Background: an optimization exercise with open tools, aiming at small area, a short achievable clock period and few clock cycles. Do not read the settings as production practice.
The RTL was checked by simulation tests, not by an equivalence proof against the original design.
The series may have gaps, and a smaller design here may also do less where the tests do not look.
Power and IR drop assume default switching activity.

==> flow/design.v <==
module Top(
    Clk,
    Reset,
    Data_in,
    Wr_En,
    Outputs,
    Re
    );
    input wire Clk;
    input wire Reset;
    input wire Wr_En;
    input wire [3:0] Data_in;
    output wire Outputs;
    output wire Re;
    reg       wr_q;
    reg [3:0] din_q;
    always @(posedge Clk or negedge Reset)
        if (~Reset) wr_q <= 1'b0;
        else        wr_q <= Wr_En;
    always @(posedge Clk) din_q <= Data_in;
    localparam ST_WR = 2'd0, ST_HUF = 2'd1, ST_OUT = 2'd2;
    reg [1:0] st;
    reg [8:0] wc;         
    reg [1:0] ph;         
    reg       gdone;      
    reg [2:0] hs;         
    wire wactive = wr_q | (wc[8] & ~gdone);
    wire ins     = wactive & ph[1];
    wire first   = wr_q & (wc == 9'd0);
    wire [2:0] hin = wr_q ? din_q[3:1] : 3'd0;
    wire       lin = din_q[0];
    reg  [6:0] acc;
    reg  [1:0] lsb;
    wire [6:0] acc5 = {acc[4:0], 2'b00} + acc + {4'd0, hin};
    wire [9:0] grp  = {lsb[0], lsb[1], lin, acc5};
    always @(posedge Clk) begin
        if (wactive) begin
            if (ph == 2'd0) begin acc <= {4'd0, hin}; lsb[0] <= lin; end
            else            begin acc <= acc5;        lsb[1] <= lin; end
        end
    end
    localparam NG = 86;
    reg  [NG*10-1:0] ring;
    wire [9:0] slot0 = ring[9:0];
    always @(posedge Clk)
        ring <= {(ins ? grp : slot0), ring[NG*10-1:10]};
    reg [7:0] cnt  [0:9];
    reg [3:0] node [0:9];
    reg [5:0] code [0:9];
    wire [7:0] cur = cnt[din_q];
    wire [7:0] inc = cur + 8'd1;
    reg  [9:0] cand;
    reg  [3:0] vhi;
    reg  [9:0] m1, m2;
    reg  [7:0] v1, v2;
    wire [9:0] cand0 = (hs == 3'd0) ? 10'h3ff : ~m1;
    reg  [9:0] ch, cl;
    reg  [3:0] vh, vl;
    integer i, b;
    always @* begin
        ch = cand0;
        for (b = 7; b >= 4; b = b - 1) begin : eh
            reg [9:0] z;
            for (i = 0; i < 10; i = i + 1) z[i] = ch[i] & ~cnt[i][b];
            vh[b-4] = ~|z;
            if (|z) ch = z;
        end
        cl = cand;
        for (b = 3; b >= 0; b = b - 1) begin : el
            reg [9:0] z;
            for (i = 0; i < 10; i = i + 1) z[i] = cl[i] & ~cnt[i][b];
            vl[b] = ~|z;
            if (|z) cl = z;
        end
    end
    wire [9:0] pick = cl & ~(cl - 10'd1);
    function [3:0] enc;
        input [9:0] oh;
        begin
            enc[0] = oh[1] | oh[3] | oh[5] | oh[7] | oh[9];
            enc[1] = oh[2] | oh[3] | oh[6] | oh[7];
            enc[2] = oh[4] | oh[5] | oh[6] | oh[7];
            enc[3] = oh[8] | oh[9];
        end
    endfunction
    wire [3:0] m1b = enc(m1);
    wire [3:0] m2b = enc(m2);
    wire [7:0] s   = v1 + v2;
    wire       upd = (st == ST_HUF) && (hs == 3'd4) && (v2 != 8'hff);
    always @(posedge Clk) begin
        for (i = 0; i < 10; i = i + 1) begin
            if (first) begin
                cnt[i]  <= 8'd0;
                node[i] <= i;
                code[i] <= 6'd1;
            end else if (st == ST_WR && wr_q && din_q == i) begin
                cnt[i] <= inc;
            end else if (upd) begin
                if (m1[i]) cnt[i] <= 8'hff;
                else if (m2[i]) cnt[i] <= s;
                if (node[i] == m1b) begin
                    node[i] <= m2b;
                    code[i] <= {code[i][4:0], 1'b0};
                end else if (node[i] == m2b) begin
                    code[i] <= {code[i][4:0], 1'b1};
                end
            end
        end
    end
    always @(posedge Clk) begin
        if (st == ST_HUF) begin
            case (hs)
                3'd0, 3'd2: begin cand <= ch; vhi <= vh; end
                3'd1: begin m1 <= pick; v1 <= {vhi, vl}; end
                3'd3: begin m2 <= pick; v2 <= {vhi, vl}; end
                default: ;
            endcase
        end
    end
    reg [6:0] P;         
    reg [6:0] ng;        
    reg [9:0] qh, qx;    
    reg       hv, xv, h85, x85;
    reg [1:0] hidx;
    wire       attap = (P[3:0] == 4'd0);
    reg  [9:0] tap;
    always @* begin
        case (P[6:4])
            3'd0: tap = ring[  0*10 +: 10];
            3'd1: tap = ring[ 16*10 +: 10];
            3'd2: tap = ring[ 32*10 +: 10];
            3'd3: tap = ring[ 48*10 +: 10];
            3'd4: tap = ring[ 64*10 +: 10];
            default: tap = ring[ 80*10 +: 10];
        endcase
    end
    reg [8:0] hdec;
    always @* begin
        case (qh[6:0])
            7'd0: hdec = 9'b000000000;
            7'd1: hdec = 9'b000000001;
            7'd2: hdec = 9'b000000010;
            7'd3: hdec = 9'b000000011;
            7'd4: hdec = 9'b000000100;
            7'd5: hdec = 9'b000001000;
            7'd6: hdec = 9'b000001001;
            7'd7: hdec = 9'b000001010;
            7'd8: hdec = 9'b000001011;
            7'd9: hdec = 9'b000001100;
            7'd10: hdec = 9'b000010000;
            7'd11: hdec = 9'b000010001;
            7'd12: hdec = 9'b000010010;
            7'd13: hdec = 9'b000010011;
            7'd14: hdec = 9'b000010100;
            7'd15: hdec = 9'b000011000;
            7'd16: hdec = 9'b000011001;
            7'd17: hdec = 9'b000011010;
            7'd18: hdec = 9'b000011011;
            7'd19: hdec = 9'b000011100;
            7'd20: hdec = 9'b000100000;
            7'd21: hdec = 9'b000100001;
            7'd22: hdec = 9'b000100010;
            7'd23: hdec = 9'b000100011;
            7'd24: hdec = 9'b000100100;
            7'd25: hdec = 9'b001000000;
            7'd26: hdec = 9'b001000001;
            7'd27: hdec = 9'b001000010;
            7'd28: hdec = 9'b001000011;
            7'd29: hdec = 9'b001000100;
            7'd30: hdec = 9'b001001000;
            7'd31: hdec = 9'b001001001;
            7'd32: hdec = 9'b001001010;
            7'd33: hdec = 9'b001001011;
            7'd34: hdec = 9'b001001100;
            7'd35: hdec = 9'b001010000;
            7'd36: hdec = 9'b001010001;
            7'd37: hdec = 9'b001010010;
            7'd38: hdec = 9'b001010011;
            7'd39: hdec = 9'b001010100;
            7'd40: hdec = 9'b001011000;
            7'd41: hdec = 9'b001011001;
            7'd42: hdec = 9'b001011010;
            7'd43: hdec = 9'b001011011;
            7'd44: hdec = 9'b001011100;
            7'd45: hdec = 9'b001100000;
            7'd46: hdec = 9'b001100001;
            7'd47: hdec = 9'b001100010;
            7'd48: hdec = 9'b001100011;
            7'd49: hdec = 9'b001100100;
            7'd50: hdec = 9'b010000000;
            7'd51: hdec = 9'b010000001;
            7'd52: hdec = 9'b010000010;
            7'd53: hdec = 9'b010000011;
            7'd54: hdec = 9'b010000100;
            7'd55: hdec = 9'b010001000;
            7'd56: hdec = 9'b010001001;
            7'd57: hdec = 9'b010001010;
            7'd58: hdec = 9'b010001011;
            7'd59: hdec = 9'b010001100;
            7'd60: hdec = 9'b010010000;
            7'd61: hdec = 9'b010010001;
            7'd62: hdec = 9'b010010010;
            7'd63: hdec = 9'b010010011;
            7'd64: hdec = 9'b010010100;
            7'd65: hdec = 9'b010011000;
            7'd66: hdec = 9'b010011001;
            7'd67: hdec = 9'b010011010;
            7'd68: hdec = 9'b010011011;
            7'd69: hdec = 9'b010011100;
            7'd70: hdec = 9'b010100000;
            7'd71: hdec = 9'b010100001;
            7'd72: hdec = 9'b010100010;
            7'd73: hdec = 9'b010100011;
            7'd74: hdec = 9'b010100100;
            7'd75: hdec = 9'b011000000;
            7'd76: hdec = 9'b011000001;
            7'd77: hdec = 9'b011000010;
            7'd78: hdec = 9'b011000011;
            7'd79: hdec = 9'b011000100;
            7'd80: hdec = 9'b011001000;
            7'd81: hdec = 9'b011001001;
            7'd82: hdec = 9'b011001010;
            7'd83: hdec = 9'b011001011;
            7'd84: hdec = 9'b011001100;
            7'd85: hdec = 9'b011010000;
            7'd86: hdec = 9'b011010001;
            7'd87: hdec = 9'b011010010;
            7'd88: hdec = 9'b011010011;
            7'd89: hdec = 9'b011010100;
            7'd90: hdec = 9'b011011000;
            7'd91: hdec = 9'b011011001;
            7'd92: hdec = 9'b011011010;
            7'd93: hdec = 9'b011011011;
            7'd94: hdec = 9'b011011100;
            7'd95: hdec = 9'b011100000;
            7'd96: hdec = 9'b011100001;
            7'd97: hdec = 9'b011100010;
            7'd98: hdec = 9'b011100011;
            7'd99: hdec = 9'b011100100;
            7'd100: hdec = 9'b100000000;
            7'd101: hdec = 9'b100000001;
            7'd102: hdec = 9'b100000010;
            7'd103: hdec = 9'b100000011;
            7'd104: hdec = 9'b100000100;
            7'd105: hdec = 9'b100001000;
            7'd106: hdec = 9'b100001001;
            7'd107: hdec = 9'b100001010;
            7'd108: hdec = 9'b100001011;
            7'd109: hdec = 9'b100001100;
            7'd110: hdec = 9'b100010000;
            7'd111: hdec = 9'b100010001;
            7'd112: hdec = 9'b100010010;
            7'd113: hdec = 9'b100010011;
            7'd114: hdec = 9'b100010100;
            7'd115: hdec = 9'b100011000;
            7'd116: hdec = 9'b100011001;
            7'd117: hdec = 9'b100011010;
            7'd118: hdec = 9'b100011011;
            7'd119: hdec = 9'b100011100;
            7'd120: hdec = 9'b100100000;
            7'd121: hdec = 9'b100100001;
            7'd122: hdec = 9'b100100010;
            7'd123: hdec = 9'b100100011;
            7'd124: hdec = 9'b100100100;
            default: hdec = 9'b000000000;
        endcase
    end
    wire [2:0] h0 = hdec[8:6];
    wire [2:0] h1 = hdec[5:3];
    wire [2:0] h2 = hdec[2:0];
    reg [3:0] hdig;
    always @* begin
        case (hidx)
            2'd0: hdig = {h0, qh[9]};
            2'd1: hdig = {h1, qh[8]};
            default: hdig = {h2, qh[7]};
        endcase
    end
    reg [3:0] nd;
    reg       ndv, nd8;
    reg [3:0] sc;        
    reg [5:0] S;
    reg       rep;
    reg       out_r, re_r;
    assign Outputs = out_r;
    assign Re      = re_r;
    wire       sempty = (S == 6'b100000);
    wire       take   = (st == ST_OUT) && sempty && !rep && ndv;
    wire       hpop   = hv && (!ndv || take) && (sc == 4'd9) && (hidx == 2'd2 || h85);
    wire       fetch  = gdone && attap && (!xv || hpop || !hv);
    wire [5:0] c  = code[nd];
    reg  [5:0] tf;
    always @* begin
        if      (c[5]) tf = {c[4:0], 1'b1};
        else if (c[4]) tf = {c[3:0], 2'b10};
        else if (c[3]) tf = {c[2:0], 3'b100};
        else if (c[2]) tf = {c[1:0], 4'b1000};
        else if (c[1]) tf = {c[0],   5'b10000};
        else           tf = 6'b100000;
    end
    always @(posedge Clk or negedge Reset) begin
        if (~Reset) begin
            st <= ST_WR; wc <= 9'd0; ph <= 2'd0; gdone <= 1'b0; hs <= 3'd0;
            P <= 7'd0; ng <= 7'd0; hv <= 1'b0; xv <= 1'b0; h85 <= 1'b0; x85 <= 1'b0;
            hidx <= 2'd0; ndv <= 1'b0; nd8 <= 1'b0; sc <= 4'd0;
            S <= 6'b100000; rep <= 1'b0; out_r <= 1'b0; re_r <= 1'b0;
        end else begin
            if (wr_q) wc <= wc + 9'd1;
            if (wactive) ph <= ph[1] ? 2'd0 : ph + 2'd1;
            if (ins && !wr_q) begin
                gdone <= 1'b1;
                P  <= 7'd11;
                ng <= 7'd3;
            end
            if (wr_q && wc == 9'd255) st <= ST_HUF;
            if (st == ST_HUF) begin
                if (hs == 3'd4) begin
                    hs <= 3'd0;
                    if (v2 == 8'hff) st <= ST_OUT;
                end else hs <= hs + 3'd1;
            end
            if (gdone) begin
                if (fetch) begin
                    P  <= (P >= 7'd84) ? P - 7'd84 : P + 7'd2;
                    ng <= (ng == 7'd85) ? 7'd0 : ng + 7'd1;
                end else
                    P  <= (P == 7'd0) ? 7'd85 : P - 7'd1;
            end
            if (hpop || !hv) begin
                if (xv) begin
                    hv <= 1'b1; h85 <= x85; hidx <= 2'd0;
                    xv <= fetch; x85 <= (ng == 7'd85);
                end else begin
                    hv <= fetch; h85 <= (ng == 7'd85); hidx <= 2'd0;
                end
            end else if (fetch) begin
                xv <= 1'b1; x85 <= (ng == 7'd85);
            end
            if (!ndv || take) begin
                if (sc != 4'd9) begin
                    ndv <= 1'b1; nd8 <= (sc == 4'd8); sc <= sc + 4'd1;
                end else if (hv) begin
                    ndv <= 1'b1; nd8 <= 1'b0;
                    if (!hpop) hidx <= hidx + 2'd1;
                end else
                    ndv <= 1'b0;
            end
            if (!sempty) begin
                out_r <= S[5]; re_r <= 1'b1; S <= {S[4:0], 1'b0};
            end else if (rep) begin
                re_r <= 1'b1; rep <= 1'b0;
            end else begin
                re_r <= 1'b0;
                if (take) begin
                    S   <= tf;
                    rep <= nd8 && (tf != 6'b100000);
                end
            end
        end
    end
    always @(posedge Clk) begin
        if (hpop || !hv) begin
            if (xv) qh <= qx; else qh <= tap;
            if (xv) qx <= tap;
        end else if (fetch) qx <= tap;
        if (!ndv || take) begin
            if (sc != 4'd9) nd <= sc;
            else            nd <= hdig;
        end
    end
endmodule
==> flow/run.sh <==
#!/bin/bash
# synth_recipe.tcl (not shown) runs the flow's synth.tcl, then flattens the netlist and writes it again
# the make line also repeats each setting of config.mk as NAME=value (left out here)
make -C /OpenROAD-flow-scripts/flow DESIGN_CONFIG=/design/flow/config.mk WORK_HOME=/design/flow/orfs CLKGATE_MAP_FILE= SYNTH_SCRIPT=/design/flow/synth_recipe.tcl finish
==> flow/config.mk <==
export PLATFORM = sky130hd
export DESIGN_NAME = Top
export DESIGN_NICKNAME = Top
export VERILOG_FILES = /design/flow/design.v
export SDC_FILE = /design/flow/constraint.sdc
export NUM_CORES = 4
export LEC_CHECK = 0
export CAP_MARGIN = 20
export CORE_MARGIN = 2
export CORE_UTILIZATION = 40
export SETUP_SLACK_MARGIN = 0.5
export SLEW_MARGIN = 20
==> flow/constraint.sdc <==
create_clock -name core_clock -period 7.0 [get_ports {Clk}]
set_input_delay 1.4000 -clock core_clock [delete_from_list [all_inputs] [get_ports {Clk}]]
set_output_delay 1.4000 -clock core_clock [all_outputs]
set_load 0.01 [all_outputs]
Figure 1. Metal layers overlaid (run 1).
Only two layers are drawn.
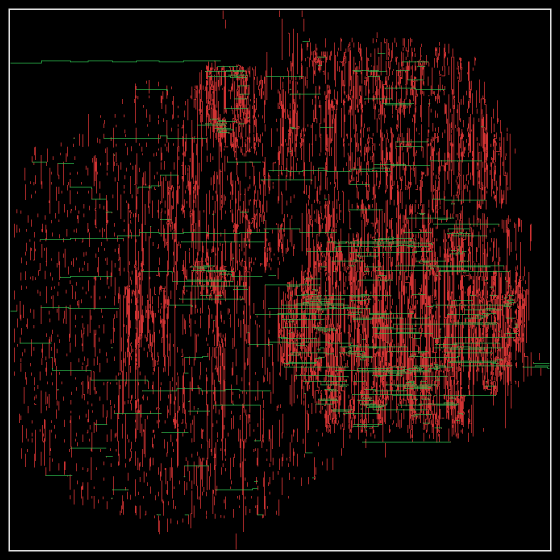
legend:
  met3:
    colour: green
    wire_length: 5040 um
  met2:
    colour: red
    wire_length: 34.6 mm

Figure 2. Metal 2 (run 1).
Scale bar: 100 um. Cells faint in the background.
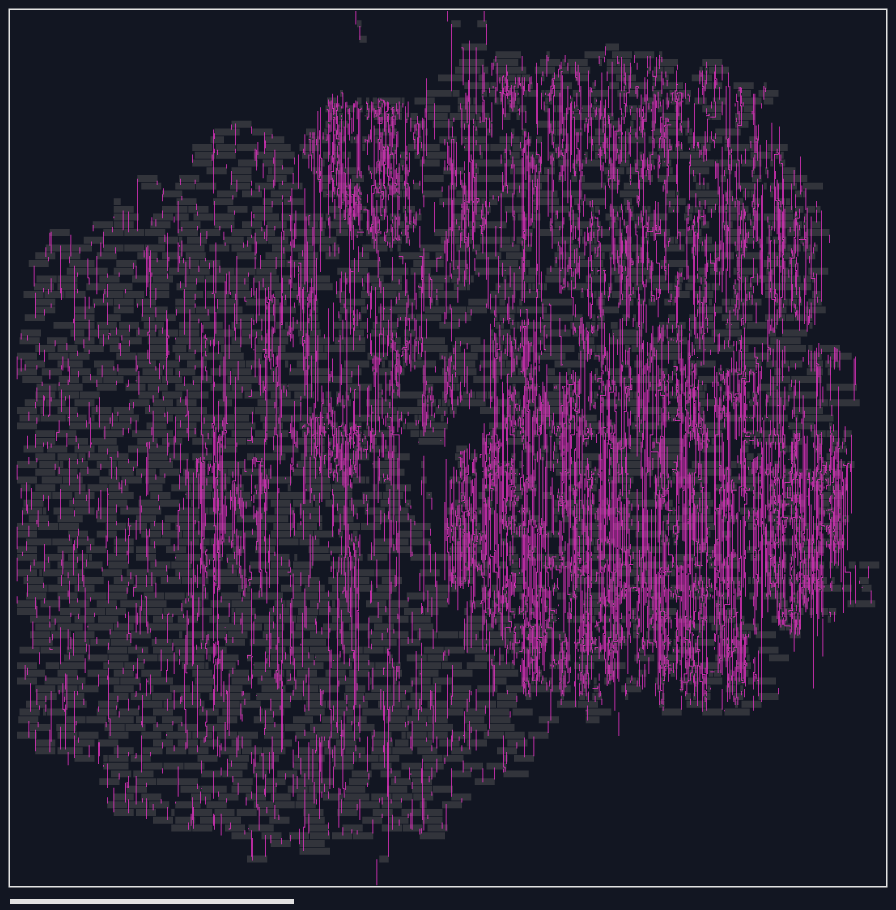
longest straight run: 82.9 um
share of all routed wire: 43%
nets with wire on the layer: 2606
wire length on this layer: 34.6 mm

Figure 3. Drive-strength map (run 1).
Scale bar: 100 um.
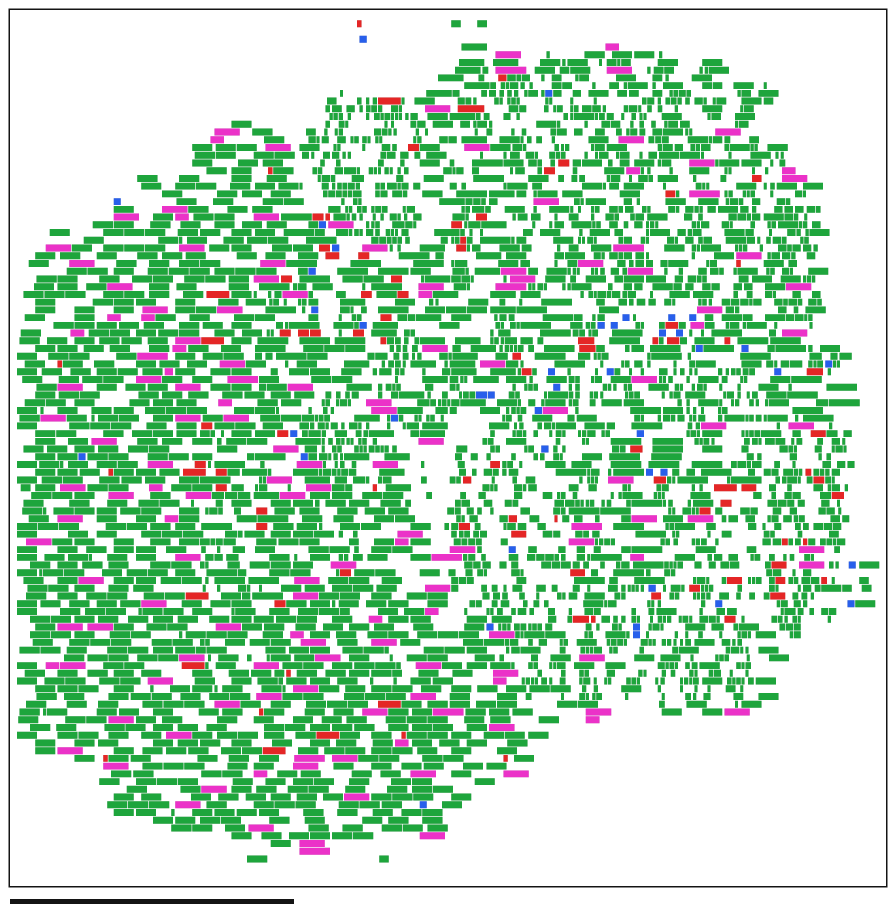
legend:
  drive 3 to 4:
    colour: blue
    cells: 42
  drive 2:
    colour: red
    cells: 93
  drive 6 and up:
    colour: magenta
    cells: 152
  drive 1 or less:
    colour: green
    cells: 3009

==> impl_metrics.env, run 1 <==
export IMPL_status="timing/DRC/antenna clean"
export IMPL_power_switching_uw=4110
export IMPL_place_ws_ns=1.487
export IMPL_yosysTopAreaCell="dfxtp_1"
export IMPL_synth_top_area_share_pct=56.98
export IMPL_synth_most_common_cell="dfxtp_1"
export IMPL_dp_cells=4281
export IMPL_hp_class="reg -> reg"
export IMPL_clkTransAtPathRegs_ns=0.06
export IMPL_ctsResizeCount=0
export IMPL_combPwrFrac_pct=10.2
export IMPL_synth_compound_area_share_pct=12.22
export IMPL_synth_top_cells_by_area="dfxtp_1 57%, edfxtp_1 6.7%, dfrtp_1 3.5%"
export IMPL_synth_area_per_cell_um2=11.67
export IMPL_vdd_drop_max_v=0.0002957
export IMPL_clock_sinks=1189
export IMPL_synthXorXnorAreaFrac_pct=2.652
export IMPL_crit_slowest_cell="or4_1"
export IMPL_die_w_um=308.1
export IMPL_dieArea_mm2=0.09494
export IMPL_antenna_cells=0
export IMPL_drtAntennaViolNets=0
export IMPL_synth_edf_count=83
export IMPL_period_share_pct=75.31
export IMPL_ys_ff_latch=1189
export IMPL_routed_wl_met2_um=34620
export IMPL_finalSetupViolCount=0
export IMPL_top_regs="ring: 860 flops, cnt: 80 flops, code: 60 flops"
export IMPL_overflow=0
export IMPL_antenna_found_initial=0
export IMPL_synth_top_family_by_area="compound AO/OA/AOI/OAI gates"
export IMPL_io_pins=9
export IMPL_root_buffer="clkbuf_16"
export IMPL_grt_max_degree=94
export IMPL_crit_chain="inv_1, ha_1, nand2b_2, a21oi_1, or4_1, nor4_1, o21a_1, o221ai_2, o21ai_2, inv_2, o211a_1, or4b_1, nand4b_1, a221oi_1"
export IMPL_worstSkewPairLatency_ns=0.69
export IMPL_maxCapViolCount=0
export IMPL_synth_nets=3227
export IMPL_wl_met1_um=37710
export IMPL_final_nets=3263
export IMPL_vias_per_cell=5.154
export IMPL_yosys_most_used_dff="dfxtp_1"
export IMPL_final_cell_mix="1053 x dfxtp_1, 317 x nor2_1, 228 x nand2_1, 162 x a21oi_1, 135 x o21ai_0"
export IMPL_layout_drive_gt1_share_pct=8.708
export IMPL_path_max_fanout=31
export IMPL_path_delay_family="simple AND/OR/NAND/NOR gates"
export IMPL_place_congestion=0.9291
export IMPL_worst_pin_slew_ns=1.188
export IMPL_routed_top_layer="met4"
export IMPL_max_clock_freq_ghz=0.1897
export IMPL_endpoint_kind="flip-flop"
export IMPL_gr_usage_all_layers_pct=16.80
export IMPL_tns_ns=0
export IMPL_critPathRequiredTime_ns=7.43
export IMPL_cts_hold_buf=0
export IMPL_power_frac_seq_pct=52.9
export IMPL_fillCellCount=8382
export IMPL_worst_slack_ns=1.728
export IMPL_maxSlewHeadroom_pct=20.52
export IMPL_postCtsSetupRepairBufs=0
export IMPL_start_util_pct=40.36
export IMPL_max_clock_path_buffers=3
export IMPL_crit_buf_inv=2
export IMPL_synth_commonest_cells="1053 x dfxtp_1, 317 x nor2_1, 228 x nand2_1, 162 x a21oi_1, 137 x o21ai_0"
export IMPL_grt_pass1_wl_um=126300
export IMPL_rr_worst_depth=14
export IMPL_largest_register_ffs=860
export IMPL_dr_pass1_iters=5
export IMPL_p_per_area_mw_per_mm2=387.3
export IMPL_grt_pass1_vias=21940
export IMPL_clkPwrFrac_pct=36.9
export IMPL_slew_violations=0
export IMPL_r2r_end="cand[0]"
export IMPL_synthesis_area_mm2=0.03700
export IMPL_synth_adder_area_share_pct=1.779
export IMPL_fin_cells=4482
export IMPL_final_common_cell="dfxtp_1"
export IMPL_synthSimpleGateAreaFrac_pct=9.781
Testbench counts for the RTL of run 1, summed over its fixed seeds: cycles 11,177.
run 1: worst max-delay path by stage:
stage | from | end | slack (ns) | depth (start not counted)
finish | hs[0] | cand[0] | 1.73 | 14
global route | hs[0] | cand[0] | 1.25 | 14
CTS | hs[0] | cand[0] | 1.38 | 14
detailed placement | hs[0] | cand[0] | 1.49 | 14
global placement | hs[0] | cand[0] | 1.48 | 14
floorplan | S[0] | hdec[1] | 2.92 | 16
run 1: power by group through the flow:
stage	clock network, uW	registers (uW)	logic [uW]
finish	6020	8650	1670
CTS	6180	8650	1660
global placement	0	8780	1640
global route	6460	8760	1870
detailed placement	0	8770	1650
floorplan	0	8430	1330
run 1: area by class of cell:
cell class / count / area, um^2 / share of cell area (%)
clock buffers: 172 / 3353 / 7.946
clock inverters: 29 / 429.2 / 1.017
inverters: 79 / 297.8 / 0.7057
multi-input cells: 1781 / 11370 / 26.95
flip-flops and latches: 1189 / 24900 / 59.01
well taps: 1186 / 1484 / 3.516
repair buffers: 46 / 360.3 / 0.8539
run 1: per-layer routing:
layer  vias up  GRT usage, %
met2       771         25.38
met1     10959         24.23
met3       184         2.646
li1      11187             -
met5         -             0
met4         0         6.228
Figure 4. Clock network drawn from the DEF (run 1).
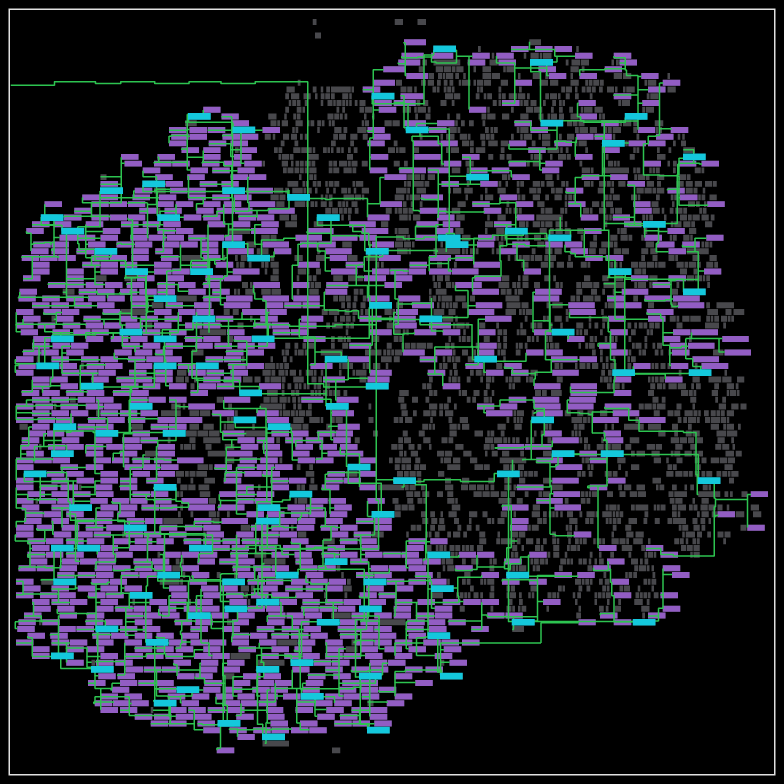

==> run 2: changes to the inputs <==
--- a/flow/design.v
+++ b/flow/design.v
@@ -51,9 +51,11 @@
     wire [7:0] inc = cur + 8'd1;
     reg  [9:0] cand;
     reg  [3:0] vhi;
-    reg  [9:0] m1, m2;
-    reg  [7:0] v1, v2;
-    wire [9:0] cand0 = (hs == 3'd0) ? 10'h3ff : ~m1;
+    reg  [9:0] C1, C2;    
+    reg  [7:0] v1, v2;    
+    reg  [9:0] m1r, m2r;  
+    reg        multi;     
+    wire [9:0] cand0 = (hs == 3'd0) ? 10'h3ff : ~C1;
     reg  [9:0] ch, cl;
     reg  [3:0] vh, vl;
     integer i, b;
@@ -73,7 +75,18 @@
             if (|z) cl = z;
         end
     end
-    wire [9:0] pick = cl & ~(cl - 10'd1);
+    function [9:0] lowest;
+        input [9:0] x;
+        integer k;
+        reg seen;
+        begin
+            seen = 1'b0;
+            for (k = 0; k < 10; k = k + 1) begin
+                lowest[k] = x[k] & ~seen;
+                seen = seen | x[k];
+            end
+        end
+    endfunction
     function [3:0] enc;
         input [9:0] oh;
         begin
@@ -83,10 +96,16 @@
             enc[3] = oh[8] | oh[9];
         end
     endfunction
+    wire [9:0] c1lo  = lowest(C1);
+    wire [9:0] c1rest = C1 & ~c1lo;
+    wire [9:0] m1  = m1r;
+    wire [9:0] m2  = multi ? m2r : lowest(C2);
+    wire [7:0] v2e = multi ? v1 : v2;
     wire [3:0] m1b = enc(m1);
     wire [3:0] m2b = enc(m2);
-    wire [7:0] s   = v1 + v2;
-    wire       upd = (st == ST_HUF) && (hs == 3'd4) && (v2 != 8'hff);
+    wire [7:0] s   = v1 + v2e;
+    wire       hufu = (st == ST_HUF) && (hs == 3'd4);
+    wire       upd  = hufu && (v2e != 8'hff);
     always @(posedge Clk) begin
         for (i = 0; i < 10; i = i + 1) begin
             if (first) begin
@@ -111,10 +130,15 @@
         if (st == ST_HUF) begin
             case (hs)
                 3'd0, 3'd2: begin cand <= ch; vhi <= vh; end
-                3'd1: begin m1 <= pick; v1 <= {vhi, vl}; end
-                3'd3: begin m2 <= pick; v2 <= {vhi, vl}; end
+                3'd1: begin C1 <= cl; v1 <= {vhi, vl}; end
+                3'd3: begin C2 <= cl; v2 <= {vhi, vl}; end
                 default: ;
             endcase
+            if (hs == 3'd2) begin
+                m1r   <= c1lo;
+                m2r   <= lowest(c1rest);
+                multi <= |c1rest;
+            end
         end
     end
     reg [6:0] P;         
@@ -316,8 +340,10 @@
             if (st == ST_HUF) begin
                 if (hs == 3'd4) begin
                     hs <= 3'd0;
-                    if (v2 == 8'hff) st <= ST_OUT;
-                end else hs <= hs + 3'd1;
+                    if (v2e == 8'hff) st <= ST_OUT;
+                end else if (hs == 3'd2 && (|c1rest))
+                    hs <= 3'd4;
+                else hs <= hs + 3'd1;
             end
             if (gdone) begin
                 if (fetch) begin
--- a/flow/config.mk
+++ b/flow/config.mk
@@ -8,5 +8,5 @@
 export CAP_MARGIN = 20
 export CORE_MARGIN = 2
 export CORE_UTILIZATION = 40
-export SETUP_SLACK_MARGIN = 0.5
+export SETUP_SLACK_MARGIN = 3.5
 export SLEW_MARGIN = 20
Figure 5. Clock network drawn from the DEF (run 2).
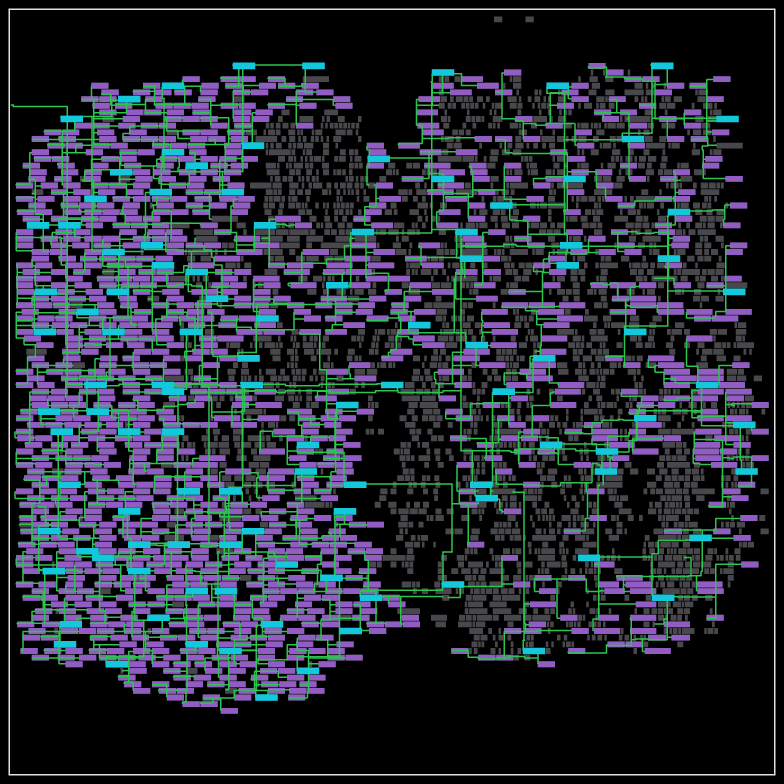
legend:
  flip-flops:
    colour: purple
    count: 1209
  clock wires:
    colour: green
    length: 12700 um
  cells driving clock nets:
    colour: cyan
    count: 108
flops lie: spread over the die
routed clock nets: 109

Figure 6. Metal 2 (run 2).
Scale bar: 100 um. Cells faint in the background.
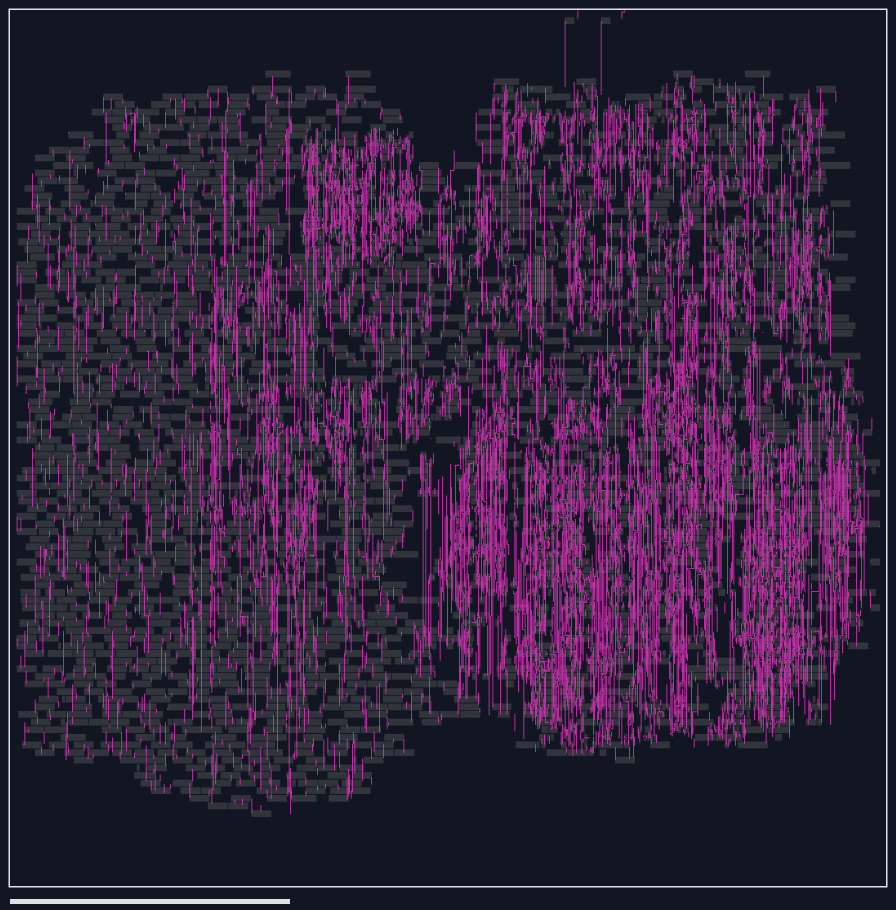
nets with wire on the layer: 2841
longest straight run: 74.3 um

==> impl_metrics.env, run 2 <==
export IMPL_status="timing/DRC/antenna clean"
export IMPL_clkTransAtPathRegs_ns=0.07
export IMPL_ctsResizeCount=109
export IMPL_synth_commonest_cells="1053 x dfxtp_1, 308 x nor2_1, 234 x nand2_1, 154 x o21ai_0, 142 x a21oi_1"
export IMPL_area_growth_pct=19.65
export IMPL_synthesis_area_mm2=0.03808
export IMPL_period_needed_ns=4.231
export IMPL_drtAntennaViolNets=0
export IMPL_antenna_found_initial=1
export IMPL_drc=0
export IMPL_synth_compound_area_share_pct=11.88
export IMPL_period_share_pct=60.44
export IMPL_yosysUniqueCellTypes=91
export IMPL_dp_cells=4434
export IMPL_final_nets=3460
export IMPL_sequentialPower_uw=8490
export IMPL_path_max_fanout=6
export IMPL_max_clock_freq_ghz=0.2364
export IMPL_worstSkewPairLatency_ns=0.70
export IMPL_synth_area_per_cell_um2=11.70
export IMPL_grt_max_degree=92
export IMPL_critPathCapture="cand[5]"
export IMPL_r2r_end="cand[5]"
export IMPL_max_clock_path_buffers=3
export IMPL_path_depth=15
export IMPL_p_total_uw=16530
export IMPL_worst_slack_ns=2.769
export IMPL_rr_worst_depth=15
export IMPL_critPathRequiredTime_ns=7.50
export IMPL_final_common_cell="dfxtp_1"
export IMPL_cts_made_buffers=108
export IMPL_maxPowerGroup="registers"
export IMPL_drt_iter0_drc=2265
export IMPL_endpoint_kind="flip-flop"
export IMPL_postCtsSetupRepairBufs=46
export IMPL_critical_path_max_stage_delay_ns=0.64
export IMPL_swShare_pct=25.62
export IMPL_hp_class="reg -> reg"
export IMPL_crit_buf_inv=3
export IMPL_dr_pass1_iters=6
export IMPL_synthXorXnorAreaFrac_pct=2.484
export IMPL_yosysTopAreaCell="dfxtp_1"
export IMPL_power_switching_uw=4237
export IMPL_pg_comb_uw=1860
export IMPL_worst_hold_slack_ns=0.3069
export IMPL_yosys_most_used_dff="dfxtp_1"
export IMPL_place_congestion=0.9760
export IMPL_tns_ns=0
export IMPL_die_w_um=312.5
export IMPL_path_delay_family="simple AND/OR/NAND/NOR gates"
export IMPL_synth_top_family_by_area="compound AO/OA/AOI/OAI gates"
export IMPL_crit_start="hs[0]"
export IMPL_largest_register_ffs=860
export IMPL_dieArea_mm2=0.09767
export IMPL_synthSimpleGateAreaFrac_pct=10.09
export IMPL_final_cell_mix="1044 x dfxtp_1, 289 x nor2_1, 231 x nand2_1, 147 x o21ai_0, 140 x buf_4"
export IMPL_clock_sinks=1209
export IMPL_synth_adder_area_share_pct=1.729
export IMPL_synth_edf_count=103
export IMPL_ys_ff_latch=1209
export IMPL_start_util_pct=40.19
export IMPL_maxSlewHeadroom_pct=22.15
export IMPL_r2r_setup_slack_ns=2.77
export IMPL_synth_nets=3310
export IMPL_grt_pass1_wl_um=141100
export IMPL_io_pins=9
export IMPL_intPower_uw=12300
export IMPL_top_register="ring"
export IMPL_syn_inst=3253
export IMPL_slew_violations=0
export IMPL_maxCapViolCount=0
export IMPL_overflow=0
export IMPL_worst_pin_slew_ns=1.168
export IMPL_cts_hold_buf=0
export IMPL_clkPwrFrac_pct=37.4
export IMPL_pg_clk_uw=6190
export IMPL_crit_slowest_cell="or4_4"
export IMPL_place_ws_ns=2.019
export IMPL_layout_drive_gt1_share_pct=16.14
export IMPL_vdd_drop_max_v=0.0002965
export IMPL_combPwrFrac_pct=11.3
export IMPL_place_area_mm2=0.03967
export IMPL_p_per_area_mw_per_mm2=363.0
export IMPL_finalHoldViolations=0
export IMPL_fillCellCount=8534
export IMPL_fin_cells=4760
export IMPL_critical_path_arrival_ns=4.73
export IMPL_leakage_uw=0.01831
export IMPL_root_buffer="clkbuf_16"
export IMPL_power_frac_seq_pct=51.3
export IMPL_synth_top_cells_by_area="dfxtp_1 55%, edfxtp_1 8.1%, dfrtp_1 3.4%"
export IMPL_top_regs="ring: 860 flops, cnt: 80 flops, code: 60 flops"
export IMPL_crit_chain="inv_2, ha_4, nand2b_4, a21oi_2, or4_4, or3_4, a221o_1, o211ai_2, a311oi_4, buf_6, o211ai_1, o32ai_2, or4_4, buf_4, o22ai_4"
export IMPL_vias_per_cell=5.278
export IMPL_finalSetupViolCount=0
export IMPL_dp_hpwl_um=57420
export IMPL_yosysSeqAreaShare_pct=66.97
export IMPL_cts_htree_levels=3
export IMPL_grt_pass1_vias=23843
export IMPL_synth_top_area_share_pct=55.36
export IMPL_synth_most_common_cell="dfxtp_1"
Testbench counts for the RTL of run 2, summed over its fixed seeds: cycles 11,169.
Figure 7. Metal layers overlaid (run 2).
Only two layers are drawn.
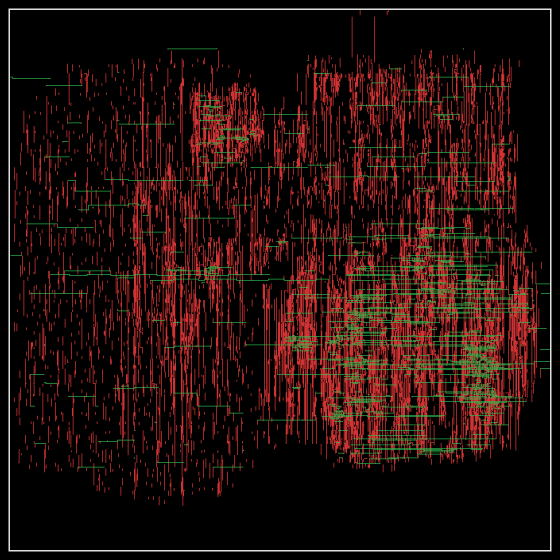
Total Routing Usage GR: 18.37%
final wirelength: 92560 um
WL/cell: 19.44 um
Via Count: 25.12k

Figure 8. Drive-strength map (run 2).
Scale bar: 100 um.
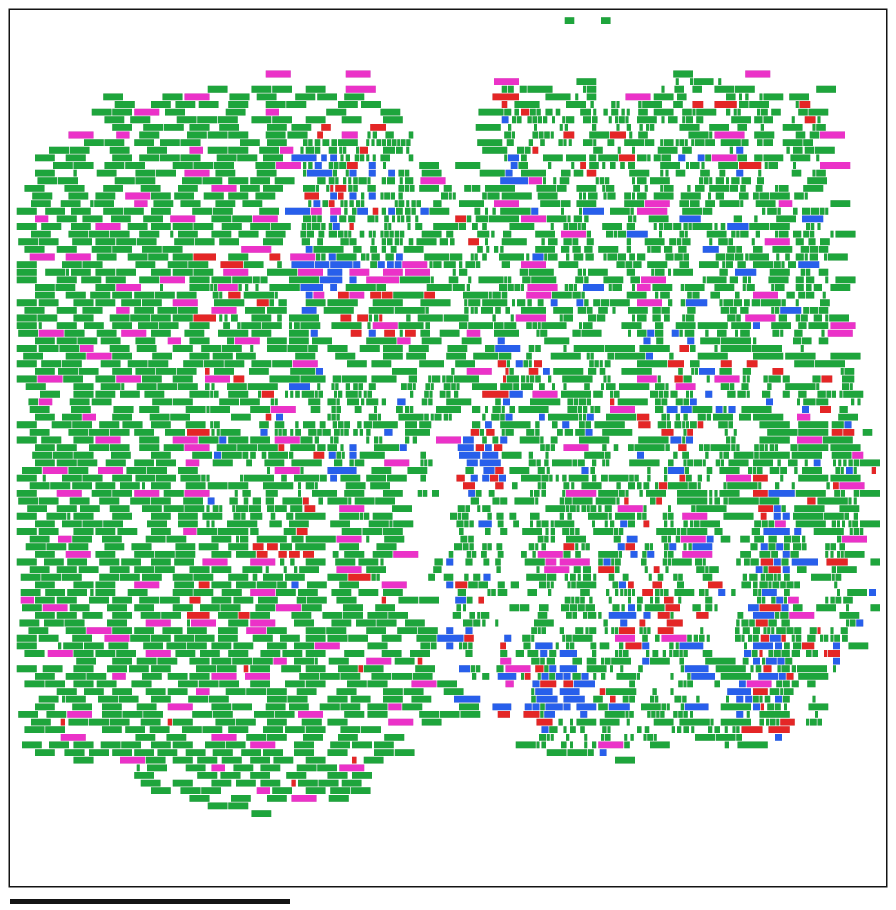
legend:
  drive 6 and up:
    colour: magenta
    cells: 173
  drive 2:
    colour: red
    cells: 166
  drive 1 or less:
    colour: green
    cells: 2930
  drive 3 to 4:
    colour: blue
    cells: 225

-- run 2: cell count changes after synthesis, moves of 20 or more --
cell and change:
xnor2_1 -23, mux2i_1 +25, edfxtp_1 +20, clkbuf_1 +24
o221ai_1 -21, a31oi_1 +25, a21oi_1 -20
-- run 2: area by class of cell --
cell class	instances	area, um^2	area share (%)
repair buffers	164	1371	3.010
well taps	1265	1583	3.474
clock inverters	34	496.7	1.090
multi-input cells	1849	12940	28.40
diodes	1	2.502	0.005493
inverters	71	281.5	0.6180
flip-flops and latches	1209	25530	56.04
clock buffers	167	3354	7.363
-- run 2: worst min path at each step --
stage | from | end | slack [ns] | cells past startpoint
3_3_place_gp | ring[419] | ring[409] | 0.31 | 0
6_report | ring[811] | ring[801] | 0.31 | 0
2_1_floorplan | ring[10] | ring[0] | 0.31 | 0
5_1_grt | ring[493] | ring[483] | 0.32 | 0
3_5_place_dp | ring[150] | ring[140] | 0.31 | 0
4_1_cts | ring[387] | ring[377] | 0.31 | 0
-- run 2: metal layers --
metal	vias up	track usage, %	part of all wire, %
met4	0	7.449	4.5
met3	307	3.895	7.7
met1	11960	25.88	45
li1	11821	-	-
met2	1034	27.52	43
met5	-	0	0
Figure 9. Path with the least slack (run 2).
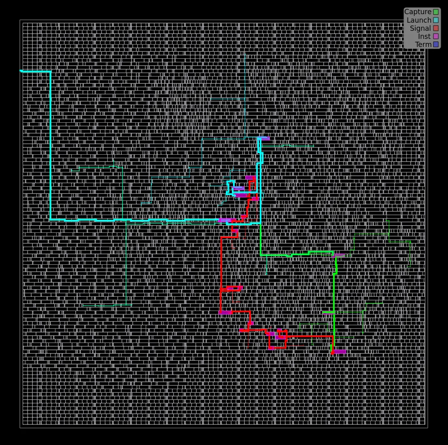

==> run 3: changes to the inputs <==
--- a/flow/config.mk
+++ b/flow/config.mk
@@ -5,8 +5,9 @@
 export SDC_FILE = /design/flow/constraint.sdc
 export NUM_CORES = 4
 export LEC_CHECK = 0
+export ABC_CLOCK_PERIOD_IN_PS = 3000
 export CAP_MARGIN = 20
 export CORE_MARGIN = 2
 export CORE_UTILIZATION = 40
-export SETUP_SLACK_MARGIN = 3.5
+export SETUP_SLACK_MARGIN = 4.0
 export SLEW_MARGIN = 20
Figure 10. Path with the least slack (run 3).
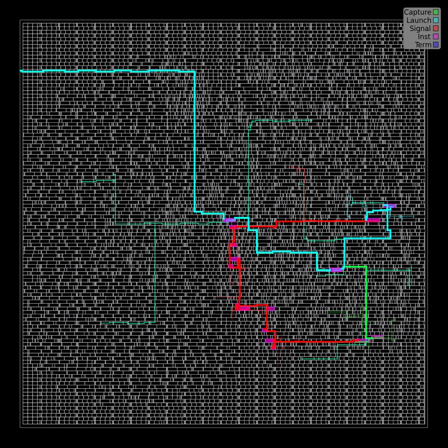
Final Util: 50.57%
Layout Cells excl Fill: 4868
Post-Route Setup TNS: 0 ns

Figure 11. Metal 2 (run 3).
Scale bar: 100 um. Cells faint in the background.
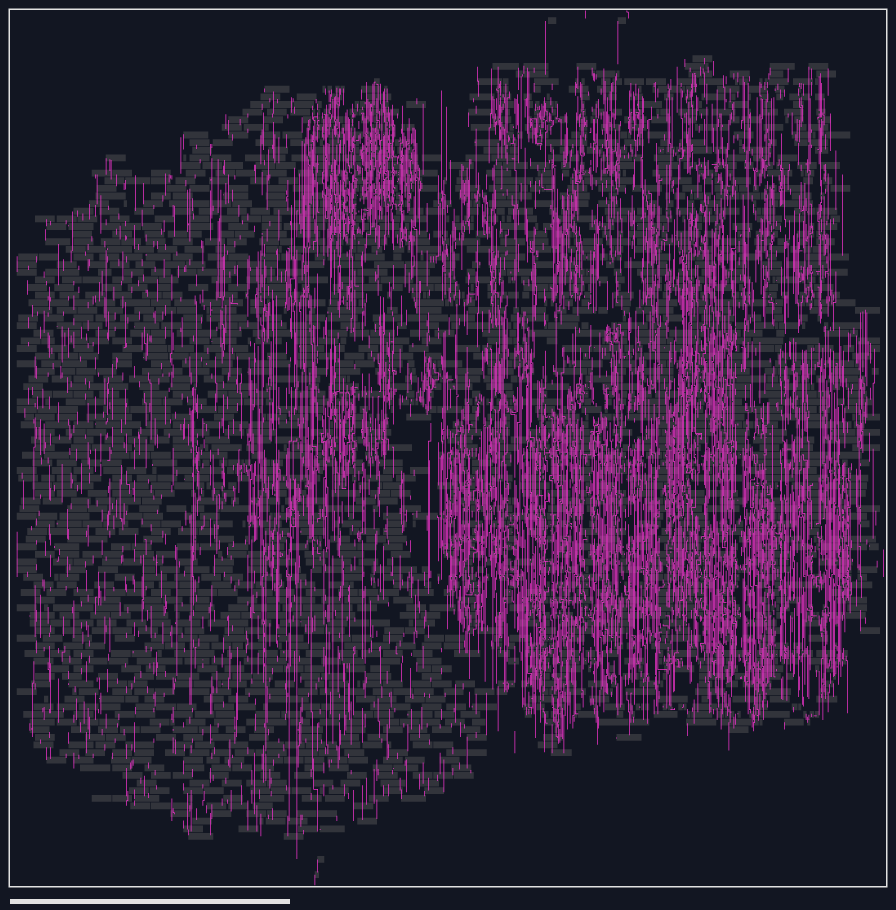
longest straight run: 128 um
main direction: vertical
wire length on this layer: 42.1 mm
nets with wire on the layer: 2972

Figure 12. Drive-strength map (run 3).
Scale bar: 100 um.
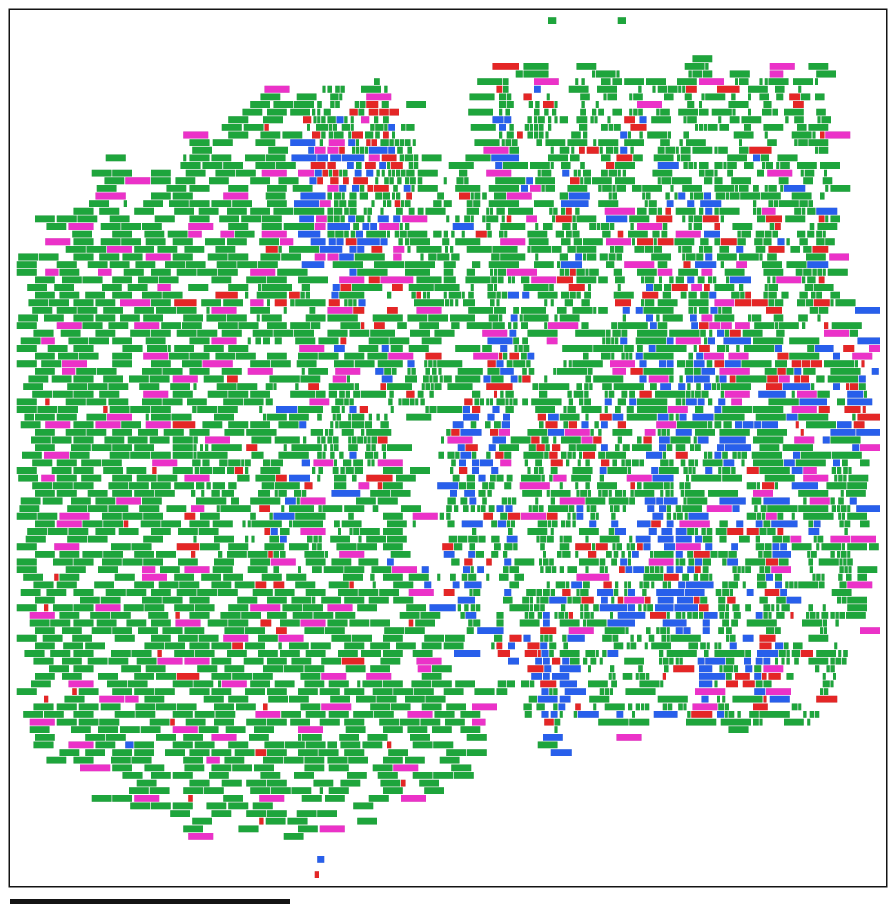
legend:
  drive 1 or less:
    colour: green
    cells: 2767
  drive 6 and up:
    colour: magenta
    cells: 211
  drive 2:
    colour: red
    cells: 259
  drive 3 to 4:
    colour: blue
    cells: 366

Figure 13. Metal layers overlaid (run 3).
Only two layers are drawn.
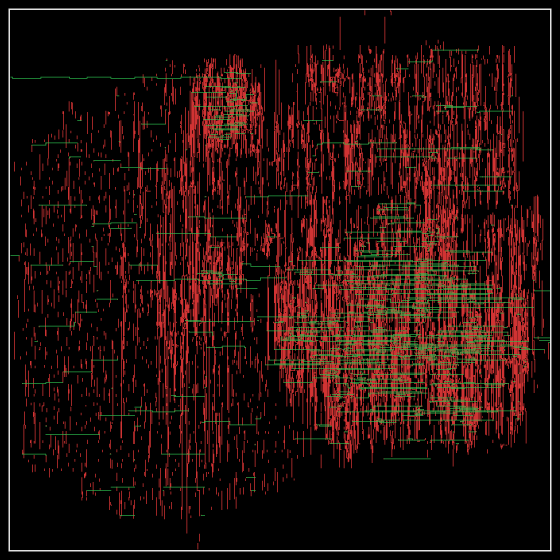
legend:
  met2:
    colour: red
    wire_length: 42.1 mm
  met3:
    colour: green
    wire_length: 7280 um

==> impl_metrics.env, run 3 <==
export IMPL_vias_per_cell=5.302
export IMPL_overflow=0
export IMPL_pg_comb_uw=2000
export IMPL_seq_cells=1209
export IMPL_dr_pass1_iters=6
export IMPL_synth_most_common_cell="dfxtp_1"
export IMPL_vias=25808
export IMPL_area_growth_pct=25.82
export IMPL_multi_input_area_share_pct=29.53
export IMPL_grt_pass1_wl_um=146400
export IMPL_dp_hpwl_um=56730
export IMPL_slew_violations=0
export IMPL_hp_class="reg -> reg"
export IMPL_drtAntennaViolNets=0
export IMPL_worst_hold_slack_ns=0.3011
export IMPL_period_share_pct=58.61
export IMPL_max_clock_path_buffers=3
export IMPL_top_regs="ring: 860 flops, cnt: 80 flops, code: 60 flops"
export IMPL_path_delay_family="simple AND/OR/NAND/NOR gates"
export IMPL_clock_buffers=155
export IMPL_hold_end="ring[810]"
export IMPL_critPathRequiredTime_ns=7.55
export IMPL_leakage_uw=0.01932
export IMPL_avgRoutedWirePerCell_um=19.87
export IMPL_postCtsSetupRepairBufs=130
export IMPL_crit_chain="a21oi_1, or4_4, or3_4, a221o_1, o211ai_4, a311oi_4, o211ai_1, o32ai_2, or4_4, buf_4, o22ai_4"
export IMPL_synthesis_area_mm2=0.03808
export IMPL_fillCellCount=8214
export IMPL_power_frac_seq_pct=50.5
export IMPL_maxSlewHeadroom_pct=25.88
export IMPL_final_cell_mix="1045 x dfxtp_1, 260 x nor2_1, 225 x nand2_1, 195 x buf_4, 126 x o21ai_0"
export IMPL_place_area_mm2=0.03994
export IMPL_top_register="ring"
export IMPL_antenna_cells=0
export IMPL_final_nets=3563
export IMPL_layout_drive_gt1_share_pct=23.20
export IMPL_finalHoldViolations=0
export IMPL_crit_buf_inv=1
export IMPL_status="timing/DRC/antenna clean"
export IMPL_worst_slack_ns=2.897
export IMPL_drc=0
export IMPL_yosysSeqAreaShare_pct=66.97
export IMPL_critical_path_max_stage_delay_ns=0.66
export IMPL_ys_ff_latch=1209
export IMPL_sequentialPower_uw=8490
export IMPL_vdd_drop_max_v=0.0002866
export IMPL_clk_share_pct=8.248
export IMPL_nWellTaps=1265
export IMPL_seq_share_pct=53.29
export IMPL_yosysTopAreaCell="dfxtp_1"
-- run 3: worst max path at each step --
| stage | slack (ns) | cells past startpoint | endpoint |
|---|---|---|---|
| 5_1_grt | 2.81 | 14 | cand[5] |
| 4_1_cts | 2.89 | 13 | cand[6] |
| 3_3_place_gp | 2.13 | 13 | cand[6] |
| 2_1_floorplan | 3.08 | 16 | cand[1] |
| 6_report | 2.90 | 11 | cand[9] |
| 3_5_place_dp | 2.10 | 13 | cand[6] |
-- run 3: layer usage --
metal / track usage [%] / wire length [um]
met2: 28.88 / 42110
met4: 8.558 / 4401
met5: 0 / 27
met1: 26.58 / 42930
met3: 3.749 / 7278
-- run 3: stage by stage --
stage	std cells	utilization, %
after global routing	4868	50.57
after floorplan	3253	-
after CTS	4780	48.94
final	4868	50.57
after detailed placement	4429	42.16
after global placement	4429	42.13
-- run 3: logic make-up (layout without fill, tap and decap cells) --
logic type                 Yosys count  in the layout  share of synthesized area (%)
DFF                               1209           1209                          66.97
and+or+nand+nor                    834            840                          10.09
AOI/OAI and AO/OA                  682            684                          11.88
buffers and inverters              202            541                          2.054
muxes                              167            170                          4.785
xor gates and xnor gates           108            108                          2.484
adders and majority gates           51             51                          1.728
Figure 14. Clock network drawn from the DEF (run 3).
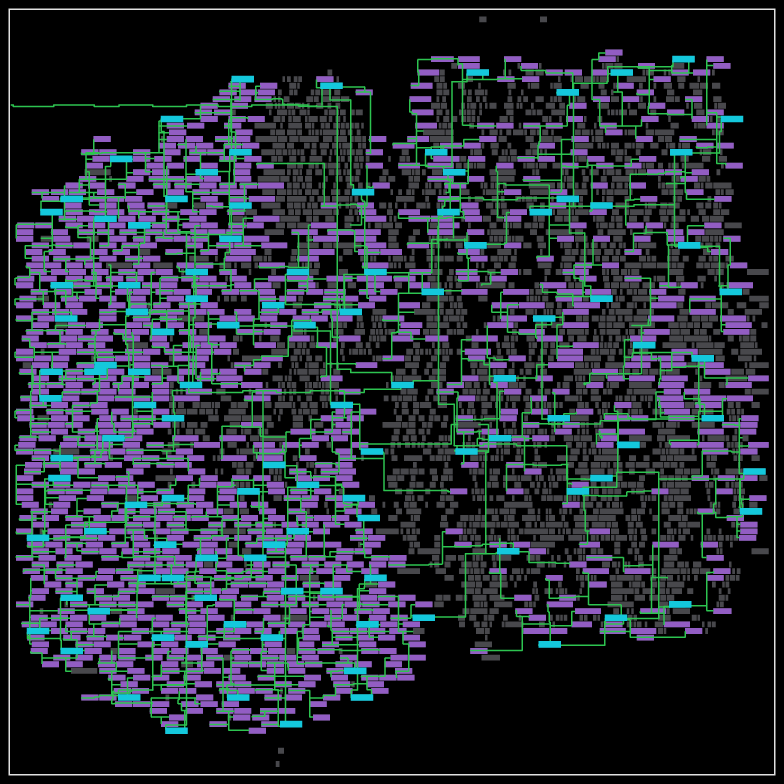

==> run 4: changes to the inputs <==
--- a/flow/design.v
+++ b/flow/design.v
@@ -23,7 +23,7 @@
     reg [8:0] wc;         
     reg [1:0] ph;         
     reg       gdone;      
-    reg [2:0] hs;         
+    reg [3:0] hs;         
     wire wactive = wr_q | (wc[8] & ~gdone);
     wire ins     = wactive & ph[1];
     wire first   = wr_q & (wc == 9'd0);
@@ -50,31 +50,35 @@
     wire [7:0] cur = cnt[din_q];
     wire [7:0] inc = cur + 8'd1;
     reg  [9:0] cand;
-    reg  [3:0] vhi;
     reg  [9:0] C1, C2;    
     reg  [7:0] v1, v2;    
     reg  [9:0] m1r, m2r;  
     reg        multi;     
-    wire [9:0] cand0 = (hs == 3'd0) ? 10'h3ff : ~C1;
-    reg  [9:0] ch, cl;
-    reg  [3:0] vh, vl;
-    integer i, b;
+    wire [9:0] cand0 = hs[2] ? ~C1 : 10'h3ff;
+    wire [9:0] cin   = (hs[1:0] == 2'd0) ? cand0 : cand;
+    reg  [9:0] ce;
+    reg  [1:0] ve;
+    reg  [5:0] vacc;
+    reg  [9:0] bh, bl;    
+    integer i;
     always @* begin
-        ch = cand0;
-        for (b = 7; b >= 4; b = b - 1) begin : eh
-            reg [9:0] z;
-            for (i = 0; i < 10; i = i + 1) z[i] = ch[i] & ~cnt[i][b];
-            vh[b-4] = ~|z;
-            if (|z) ch = z;
-        end
-        cl = cand;
-        for (b = 3; b >= 0; b = b - 1) begin : el
-            reg [9:0] z;
-            for (i = 0; i < 10; i = i + 1) z[i] = cl[i] & ~cnt[i][b];
-            vl[b] = ~|z;
-            if (|z) cl = z;
+        for (i = 0; i < 10; i = i + 1) begin
+            case (hs[1:0])
+                2'd0: begin bh[i] = cnt[i][7]; bl[i] = cnt[i][6]; end
+                2'd1: begin bh[i] = cnt[i][5]; bl[i] = cnt[i][4]; end
+                2'd2: begin bh[i] = cnt[i][3]; bl[i] = cnt[i][2]; end
+                default: begin bh[i] = cnt[i][1]; bl[i] = cnt[i][0]; end
+            endcase
         end
     end
+    wire [9:0] zh  = cin & ~bh;
+    wire [9:0] c1s = (|zh) ? zh : cin;
+    wire [9:0] zl  = c1s & ~bl;
+    always @* begin
+        ve[1] = ~|zh;
+        ve[0] = ~|zl;
+        ce    = (|zl) ? zl : c1s;
+    end
     function [9:0] lowest;
         input [9:0] x;
         integer k;
@@ -104,7 +108,7 @@
     wire [3:0] m1b = enc(m1);
     wire [3:0] m2b = enc(m2);
     wire [7:0] s   = v1 + v2e;
-    wire       hufu = (st == ST_HUF) && (hs == 3'd4);
+    wire       hufu = (st == ST_HUF) && (hs == 4'd8);
     wire       upd  = hufu && (v2e != 8'hff);
     always @(posedge Clk) begin
         for (i = 0; i < 10; i = i + 1) begin
@@ -128,13 +132,11 @@
     end
     always @(posedge Clk) begin
         if (st == ST_HUF) begin
-            case (hs)
-                3'd0, 3'd2: begin cand <= ch; vhi <= vh; end
-                3'd1: begin C1 <= cl; v1 <= {vhi, vl}; end
-                3'd3: begin C2 <= cl; v2 <= {vhi, vl}; end
-                default: ;
-            endcase
-            if (hs == 3'd2) begin
+            cand <= ce;
+            vacc <= {vacc[3:0], ve};
+            if (hs == 4'd3) begin C1 <= ce; v1 <= {vacc, ve}; end
+            if (hs == 4'd7) begin C2 <= ce; v2 <= {vacc, ve}; end
+            if (hs == 4'd4) begin
                 m1r   <= c1lo;
                 m2r   <= lowest(c1rest);
                 multi <= |c1rest;
@@ -324,7 +326,7 @@
     end
     always @(posedge Clk or negedge Reset) begin
         if (~Reset) begin
-            st <= ST_WR; wc <= 9'd0; ph <= 2'd0; gdone <= 1'b0; hs <= 3'd0;
+            st <= ST_WR; wc <= 9'd0; ph <= 2'd0; gdone <= 1'b0; hs <= 4'd0;
             P <= 7'd0; ng <= 7'd0; hv <= 1'b0; xv <= 1'b0; h85 <= 1'b0; x85 <= 1'b0;
             hidx <= 2'd0; ndv <= 1'b0; nd8 <= 1'b0; sc <= 4'd0;
             S <= 6'b100000; rep <= 1'b0; out_r <= 1'b0; re_r <= 1'b0;
@@ -338,12 +340,12 @@
             end
             if (wr_q && wc == 9'd255) st <= ST_HUF;
             if (st == ST_HUF) begin
-                if (hs == 3'd4) begin
-                    hs <= 3'd0;
+                if (hs == 4'd8) begin
+                    hs <= 4'd0;
                     if (v2e == 8'hff) st <= ST_OUT;
-                end else if (hs == 3'd2 && (|c1rest))
-                    hs <= 3'd4;
-                else hs <= hs + 3'd1;
+                end else if (hs == 4'd4 && (|c1rest))
+                    hs <= 4'd8;
+                else hs <= hs + 4'd1;
             end
             if (gdone) begin
                 if (fetch) begin
Figure 15. Clock network drawn from the DEF (run 4).
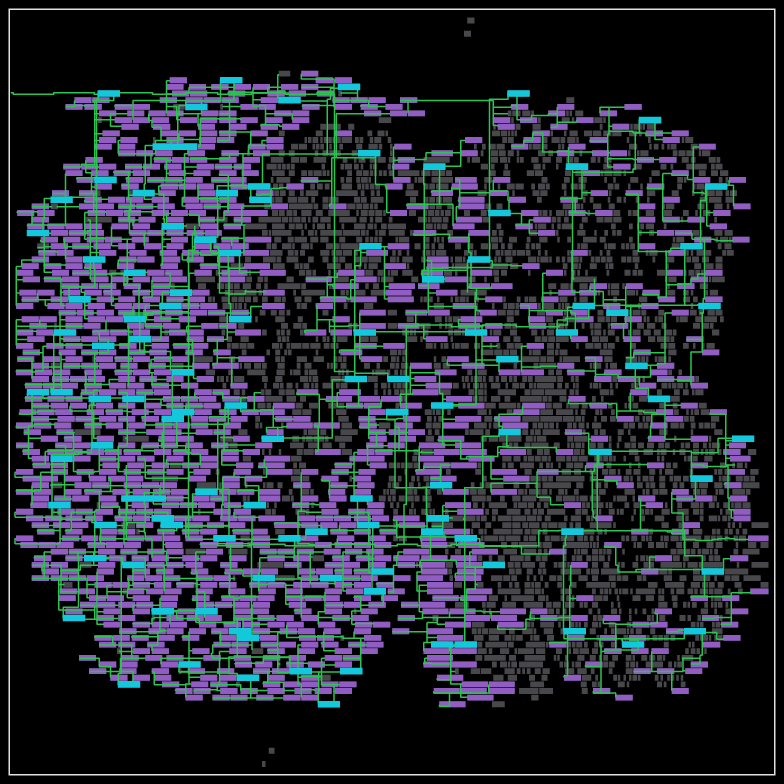
legend:
  cells driving clock nets:
    colour: cyan
    count: 108
  clock wires:
    colour: green
    length: 12800 um
  flip-flops:
    colour: purple
    count: 1212
routed clock nets: 109

Figure 16. Metal layers overlaid (run 4).
Only two layers are drawn.
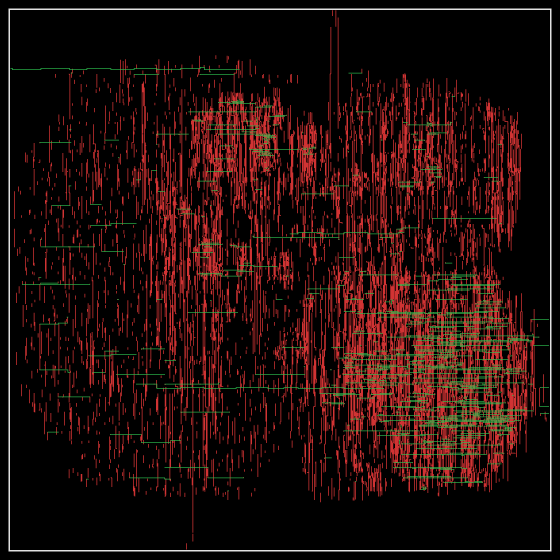
legend:
  met3:
    colour: green
    wire_length: 5570 um
  met2:
    colour: red
    wire_length: 38.8 mm

Figure 17. Path with the least slack (run 4).
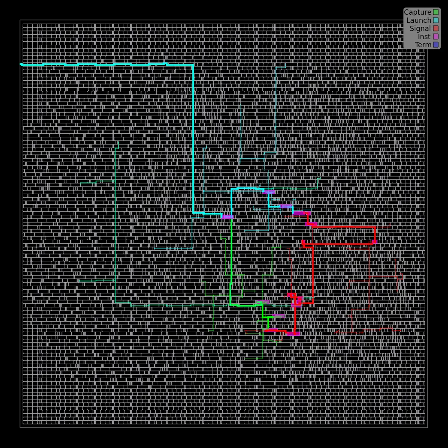
Final WS setup: 3.627 ns
Period minus WS final: 3.373 ns
Layout Cells excl Fill: 4806

Figure 18. Metal 2 (run 4).
Scale bar: 100 um. Cells faint in the background.
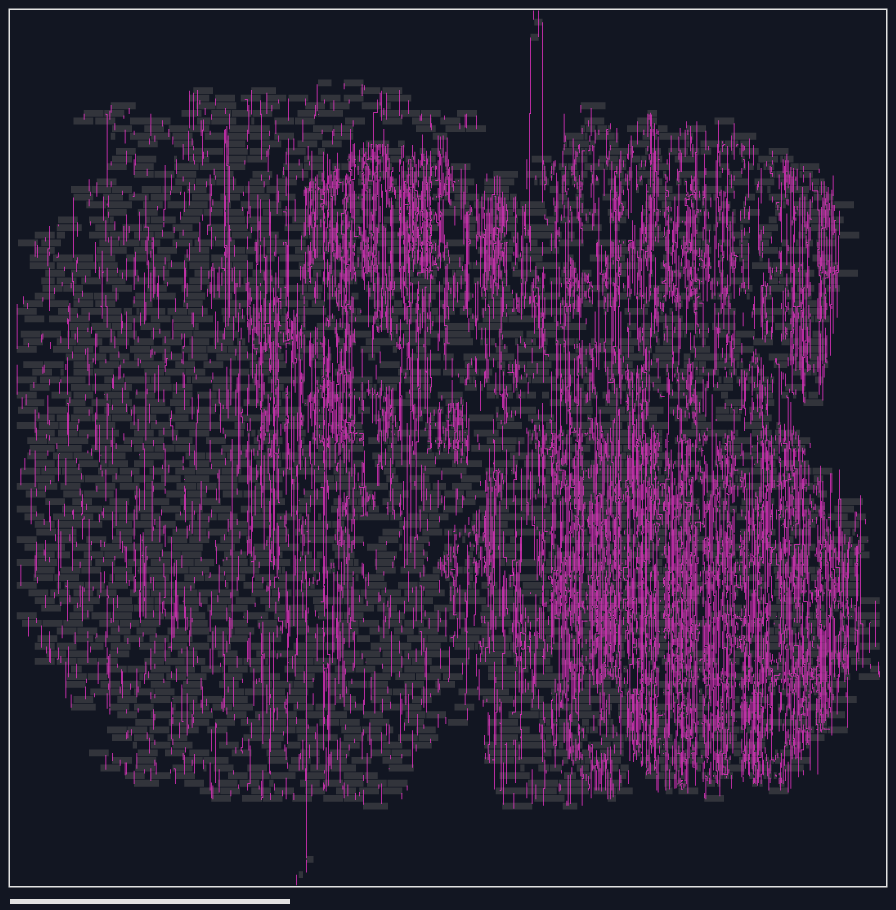
wire length on this layer: 38.8 mm
longest straight run: 102 um
nets with wire on the layer: 2946
main direction: vertical
share of all routed wire: 44%

==> impl_metrics.env, run 4 <==
export IMPL_synth_compound_area_share_pct=11.84
export IMPL_dp_hpwl_um=52020
export IMPL_synth_top_family_by_area="compound AO/OA/AOI/OAI gates"
export IMPL_synthSimpleGateAreaFrac_pct=9.456
export IMPL_leakage_uw=0.01844
export IMPL_final_nets=3503
export IMPL_area_growth_pct=22.22
export IMPL_layout_drive_gt1_share_pct=19.97
export IMPL_drc=0
export IMPL_synth_adder_area_share_pct=1.802
export IMPL_synthXorXnorAreaFrac_pct=2.591
export IMPL_yosysWarnings=4
export IMPL_drtAntennaViolNets=0
export IMPL_sequentialPower_uw=8790
export IMPL_nWellTaps=1265
export IMPL_n_all_buffers=254
export IMPL_power_frac_seq_pct=52.4
export IMPL_critPathRequiredTime_ns=7.49
export IMPL_top_register="ring"
export IMPL_fillCellCount=8217
export IMPL_syn_inst=3241
export IMPL_maxPowerGroup="registers"
export IMPL_ys_ff_latch=1212
export IMPL_period_share_pct=48.19
export IMPL_seq_cells=1212
export IMPL_crit_chain="buf_4, ha_4, a222oi_1, nand2b_1, o311ai_0, or4_4, a311o_1, nand4_4, a221oi_4"
export IMPL_dr_pass1_iters=9
export IMPL_overflow=0
export IMPL_start_util_pct=40.26
export IMPL_grt_pass1_wl_um=134800
export IMPL_top_regs="ring: 860 flops, cnt: 80 flops, code: 60 flops"
export IMPL_clk_share_pct=7.908
export IMPL_max_clock_path_buffers=3
export IMPL_antenna_cells=0
export IMPL_multi_input_area_share_pct=27.89
export IMPL_slew_violations=0
export IMPL_num_multi_input_gates=1789
export IMPL_crit_buf_inv=1
export IMPL_vias_per_cell=5.175
export IMPL_postCtsSetupRepairBufs=106
export IMPL_crit_slowest_cell="a222oi_1"
export IMPL_synthesis_area_mm2=0.03820
export IMPL_critical_path_max_stage_delay_ns=0.72
export IMPL_vdd_drop_max_v=0.0003223
export IMPL_hp_class="reg -> reg"
export IMPL_synthMuxAreaShare_pct=4.717
export IMPL_clock_buffers=158
export IMPL_status="timing/DRC/antenna clean"
export IMPL_vias=24871
export IMPL_largest_register_ffs=860
export IMPL_synth_most_common_cell="dfxtp_1"
export IMPL_r2r_setup_slack_ns=3.63
export IMPL_pg_comb_uw=2000
export IMPL_maxSlewHeadroom_pct=33.01
export IMPL_seq_share_pct=54.84
export IMPL_avgRoutedWirePerCell_um=18.39
export IMPL_yosysSeqAreaShare_pct=66.98
Testbench counts for the RTL of run 4, summed over its fixed seeds: cycles 11,455.
==> run 4: stage by stage <==
step	instance area [um^2]	hold slack (ns)	util (%)	worst slack, ns	std cells
2_1_floorplan	38360	0.3096	-	4.002	3241
3_3_place_gp	39620	0.3095	41.77	2.391	4392
3_5_place_dp	39620	0.3121	41.77	2.360	4392
4_1_cts	45080	0.3144	47.52	3.698	4710
5_1_grt	46690	0.3221	49.21	3.622	4806
6_report	46690	0.3139	49.21	3.627	4806
==> run 4: worst paths after layout <==
check | startpoint | end | cells past startpoint
setup reg to reg | hs[1] | C2[0] | 9
setup / recovery | hs[1] | C2[0] | 9
hold / removal | ring[141] | ring[131] | 0
min in group asynchronous | Reset | ph[0] | 2
max in group asynchronous | Reset | xv | 2
hold reg to reg | ring[141] | ring[131] | 0
==> run 4: routing by layer <==
metal | share of wire [%] | track usage (%) | up-vias | wire, um
met1 | 46 | 24.30 | 11884 | 40680
met5 | 0 | 0 | - | 0
met4 | 3.8 | 6.612 | 0 | 3319
met2 | 44 | 26.39 | 917 | 38820
li1 | - | - | 11824 | -
met3 | 6.3 | 2.971 | 246 | 5574
Figure 19. Drive-strength map (run 4).
Scale bar: 100 um.
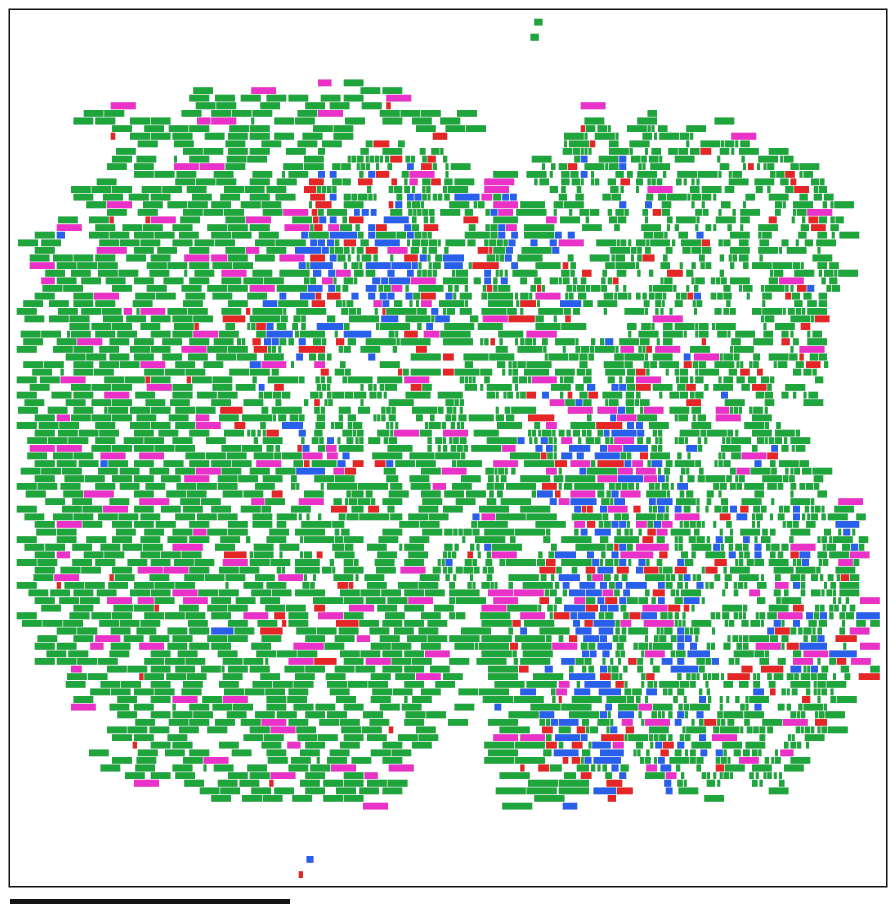

==> run 5: changes to the inputs <==
--- a/flow/design.v
+++ b/flow/design.v
@@ -23,7 +23,7 @@
     reg [8:0] wc;         
     reg [1:0] ph;         
     reg       gdone;      
-    reg [3:0] hs;         
+    reg [2:0] hs;         
     wire wactive = wr_q | (wc[8] & ~gdone);
     wire ins     = wactive & ph[1];
     wire first   = wr_q & (wc == 9'd0);
@@ -45,20 +45,10 @@
     always @(posedge Clk)
         ring <= {(ins ? grp : slot0), ring[NG*10-1:10]};
     reg [7:0] cnt  [0:9];
-    reg [3:0] node [0:9];
-    reg [5:0] code [0:9];
     wire [7:0] cur = cnt[din_q];
     wire [7:0] inc = cur + 8'd1;
-    reg  [9:0] cand;
-    reg  [9:0] C1, C2;    
+    reg  [9:0] A, W, B;
     reg  [7:0] v1, v2;    
-    reg  [9:0] m1r, m2r;  
-    reg        multi;     
-    wire [9:0] cand0 = hs[2] ? ~C1 : 10'h3ff;
-    wire [9:0] cin   = (hs[1:0] == 2'd0) ? cand0 : cand;
-    reg  [9:0] ce;
-    reg  [1:0] ve;
-    reg  [5:0] vacc;
     reg  [9:0] bh, bl;    
     integer i;
     always @* begin
@@ -71,13 +61,51 @@
             endcase
         end
     end
-    wire [9:0] zh  = cin & ~bh;
-    wire [9:0] c1s = (|zh) ? zh : cin;
-    wire [9:0] zl  = c1s & ~bl;
-    always @* begin
-        ve[1] = ~|zh;
-        ve[0] = ~|zl;
-        ce    = (|zl) ? zl : c1s;
+    function two;    
+        input [9:0] x;
+        integer k;
+        reg seen;
+        begin
+            two = 1'b0; seen = 1'b0;
+            for (k = 0; k < 10; k = k + 1) begin
+                two = two | (x[k] & seen);
+                seen = seen | x[k];
+            end
+        end
+    endfunction
+    function [31:0] step;
+        input [9:0] a, w, bb, x;
+        reg [9:0] z, zb, an, wn, bn;
+        reg b1, b2;
+        begin
+            an = a; wn = w; bn = bb;
+            if (w == 10'd0) begin
+                z = a & ~x;
+                if (two(z)) begin an = z; b1 = 1'b0; b2 = 1'b0; end
+                else if (|z) begin wn = z; bn = a & x; b1 = 1'b0; b2 = 1'b1; end
+                else begin b1 = 1'b1; b2 = 1'b1; end
+            end else begin
+                zb = bb & ~x;
+                if (|zb) bn = zb;
+                b1 = |(w & x);
+                b2 = ~|zb;
+            end
+            step = {an, wn, bn, b1, b2};
+        end
+    endfunction
+    wire        s0   = (hs[1:0] == 2'd0);
+    wire [9:0]  Ai   = s0 ? 10'h3ff : A;
+    wire [9:0]  Wi   = s0 ? 10'h000 : W;
+    wire [31:0] r1   = step(Ai, Wi, B, bh);
+    wire [31:0] r2   = step(r1[31:22], r1[21:12], r1[11:2], bl);
+    always @(posedge Clk) begin
+        if (st == ST_HUF && !hs[2]) begin
+            A  <= r2[31:22];
+            W  <= r2[21:12];
+            B  <= r2[11:2];
+            v1 <= {v1[5:0], r1[1], r2[1]};
+            v2 <= {v2[5:0], r1[0], r2[0]};
+        end
     end
     function [9:0] lowest;
         input [9:0] x;
@@ -100,49 +128,73 @@
             enc[3] = oh[8] | oh[9];
         end
     endfunction
-    wire [9:0] c1lo  = lowest(C1);
-    wire [9:0] c1rest = C1 & ~c1lo;
-    wire [9:0] m1  = m1r;
-    wire [9:0] m2  = multi ? m2r : lowest(C2);
-    wire [7:0] v2e = multi ? v1 : v2;
-    wire [3:0] m1b = enc(m1);
+    wire       wz  = (W == 10'd0);
+    wire [9:0] alo = lowest(A);
+    wire [9:0] m1  = wz ? alo : W;
+    wire [9:0] m2  = lowest(wz ? (A & ~alo) : B);
     wire [3:0] m2b = enc(m2);
-    wire [7:0] s   = v1 + v2e;
-    wire       hufu = (st == ST_HUF) && (hs == 4'd8);
-    wire       upd  = hufu && (v2e != 8'hff);
+    wire [7:0] s   = v1 + v2;
+    wire       hufu = (st == ST_HUF) && hs[2];
+    wire       upd  = hufu && (v2 != 8'hff);
     always @(posedge Clk) begin
         for (i = 0; i < 10; i = i + 1) begin
             if (first) begin
                 cnt[i]  <= 8'd0;
-                node[i] <= i;
-                code[i] <= 6'd1;
             end else if (st == ST_WR && wr_q && din_q == i) begin
                 cnt[i] <= inc;
             end else if (upd) begin
                 if (m1[i]) cnt[i] <= 8'hff;
                 else if (m2[i]) cnt[i] <= s;
-                if (node[i] == m1b) begin
-                    node[i] <= m2b;
-                    code[i] <= {code[i][4:0], 1'b0};
-                end else if (node[i] == m2b) begin
-                    code[i] <= {code[i][4:0], 1'b1};
-                end
             end
         end
     end
-    always @(posedge Clk) begin
-        if (st == ST_HUF) begin
-            cand <= ce;
-            vacc <= {vacc[3:0], ve};
-            if (hs == 4'd3) begin C1 <= ce; v1 <= {vacc, ve}; end
-            if (hs == 4'd7) begin C2 <= ce; v2 <= {vacc, ve}; end
-            if (hs == 4'd4) begin
-                m1r   <= c1lo;
-                m2r   <= lowest(c1rest);
-                multi <= |c1rest;
+    reg  [99:0] ncr;
+    reg  [3:0]  rot;
+    reg         pa_v, pb_v;
+    reg  [3:0]  pa_n, pb_n, pa_1, pa_2, pb_1, pb_2;
+    wire [3:0]  m1b = enc(m1);
+    function [9:0] apply;
+        input [9:0] e;
+        input [3:0] a1, a2;
+        begin
+            if (e[9:6] == a1)      apply = {a2, e[4:0], 1'b0};
+            else if (e[9:6] == a2) apply = {e[9:6], e[4:0], 1'b1};
+            else                   apply = e;
+        end
+    endfunction
+    wire [9:0] ea = pa_v ? apply(ncr[9:0], pa_1, pa_2) : ncr[9:0];
+    wire [9:0] eb = pb_v ? apply(ea, pb_1, pb_2) : ea;
+    wire       ncinit = wr_q && (wc < 9'd10);
+    always @(posedge Clk)
+        ncr <= {(ncinit ? {rot, 6'd1} : eb), ncr[99:10]};
+    wire pa_last = pa_v && (pa_n == 4'd1);
+    wire pb_last = pb_v && (pb_n == 4'd1);
+    always @(posedge Clk or negedge Reset) begin
+        if (~Reset) begin
+            rot <= 4'd0;
+            pa_v <= 1'b0; pb_v <= 1'b0;
+            pa_n <= 4'd0; pb_n <= 4'd0;
+            pa_1 <= 4'd0; pa_2 <= 4'd0; pb_1 <= 4'd0; pb_2 <= 4'd0;
+        end else begin
+            rot <= (rot == 4'd9) ? 4'd0 : rot + 4'd1;
+            if (!pa_v || pa_last) begin
+                if (pb_v && !pb_last) begin
+                    pa_v <= 1'b1; pa_n <= pb_n - 4'd1; pa_1 <= pb_1; pa_2 <= pb_2;
+                    pb_v <= upd; pb_n <= 4'd10; pb_1 <= m1b; pb_2 <= m2b;
+                end else begin
+                    pa_v <= upd; pa_n <= 4'd10; pa_1 <= m1b; pa_2 <= m2b;
+                    pb_v <= 1'b0;
+                end
+            end else begin
+                pa_n <= pa_n - 4'd1;
+                if (pb_v && !pb_last) pb_n <= pb_n - 4'd1;
+                else begin
+                    pb_v <= upd; pb_n <= 4'd10; pb_1 <= m1b; pb_2 <= m2b;
+                end
             end
         end
     end
+    wire ncbusy = pa_v | pb_v;
     reg [6:0] P;         
     reg [6:0] ng;        
     reg [9:0] qh, qx;    
@@ -311,10 +363,16 @@
     assign Outputs = out_r;
     assign Re      = re_r;
     wire       sempty = (S == 6'b100000);
-    wire       take   = (st == ST_OUT) && sempty && !rep && ndv;
+    wire       take   = (st == ST_OUT) && !ncbusy && sempty && !rep && ndv;
     wire       hpop   = hv && (!ndv || take) && (sc == 4'd9) && (hidx == 2'd2 || h85);
     wire       fetch  = gdone && attap && (!xv || hpop || !hv);
-    wire [5:0] c  = code[nd];
+    wire [4:0] pd = {1'b0, nd} + 5'd10 - {1'b0, rot};
+    wire [3:0] pos = (pd >= 5'd10) ? pd - 5'd10 : pd[3:0];
+    reg  [5:0] c;
+    always @* begin
+        c = 6'd0;
+        for (i = 0; i < 10; i = i + 1) if (pos == i) c = ncr[10*i +: 6];
+    end
     reg  [5:0] tf;
     always @* begin
         if      (c[5]) tf = {c[4:0], 1'b1};
@@ -326,7 +384,7 @@
     end
     always @(posedge Clk or negedge Reset) begin
         if (~Reset) begin
-            st <= ST_WR; wc <= 9'd0; ph <= 2'd0; gdone <= 1'b0; hs <= 4'd0;
+            st <= ST_WR; wc <= 9'd0; ph <= 2'd0; gdone <= 1'b0; hs <= 3'd0;
             P <= 7'd0; ng <= 7'd0; hv <= 1'b0; xv <= 1'b0; h85 <= 1'b0; x85 <= 1'b0;
             hidx <= 2'd0; ndv <= 1'b0; nd8 <= 1'b0; sc <= 4'd0;
             S <= 6'b100000; rep <= 1'b0; out_r <= 1'b0; re_r <= 1'b0;
@@ -340,12 +398,10 @@
             end
             if (wr_q && wc == 9'd255) st <= ST_HUF;
             if (st == ST_HUF) begin
-                if (hs == 4'd8) begin
-                    hs <= 4'd0;
-                    if (v2e == 8'hff) st <= ST_OUT;
-                end else if (hs == 4'd4 && (|c1rest))
-                    hs <= 4'd8;
-                else hs <= hs + 4'd1;
+                if (hs[2]) begin
+                    hs <= 3'd0;
+                    if (v2 == 8'hff) st <= ST_OUT;
+                end else hs <= hs + 3'd1;
             end
             if (gdone) begin
                 if (fetch) begin
--- a/flow/config.mk
+++ b/flow/config.mk
@@ -9,5 +9,8 @@
 export CAP_MARGIN = 20
 export CORE_MARGIN = 2
 export CORE_UTILIZATION = 40
+export CTS_BUF_LIST = sky130_fd_sc_hd__clkbuf_8 sky130_fd_sc_hd__clkbuf_16
+export CTS_CLUSTER_DIAMETER = 50
+export CTS_CLUSTER_SIZE = 18
 export SETUP_SLACK_MARGIN = 4.0
 export SLEW_MARGIN = 20
Figure 20. Drive-strength map (run 5).
Scale bar: 100 um.
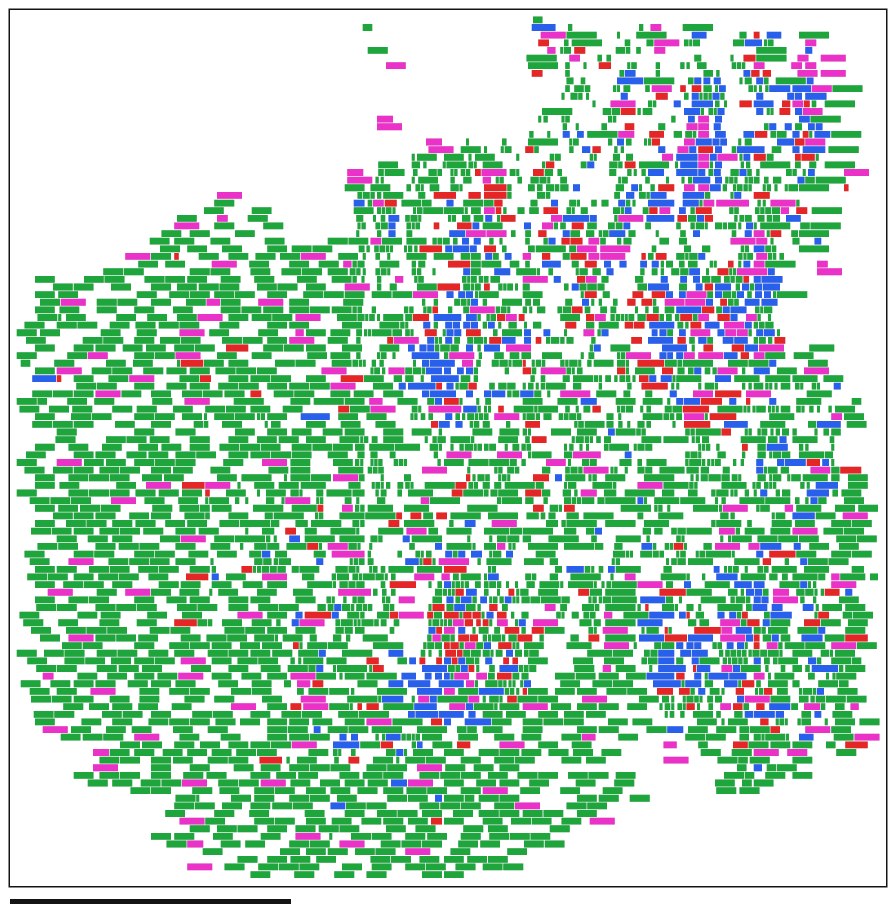
legend:
  drive 3 to 4:
    colour: blue
    cells: 395
  drive 6 and up:
    colour: magenta
    cells: 250
  drive 1 or less:
    colour: green
    cells: 2725
  drive 2:
    colour: red
    cells: 237

Figure 21. Clock network drawn from the DEF (run 5).
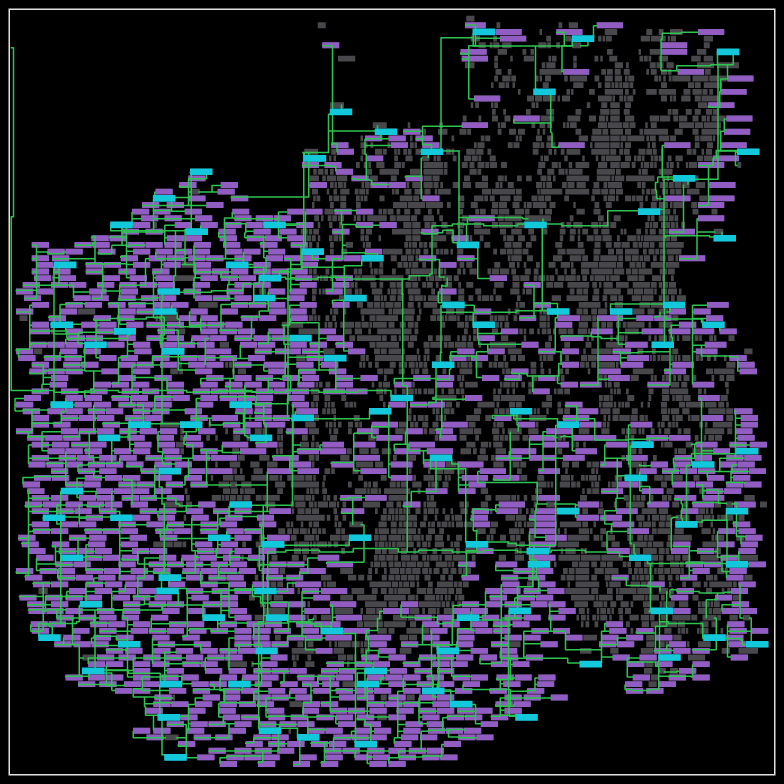
insertion delay to the later sink of the worst-skew pair: 0.70 ns
clock network power: 5770 uW

==> impl_metrics.env, run 5 <==
export IMPL_root_buffer="clkbuf_16"
export IMPL_grt_pass1_wl_um=150000
export IMPL_synth_most_common_cell="dfxtp_1"
export IMPL_io_pins=9
export IMPL_place_congestion=0.9936
export IMPL_r2r_end="B[9]"
export IMPL_start_util_pct=40.18
export IMPL_vdd_drop_max_v=0.0002063
export IMPL_routed_wl_um=98770
export IMPL_area_growth_pct=26.12
export IMPL_p_per_area_mw_per_mm2=342.5
export IMPL_cts_hold_buf=0
export IMPL_crit_slowest_cell="a222oi_1"
export IMPL_status="timing/DRC/antenna clean"
export IMPL_async_flop_share_pct=6.831
export IMPL_finalHoldViolations=0
export IMPL_synth_top_family_by_area="compound AO/OA/AOI/OAI gates"
export IMPL_yosysUniqueCellTypes=99
export IMPL_dp_cells=4411
export IMPL_r2r_start="hs[1]"
export IMPL_path_depth=18
export IMPL_crit_start="hs[1]"
export IMPL_startpoint_type="flip-flop"
export IMPL_ys_ff_latch=1215
export IMPL_avgRoutedWirePerCell_um=20.27
export IMPL_critical_path_max_stage_delay_ns=0.49
export IMPL_synth_compound_area_share_pct=13.23
export IMPL_largest_register_ffs=860
export IMPL_design_area_mm2=0.04793
export IMPL_critPathCapture="B[9]"
export IMPL_antenna_cells=0
export IMPL_synthSimpleGateAreaFrac_pct=9.293
export IMPL_final_nets=3608
export IMPL_drtAntennaViolNets=0
export IMPL_synthesis_area_mm2=0.03801
export IMPL_drc=0
export IMPL_cts_tree="done"
export IMPL_max_clock_path_buffers=3
export IMPL_synth_commonest_cells="1053 x dfxtp_1, 244 x nor2_1, 242 x nand2_1, 191 x a21oi_1, 161 x o21ai_0"
export IMPL_dieArea_mm2=0.09750
export IMPL_hp_class="reg -> reg"
export IMPL_synthMuxAreaShare_pct=4.105
export IMPL_gr_usage_all_layers_pct=19.64
export IMPL_postCtsSetupRepairBufs=181
export IMPL_synth_adder_area_share_pct=2.337
export IMPL_synth_top_area_share_pct=55.46
export IMPL_yosysTopAreaCell="dfxtp_1"
export IMPL_top_regs="ring: 860 flops, ncr: 100 flops, cnt: 80 flops"
export IMPL_yosysWarnings=2
export IMPL_die_h_um=312.3
export IMPL_leakage_uw=0.01902
export IMPL_cts_htree_levels=3
export IMPL_dr_pass1_iters=9
export IMPL_vias_per_cell=5.408
export IMPL_yosysSeqAreaShare_pct=67.17
export IMPL_crit_buf_inv=6
export IMPL_place_area_mm2=0.03989
export IMPL_synth_top_cells_by_area="dfxtp_1 55%, edfxtp_1 6.2%, dfrtp_1 5.4%"
export IMPL_dp_hpwl_um=61050
export IMPL_clock_skew_final_ns=0.04965
export IMPL_core_mm2=0.09459
export IMPL_synthXorXnorAreaFrac_pct=1.564
export IMPL_place_ws_ns=1.318
export IMPL_rr_worst_depth=18
export IMPL_syn_inst=3221
export IMPL_r2r_setup_slack_ns=2.67
export IMPL_vias=26347
export IMPL_maxSlewHeadroom_pct=20.48
export IMPL_worst_hold_slack_ns=0.3127
export IMPL_final_common_cell="dfxtp_1"
export IMPL_period_share_pct=61.81
export IMPL_slew_violations=0
export IMPL_crit_chain="inv_4, ha_4, buf_12, buf_6, a222oi_1, buf_4, mux2i_1, buf_4, o22ai_1, nor3b_1, nand4_1, buf_4, nand2_1, a211oi_1, a21oi_1, o31a_4, a22oi_1, mux2_2"
export IMPL_die_w_um=312.3
export IMPL_drt_iter0_drc=2664
export IMPL_top_register="ring"
export IMPL_layout_drive_gt1_share_pct=24.45
export IMPL_critPathRequiredTime_ns=7.52
export IMPL_overflow=0
Testbench counts for the RTL of run 5, summed over its fixed seeds: cycles 11,224.
Figure 22. Path with the least slack (run 5).
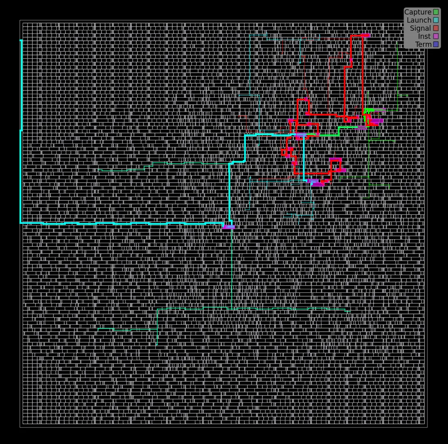
Layout Cells excl Fill: 4872
Final WS setup: 2.673 ns
Final Util: 50.68%
Period minus WS final: 4.327 ns

Figure 23. Metal 2 (run 5).
Scale bar: 100 um. Cells faint in the background.
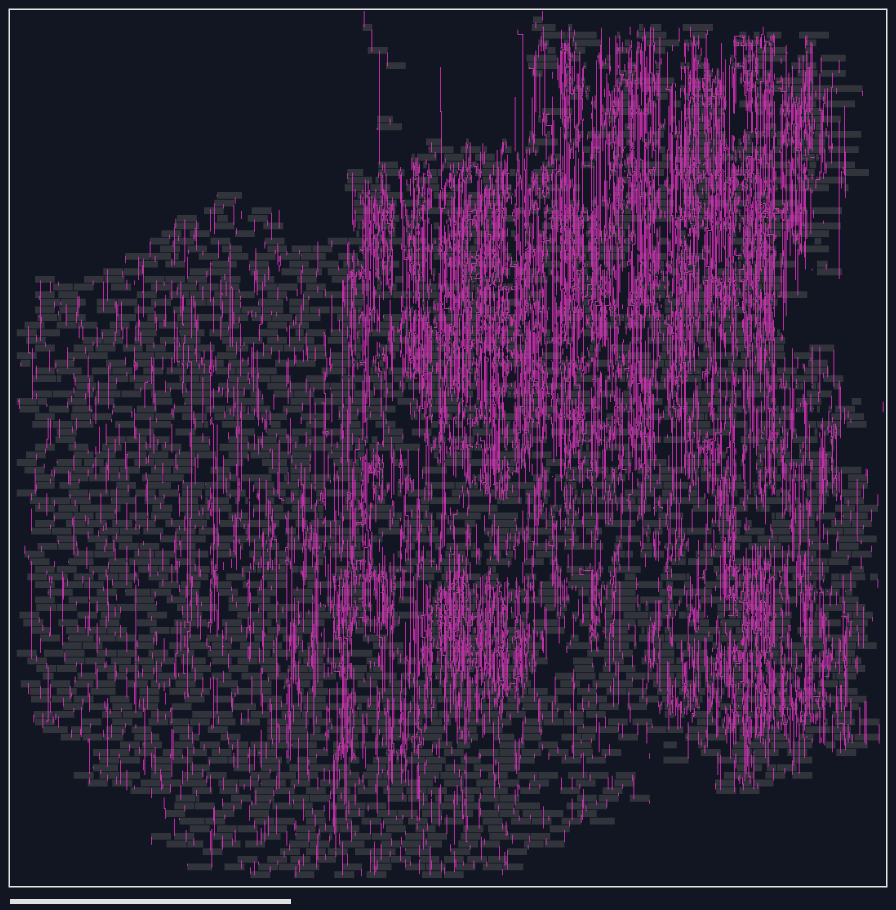
wire length on this layer: 42.3 mm
nets with wire on the layer: 3062
main direction: vertical
longest straight run: 96.6 um

-- run 5: changes by cell type after synthesis, moves of 31 or more --
cell	change
mux2i_1	-59
a21oi_1	+61
xnor2_1	-41
o22ai_1	-31
nor2_1	+68
nand2_1	-55
buf_2	-34
-- run 5: worst min path at each step --
stage,start,endpoint,cells after the start
6_report,ring[390],ring[380],0
5_1_grt,ring[310],ring[300],0
4_1_cts,ring[390],ring[380],0
3_5_place_dp,ring[124],ring[114],0
3_3_place_gp,ring[174],ring[164],0
2_1_floorplan,ncr[26],ncr[16],0
-- run 5: layout make-up --
| cell class | count | area (um^2) |
|---|---|---|
| Clock inverter | 61 | 649.4 |
| Multi-Input combinational cell | 1792 | 13760 |
| Tap cell | 1265 | 1583 |
| Clock buffer | 116 | 2846 |
| Inverter | 98 | 434.2 |
| Fill cell | 8130 | 46650 |
| Timing Repair inverter | 3 | 22.52 |
| Timing Repair Buffer | 322 | 3080 |
| Sequential cell | 1215 | 25560 |
-- run 5: power by group --
part	switching [uW]	internal [uW]
Sequential	609	8180
Clock	2700	3070
Combinational	1020	841
-- run 5: routing by layer --
metal	wire length, um	global-route usage, %
met2	42350	29.03
met5	0	0
met1	43670	27.96
met4	4475	7.922
met3	8270	4.220
Figure 24. Metal layers overlaid (run 5).
Only two layers are drawn.
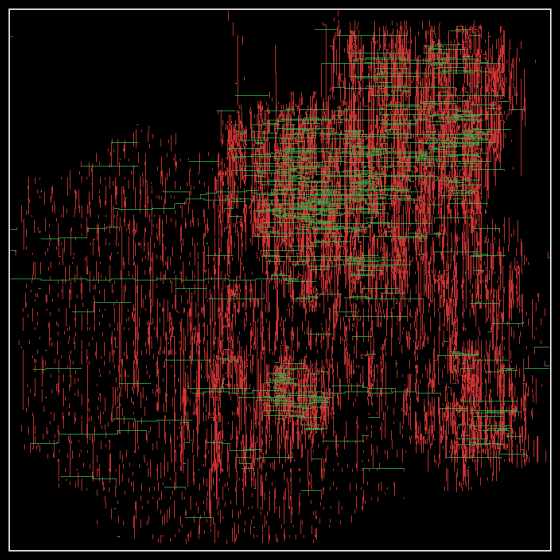

==> run 6: changes to the inputs <==
--- a/flow/config.mk
+++ b/flow/config.mk
@@ -9,8 +9,5 @@
 export CAP_MARGIN = 20
 export CORE_MARGIN = 2
 export CORE_UTILIZATION = 40
-export CTS_BUF_LIST = sky130_fd_sc_hd__clkbuf_8 sky130_fd_sc_hd__clkbuf_16
-export CTS_CLUSTER_DIAMETER = 50
-export CTS_CLUSTER_SIZE = 18
 export SETUP_SLACK_MARGIN = 4.0
 export SLEW_MARGIN = 20
Figure 25. Metal layers overlaid (run 6).
Only two layers are drawn.
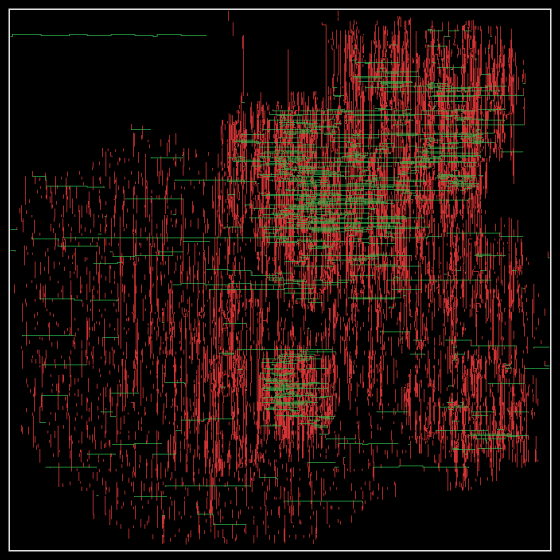
legend:
  met2:
    colour: red
    wire_length: 41.8 mm
  met3:
    colour: green
    wire_length: 8000 um

Figure 26. Path with the least slack (run 6).
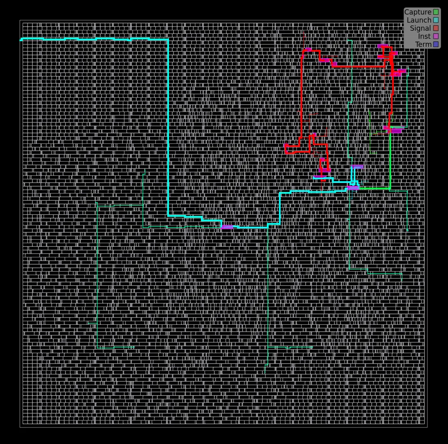
Final WS setup: 2.744 ns
Period minus WS final: 4.256 ns
Final Util: 50.75%

Figure 27. Drive-strength map (run 6).
Scale bar: 100 um.
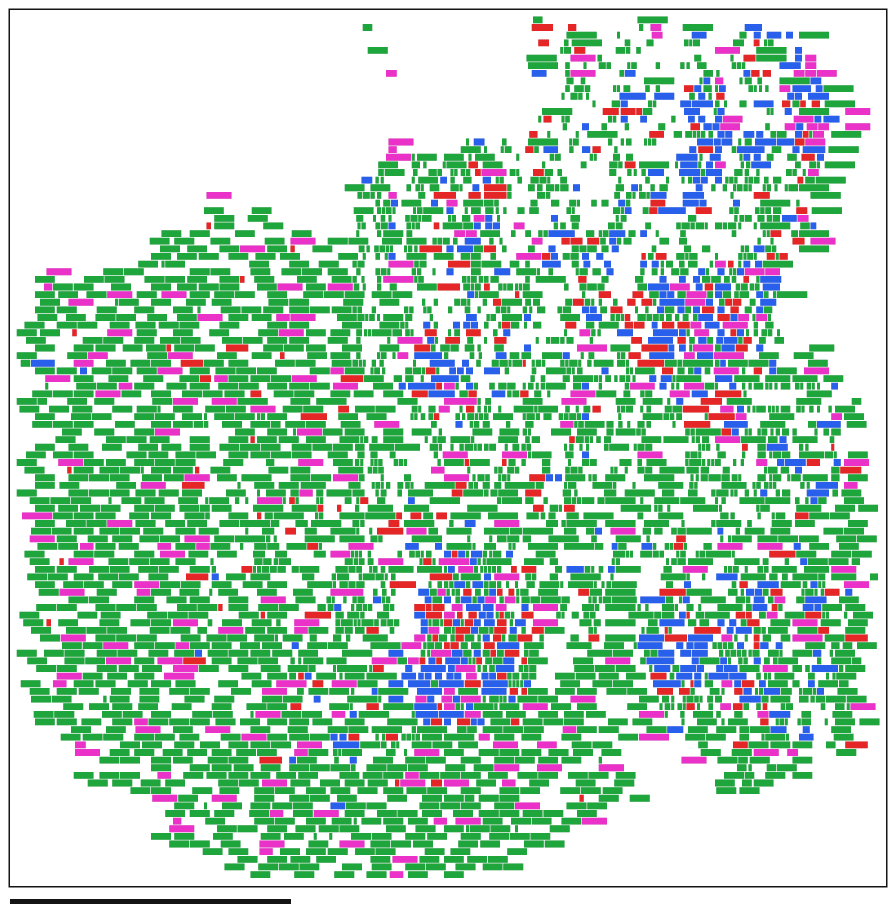
legend:
  drive 6 and up:
    colour: magenta
    cells: 244
  drive 3 to 4:
    colour: blue
    cells: 385
  drive 1 or less:
    colour: green
    cells: 2743
  drive 2:
    colour: red
    cells: 251

Figure 28. Metal 2 (run 6).
Scale bar: 100 um. Cells faint in the background.
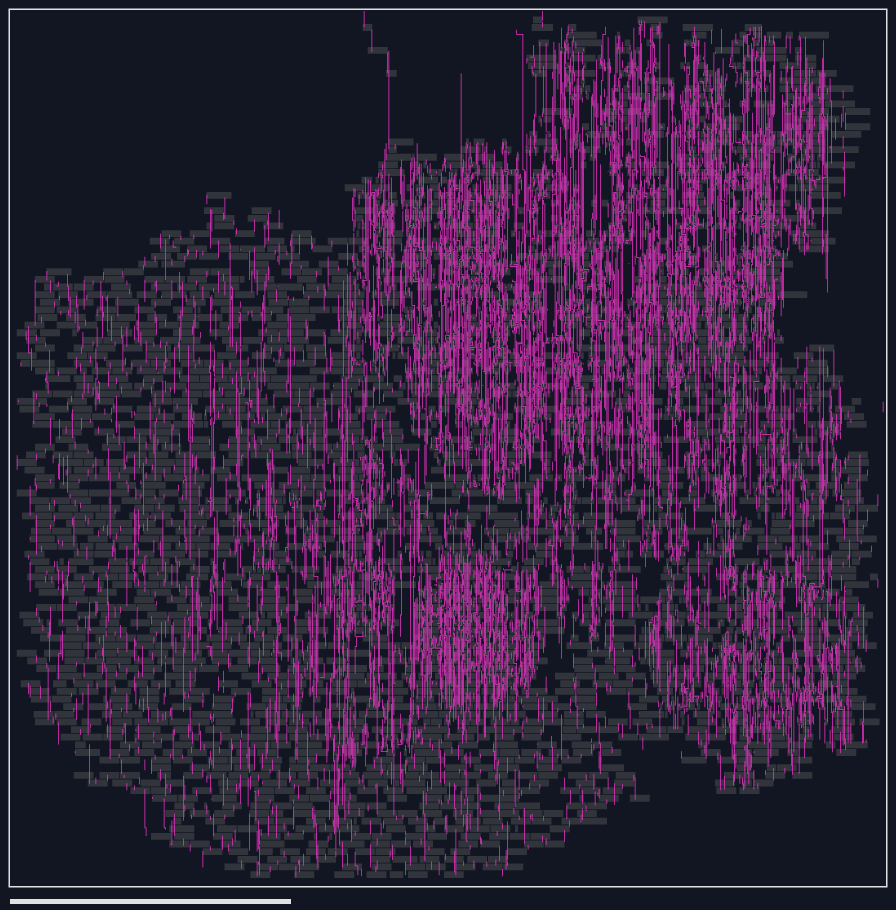
longest straight run: 94.2 um
main direction: vertical
nets with wire on the layer: 3056
wire length on this layer: 41.8 mm

==> impl_metrics.env, run 6 <==
export IMPL_power_switching_uw=4250
export IMPL_critical_path_max_stage_delay_ns=0.54
export IMPL_clkPwrFrac_pct=37.1
export IMPL_dr_pass1_iters=9
export IMPL_cts_tree="done"
export IMPL_vdd_drop_max_v=0.0002545
export IMPL_final_nets=3594
export IMPL_pg_clk_uw=6250
export IMPL_avgRoutedWirePerCell_um=20.21
export IMPL_dieArea_mm2=0.09750
export IMPL_status="timing/DRC/antenna clean"
export IMPL_top_register="ring"
export IMPL_dr_wl_met3_um=7995
export IMPL_worstHoldStart="ring[233]"
export IMPL_antenna_cells=0
export IMPL_design_area_mm2=0.04800
export IMPL_crit_slowest_cell="or4_4"
export IMPL_die_w_um=312.3
export IMPL_yosysUniqueCellTypes=99
export IMPL_synth_commonest_cells="1053 x dfxtp_1, 244 x nor2_1, 242 x nand2_1, 191 x a21oi_1, 161 x o21ai_0"
export IMPL_path_depth=16
export IMPL_min_path_cells=0
export IMPL_routed_wl_met2_um=41800
export IMPL_critPathCapture="A[5]"
export IMPL_period_share_pct=60.81
export IMPL_maxPowerGroup="registers"
export IMPL_r2r_end="A[5]"
export IMPL_root_buffer="clkbuf_16"
export IMPL_max_clock_path_buffers=3
export IMPL_rr_worst_depth=16
export IMPL_finalHoldViolations=0
export IMPL_core_mm2=0.09459
export IMPL_yosysTopAreaCell="dfxtp_1"
export IMPL_critical_path_arrival_ns=4.79
export IMPL_synth_top_area_share_pct=55.46
export IMPL_met3_usage_pct=4.499
export IMPL_largest_register_ffs=860
export IMPL_final_common_cell="dfxtp_1"
export IMPL_cts_made_buffers=113
export IMPL_slew_violations=0
export IMPL_worst_hold_slack_ns=0.3130
export IMPL_place_congestion=0.9936
export IMPL_synth_top_cells_by_area="dfxtp_1 55%, edfxtp_1 6.2%, dfrtp_1 5.4%"
export IMPL_dp_cells=4411
export IMPL_met1_usage_pct=27.54
export IMPL_grt_busiest_layer="met2"
export IMPL_hold_end="ring[223]"
export IMPL_vias=26125
export IMPL_leakage_uw=0.01907
export IMPL_grt_pass1_wl_um=149100
export IMPL_crit_chain="buf_4, ha_4, clkinvlp_2, nor2_1, a21oi_2, nor2_1, or4_4, a211oi_4, nand2_4, or3_4, buf_6, buf_6, o21ai_4, a31oi_4, buf_6, a211oi_2"
export IMPL_routed_wl_um=98810
export IMPL_place_area_mm2=0.03989
export IMPL_drtAntennaViolNets=0
export IMPL_r2r_setup_slack_ns=2.74
export IMPL_clock_skew_final_ns=0.02296
export IMPL_critPathRequiredTime_ns=7.53
export IMPL_cts_htree_levels=3
export IMPL_combPwrFrac_pct=10.6
export IMPL_area_growth_pct=26.29
export IMPL_cts_hold_buf=0
export IMPL_overflow=0
export IMPL_io_pins=9
export IMPL_yosysWarnings=2
export IMPL_crit_buf_inv=5
export IMPL_dp_hpwl_um=61050
export IMPL_pg_comb_uw=1790
export IMPL_place_ws_ns=1.318
export IMPL_swShare_pct=25.26
export IMPL_maxSlewHeadroom_pct=15.40
export IMPL_synthesis_area_mm2=0.03801
export IMPL_r2r_start="hs[0]"
export IMPL_layout_drive_gt1_share_pct=24.29
export IMPL_drc=0
export IMPL_worstSkewPairLatency_ns=0.69
export IMPL_yosysSeqAreaShare_pct=67.17
export IMPL_die_h_um=312.3
export IMPL_rows=113
export IMPL_path_max_fanout=11
export IMPL_start_util_pct=40.18
export IMPL_hp_class="reg -> reg"
export IMPL_syn_inst=3221
export IMPL_startpoint_type="flip-flop"
export IMPL_routed_top_layer="met4"
export IMPL_synth_most_common_cell="dfxtp_1"
export IMPL_gr_usage_all_layers_pct=19.53
export IMPL_sequentialPower_uw=8790
-- run 6: cell counts after synthesis --
No cell type changed its count.
-- run 6: cell families (layout without fill, tap and decap cells) --
kind of cell,count (synthesis),in the layout,share of synthesized area [%]
DFF,1215,1215,67.17
and+or+nand+nor,762,765,9.293
AOI/OAI and AO/OA,758,758,13.23
buffers and inverters,220,617,2.301
muxes,129,131,4.105
adders and majority gates,70,70,2.337
xor gates and xnor gates,67,67,1.564
-- run 6: layout make-up --
type | count | area (um^2)
Inverter | 98 | 427.9
Multi-Input combinational cell | 1791 | 13730
Clock inverter | 47 | 494.2
Timing Repair inverter | 2 | 13.76
Clock buffer | 167 | 3428
Tap cell | 1265 | 1583
Fill cell | 8144 | 46590
Timing Repair Buffer | 303 | 2771
Sequential cell | 1215 | 25550
-- run 6: what timing repair did --
item | in CTS | in global routing
gates resized for setup | 258 | 195
endpoints found under the hold margin | 0 | 0
buffers inserted | 154 | 97
pin swaps | 71 | 74
setup endpoints to repair | 168 | 151
cloned | 9 | 2
Figure 29. Clock network drawn from the DEF (run 6).
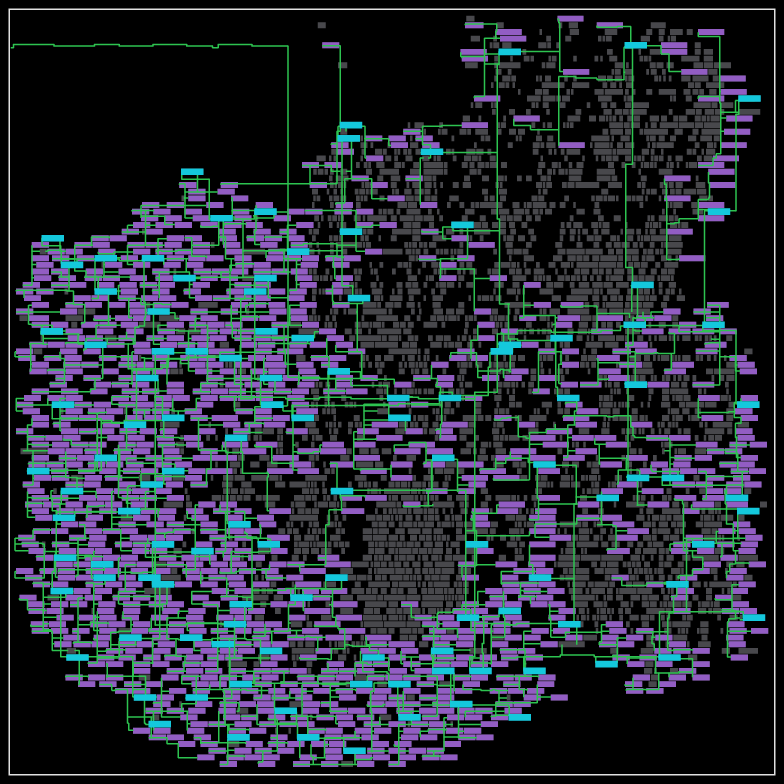

--- run 7: outline of the changes from run 6 ---
flow/design.v: 455 -> 454 lines; modules unchanged: 0
  Top: edited, 455 -> 454 lines
--- a/flow/config.mk
+++ b/flow/config.mk
@@ -10,4 +10,7 @@
 export CORE_MARGIN = 2
 export CORE_UTILIZATION = 40
-export SETUP_SLACK_MARGIN = 4.0
+export CTS_BUF_LIST = sky130_fd_sc_hd__clkbuf_8
+export CTS_CLUSTER_DIAMETER = 40
+export CTS_CLUSTER_SIZE = 16
+export SETUP_SLACK_MARGIN = 3.6
 export SLEW_MARGIN = 20
Figure 30. Clock network drawn from the DEF (run 7).
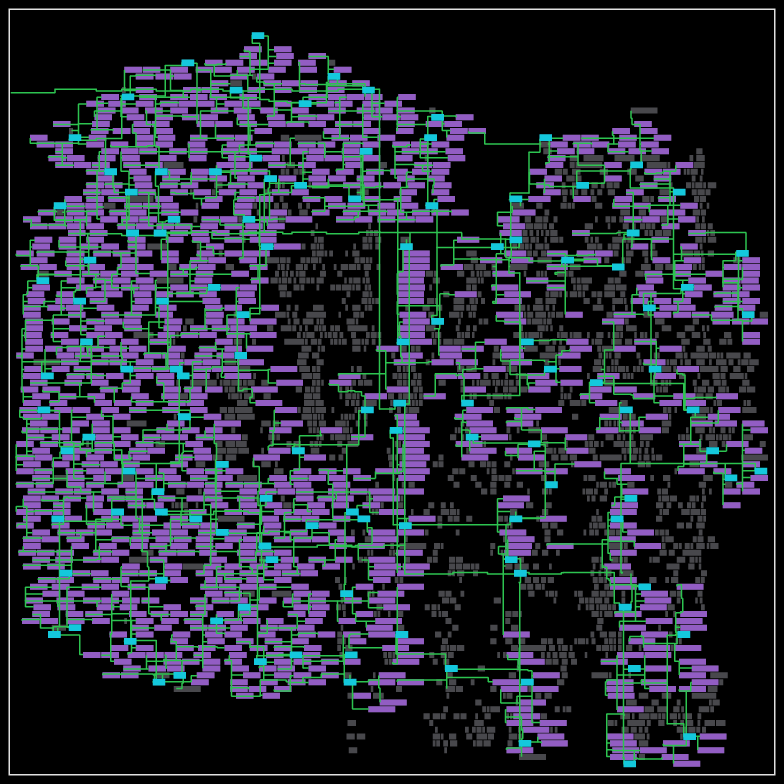
legend:
  flip-flops:
    colour: purple
    count: 1235
  clock wires:
    colour: green
    length: 12600 um
  cells driving clock nets:
    colour: cyan
    count: 120
flops lie: spread over the die
routed clock nets: 121

Figure 31. Metal 2 (run 7).
Scale bar: 100 um. Cells faint in the background.
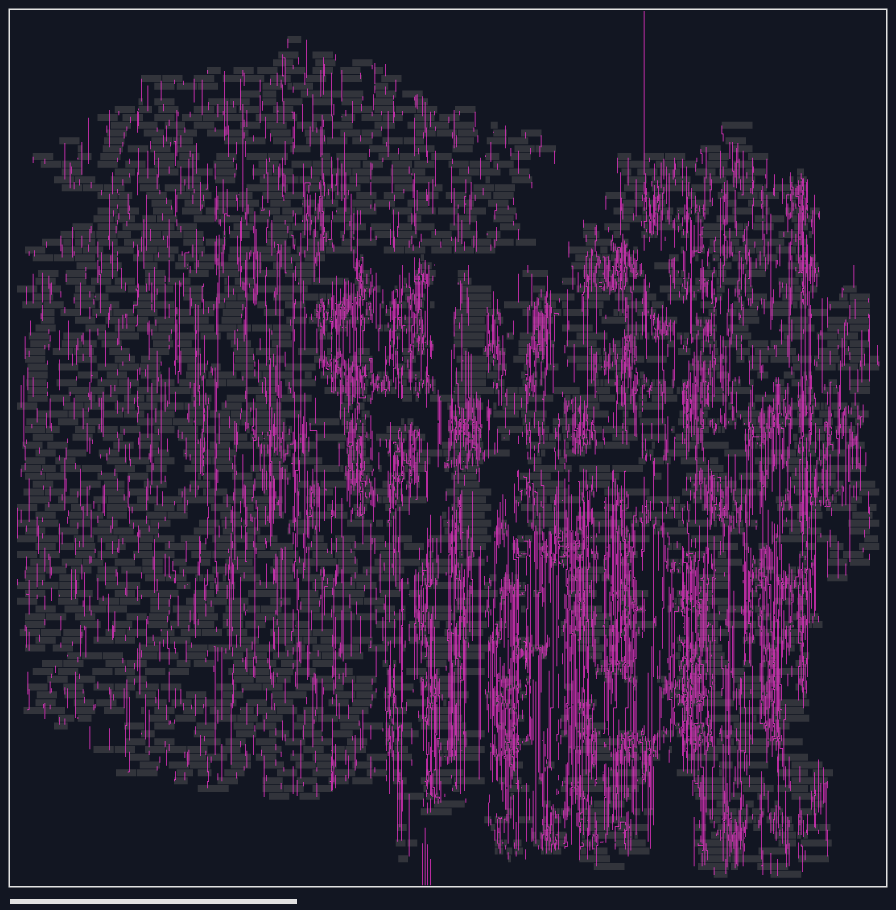
met2 Use GR: 24.03%
Via Count: 20.29k
final wirelength: 72580 um

==> impl_metrics.env, run 7 <==
export IMPL_vdd_drop_max_v=0.0002423
export IMPL_place_area_mm2=0.03763
export IMPL_synth_most_common_cell="dfxtp_1"
export IMPL_place_congestion=0.9234
export IMPL_clock_buffers=131
export IMPL_synthesis_area_mm2=0.03633
export IMPL_clock_skew_final_ns=0.03976
export IMPL_synth_top_area_share_pct=53.89
export IMPL_buffer_area_share_pct=0.7923
export IMPL_cts_made_buffers=120
export IMPL_seqCellArea_mm2=0.02687
export IMPL_slew_violations=0
export IMPL_inv_count=76
export IMPL_hold_end="ring[808]"
export IMPL_clkPwrFrac_pct=33.4
export IMPL_nWellTaps=1176
export IMPL_core_mm2=0.09001
export IMPL_dieArea_mm2=0.09325
export IMPL_multi_input_area_share_pct=21.89
export IMPL_startpoint_type="flip-flop"
export IMPL_dp_cells=3823
export IMPL_multi_input_area_mm2=0.008885
export IMPL_cts_htree_levels=3
export IMPL_num_multi_input_gates=1310
export IMPL_n_all_buffers=35
export IMPL_layout_drive_gt1_share_pct=11.74
export IMPL_crit_chain="clkbuf_16, a22oi_1, nand2_1, o22ai_1, nor4_1, o211ai_1, o21bai_4, a221oi_1"
export IMPL_die_h_um=305.4
export IMPL_worstSkewPairLatency_ns=0.80
export IMPL_r2r_setup_slack_ns=3.67
export IMPL_period_needed_ns=3.334
export IMPL_seq_cells=1235
export IMPL_grt_busiest_layer="met2"
export IMPL_r2r_start="hso[0]"
export IMPL_area_growth_pct=11.71
export IMPL_dp_hpwl_um=47290
export IMPL_die_w_um=305.4
export IMPL_final_common_cell="dfxtp_1"
export IMPL_grt_pass1_wl_um=114400
export IMPL_gr_usage_all_layers_pct=15.48
export IMPL_status="timing/DRC/antenna clean"
export IMPL_routed_wl_met2_um=32350
export IMPL_cts_tree="done"
export IMPL_met1_usage_pct=21.28
export IMPL_largest_cell_class="registers"
export IMPL_min_path_cells=0
export IMPL_critPathRequiredTime_ns=7.48
export IMPL_period_share_pct=47.62
export IMPL_synth_top_cells_by_area="dfxtp_1 54%, edfxtp_1 14%, dfrtp_1 6.0%"
export IMPL_yosysSeqAreaShare_pct=73.92
export IMPL_rr_worst_depth=8
export IMPL_overflow=0
export IMPL_root_buffer="clkbuf_8"
export IMPL_worst_hold_slack_ns=0.3094
export IMPL_combPwrFrac_pct=7.6
export IMPL_largest_register_ffs=860
export IMPL_met3_usage_pct=3.252
export IMPL_avgRoutedWirePerCell_um=17.97
export IMPL_critPathCapture="C2[5]"
export IMPL_path_max_fanout=25
export IMPL_top_register="ring"
export IMPL_design_area_mm2=0.04058
export IMPL_syn_inst=2719
export IMPL_crit_buf_inv=1
export IMPL_drc=0
export IMPL_rows=110
export IMPL_final_nets=2850
export IMPL_yosysWarnings=2
export IMPL_drtAntennaViolNets=0
export IMPL_ctsResizeCount=12
export IMPL_seq_share_pct=66.20
export IMPL_io_pins=9
export IMPL_critical_path_arrival_ns=3.81
export IMPL_routed_top_layer="met4"
export IMPL_r2r_end="C2[5]"
Testbench counts for the RTL of run 7, summed over its fixed seeds: cycles 11,476.
Figure 32. Metal layers overlaid (run 7).
Only two layers are drawn.
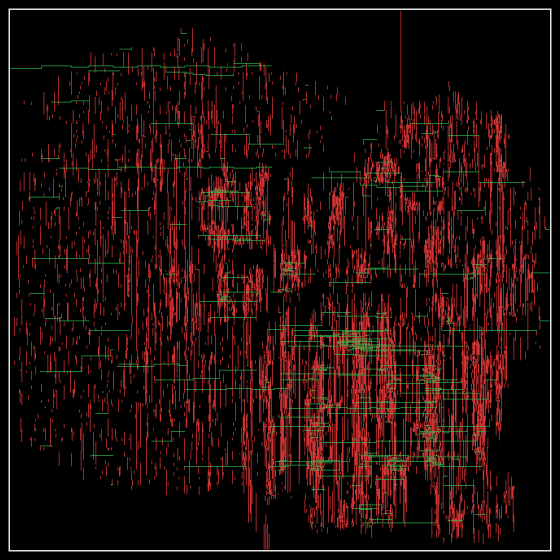
legend:
  met3:
    colour: green
    wire_length: 4000 um
  met2:
    colour: red
    wire_length: 32.4 mm

Figure 33. Path with the least slack (run 7).
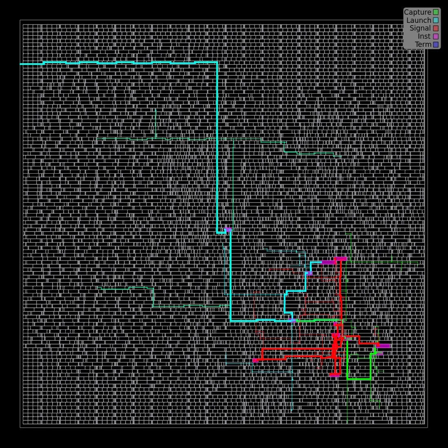
Final Util: 45.09%
Layout Cells excl Fill: 4040

-- run 7: changes by cell type after synthesis, moves of 29 or more --
cell      before  now
nor2_1       244  140
a21oi_1      191   98
edfxtp_1      79  168
dfxtp_1     1053  978
o21ai_0      161  109
nand2_1      242  196
nor3_1        56   27
-- run 7: power groups by stage --
stage / Combinational [uW] / Sequential, uW / Clock [uW]
finish: 1110 / 8560 / 4840
global placement: 1080 / 8720 / 0
global route: 1250 / 8670 / 5280
CTS: 1120 / 8590 / 5000
floorplan: 815 / 8550 / 0
detailed placement: 1110 / 8720 / 0
-- run 7: through the flow --
step	utilization [%]	total power (uW)	setup slack, ns
2_1_floorplan	-	9369	3.653
3_3_place_gp	41.80	9793	2.985
3_5_place_dp	41.80	9831	2.896
4_1_cts	44.95	14710	3.619
5_1_grt	45.09	15200	3.591
6_report	45.09	14510	3.666
-- run 7: cells by family after synthesis --
logic type / synth area share, %
XOR/XNOR: 1.391
AO/OA/AOI/OAI: 9.106
adder cells (fa/ha/maj): 2.404
buffers and inverters: 1.915
flip-flops: 73.92
multiplexers: 3.203
AND/OR/NAND/NOR: 8.063

## separate check: timing with driven ports
The results above use ideal ports. As a check the final layouts listed here were re-extracted and re-timed, cells and wires unchanged. Step 1 (the two cells are an assumption about what drives the block):
set clk [get_ports {Clk}]
set_driving_cell -lib_cell sky130_fd_sc_hd__clkbuf_16 $clk
set_driving_cell -lib_cell sky130_fd_sc_hd__buf_2 [delete_from_list [all_inputs] $clk]
Step 2 adds t to the input delays and takes it off the output delays; t is the mean of the earliest and latest rising clock arrival at the registers after step 1. Input paths then give back, and output paths get back, about the clock's delay inside the block. Three values: ideal ports, drivers, drivers and shift; two values: the first two.
run	t (ns)	setup WS [ns]	worst hold slack (ns)
run 1	0.712	1.728 / 1.728 / 1.728	0.282 / 0.282 / 0.282
run 2	0.742	2.769 / 2.769 / 2.769	0.307 / 0.307 / 0.307
run 3	0.754	2.897 / 2.897 / 2.897	0.301 / 0.301 / 0.301
run 4	0.733	3.627 / 3.627 / 3.627	0.314 / 0.314 / 0.314
run 5	0.732	2.673 / 2.673 / 2.673	0.313 / 0.313 / 0.313
run 6	0.746	2.744 / 2.744 / 2.744	0.313 / 0.313 / 0.313
run 7	0.834	3.666 / 3.666 / 3.666	0.309 / 0.309 / 0.309
After both steps setup and hold are still met in every run listed.
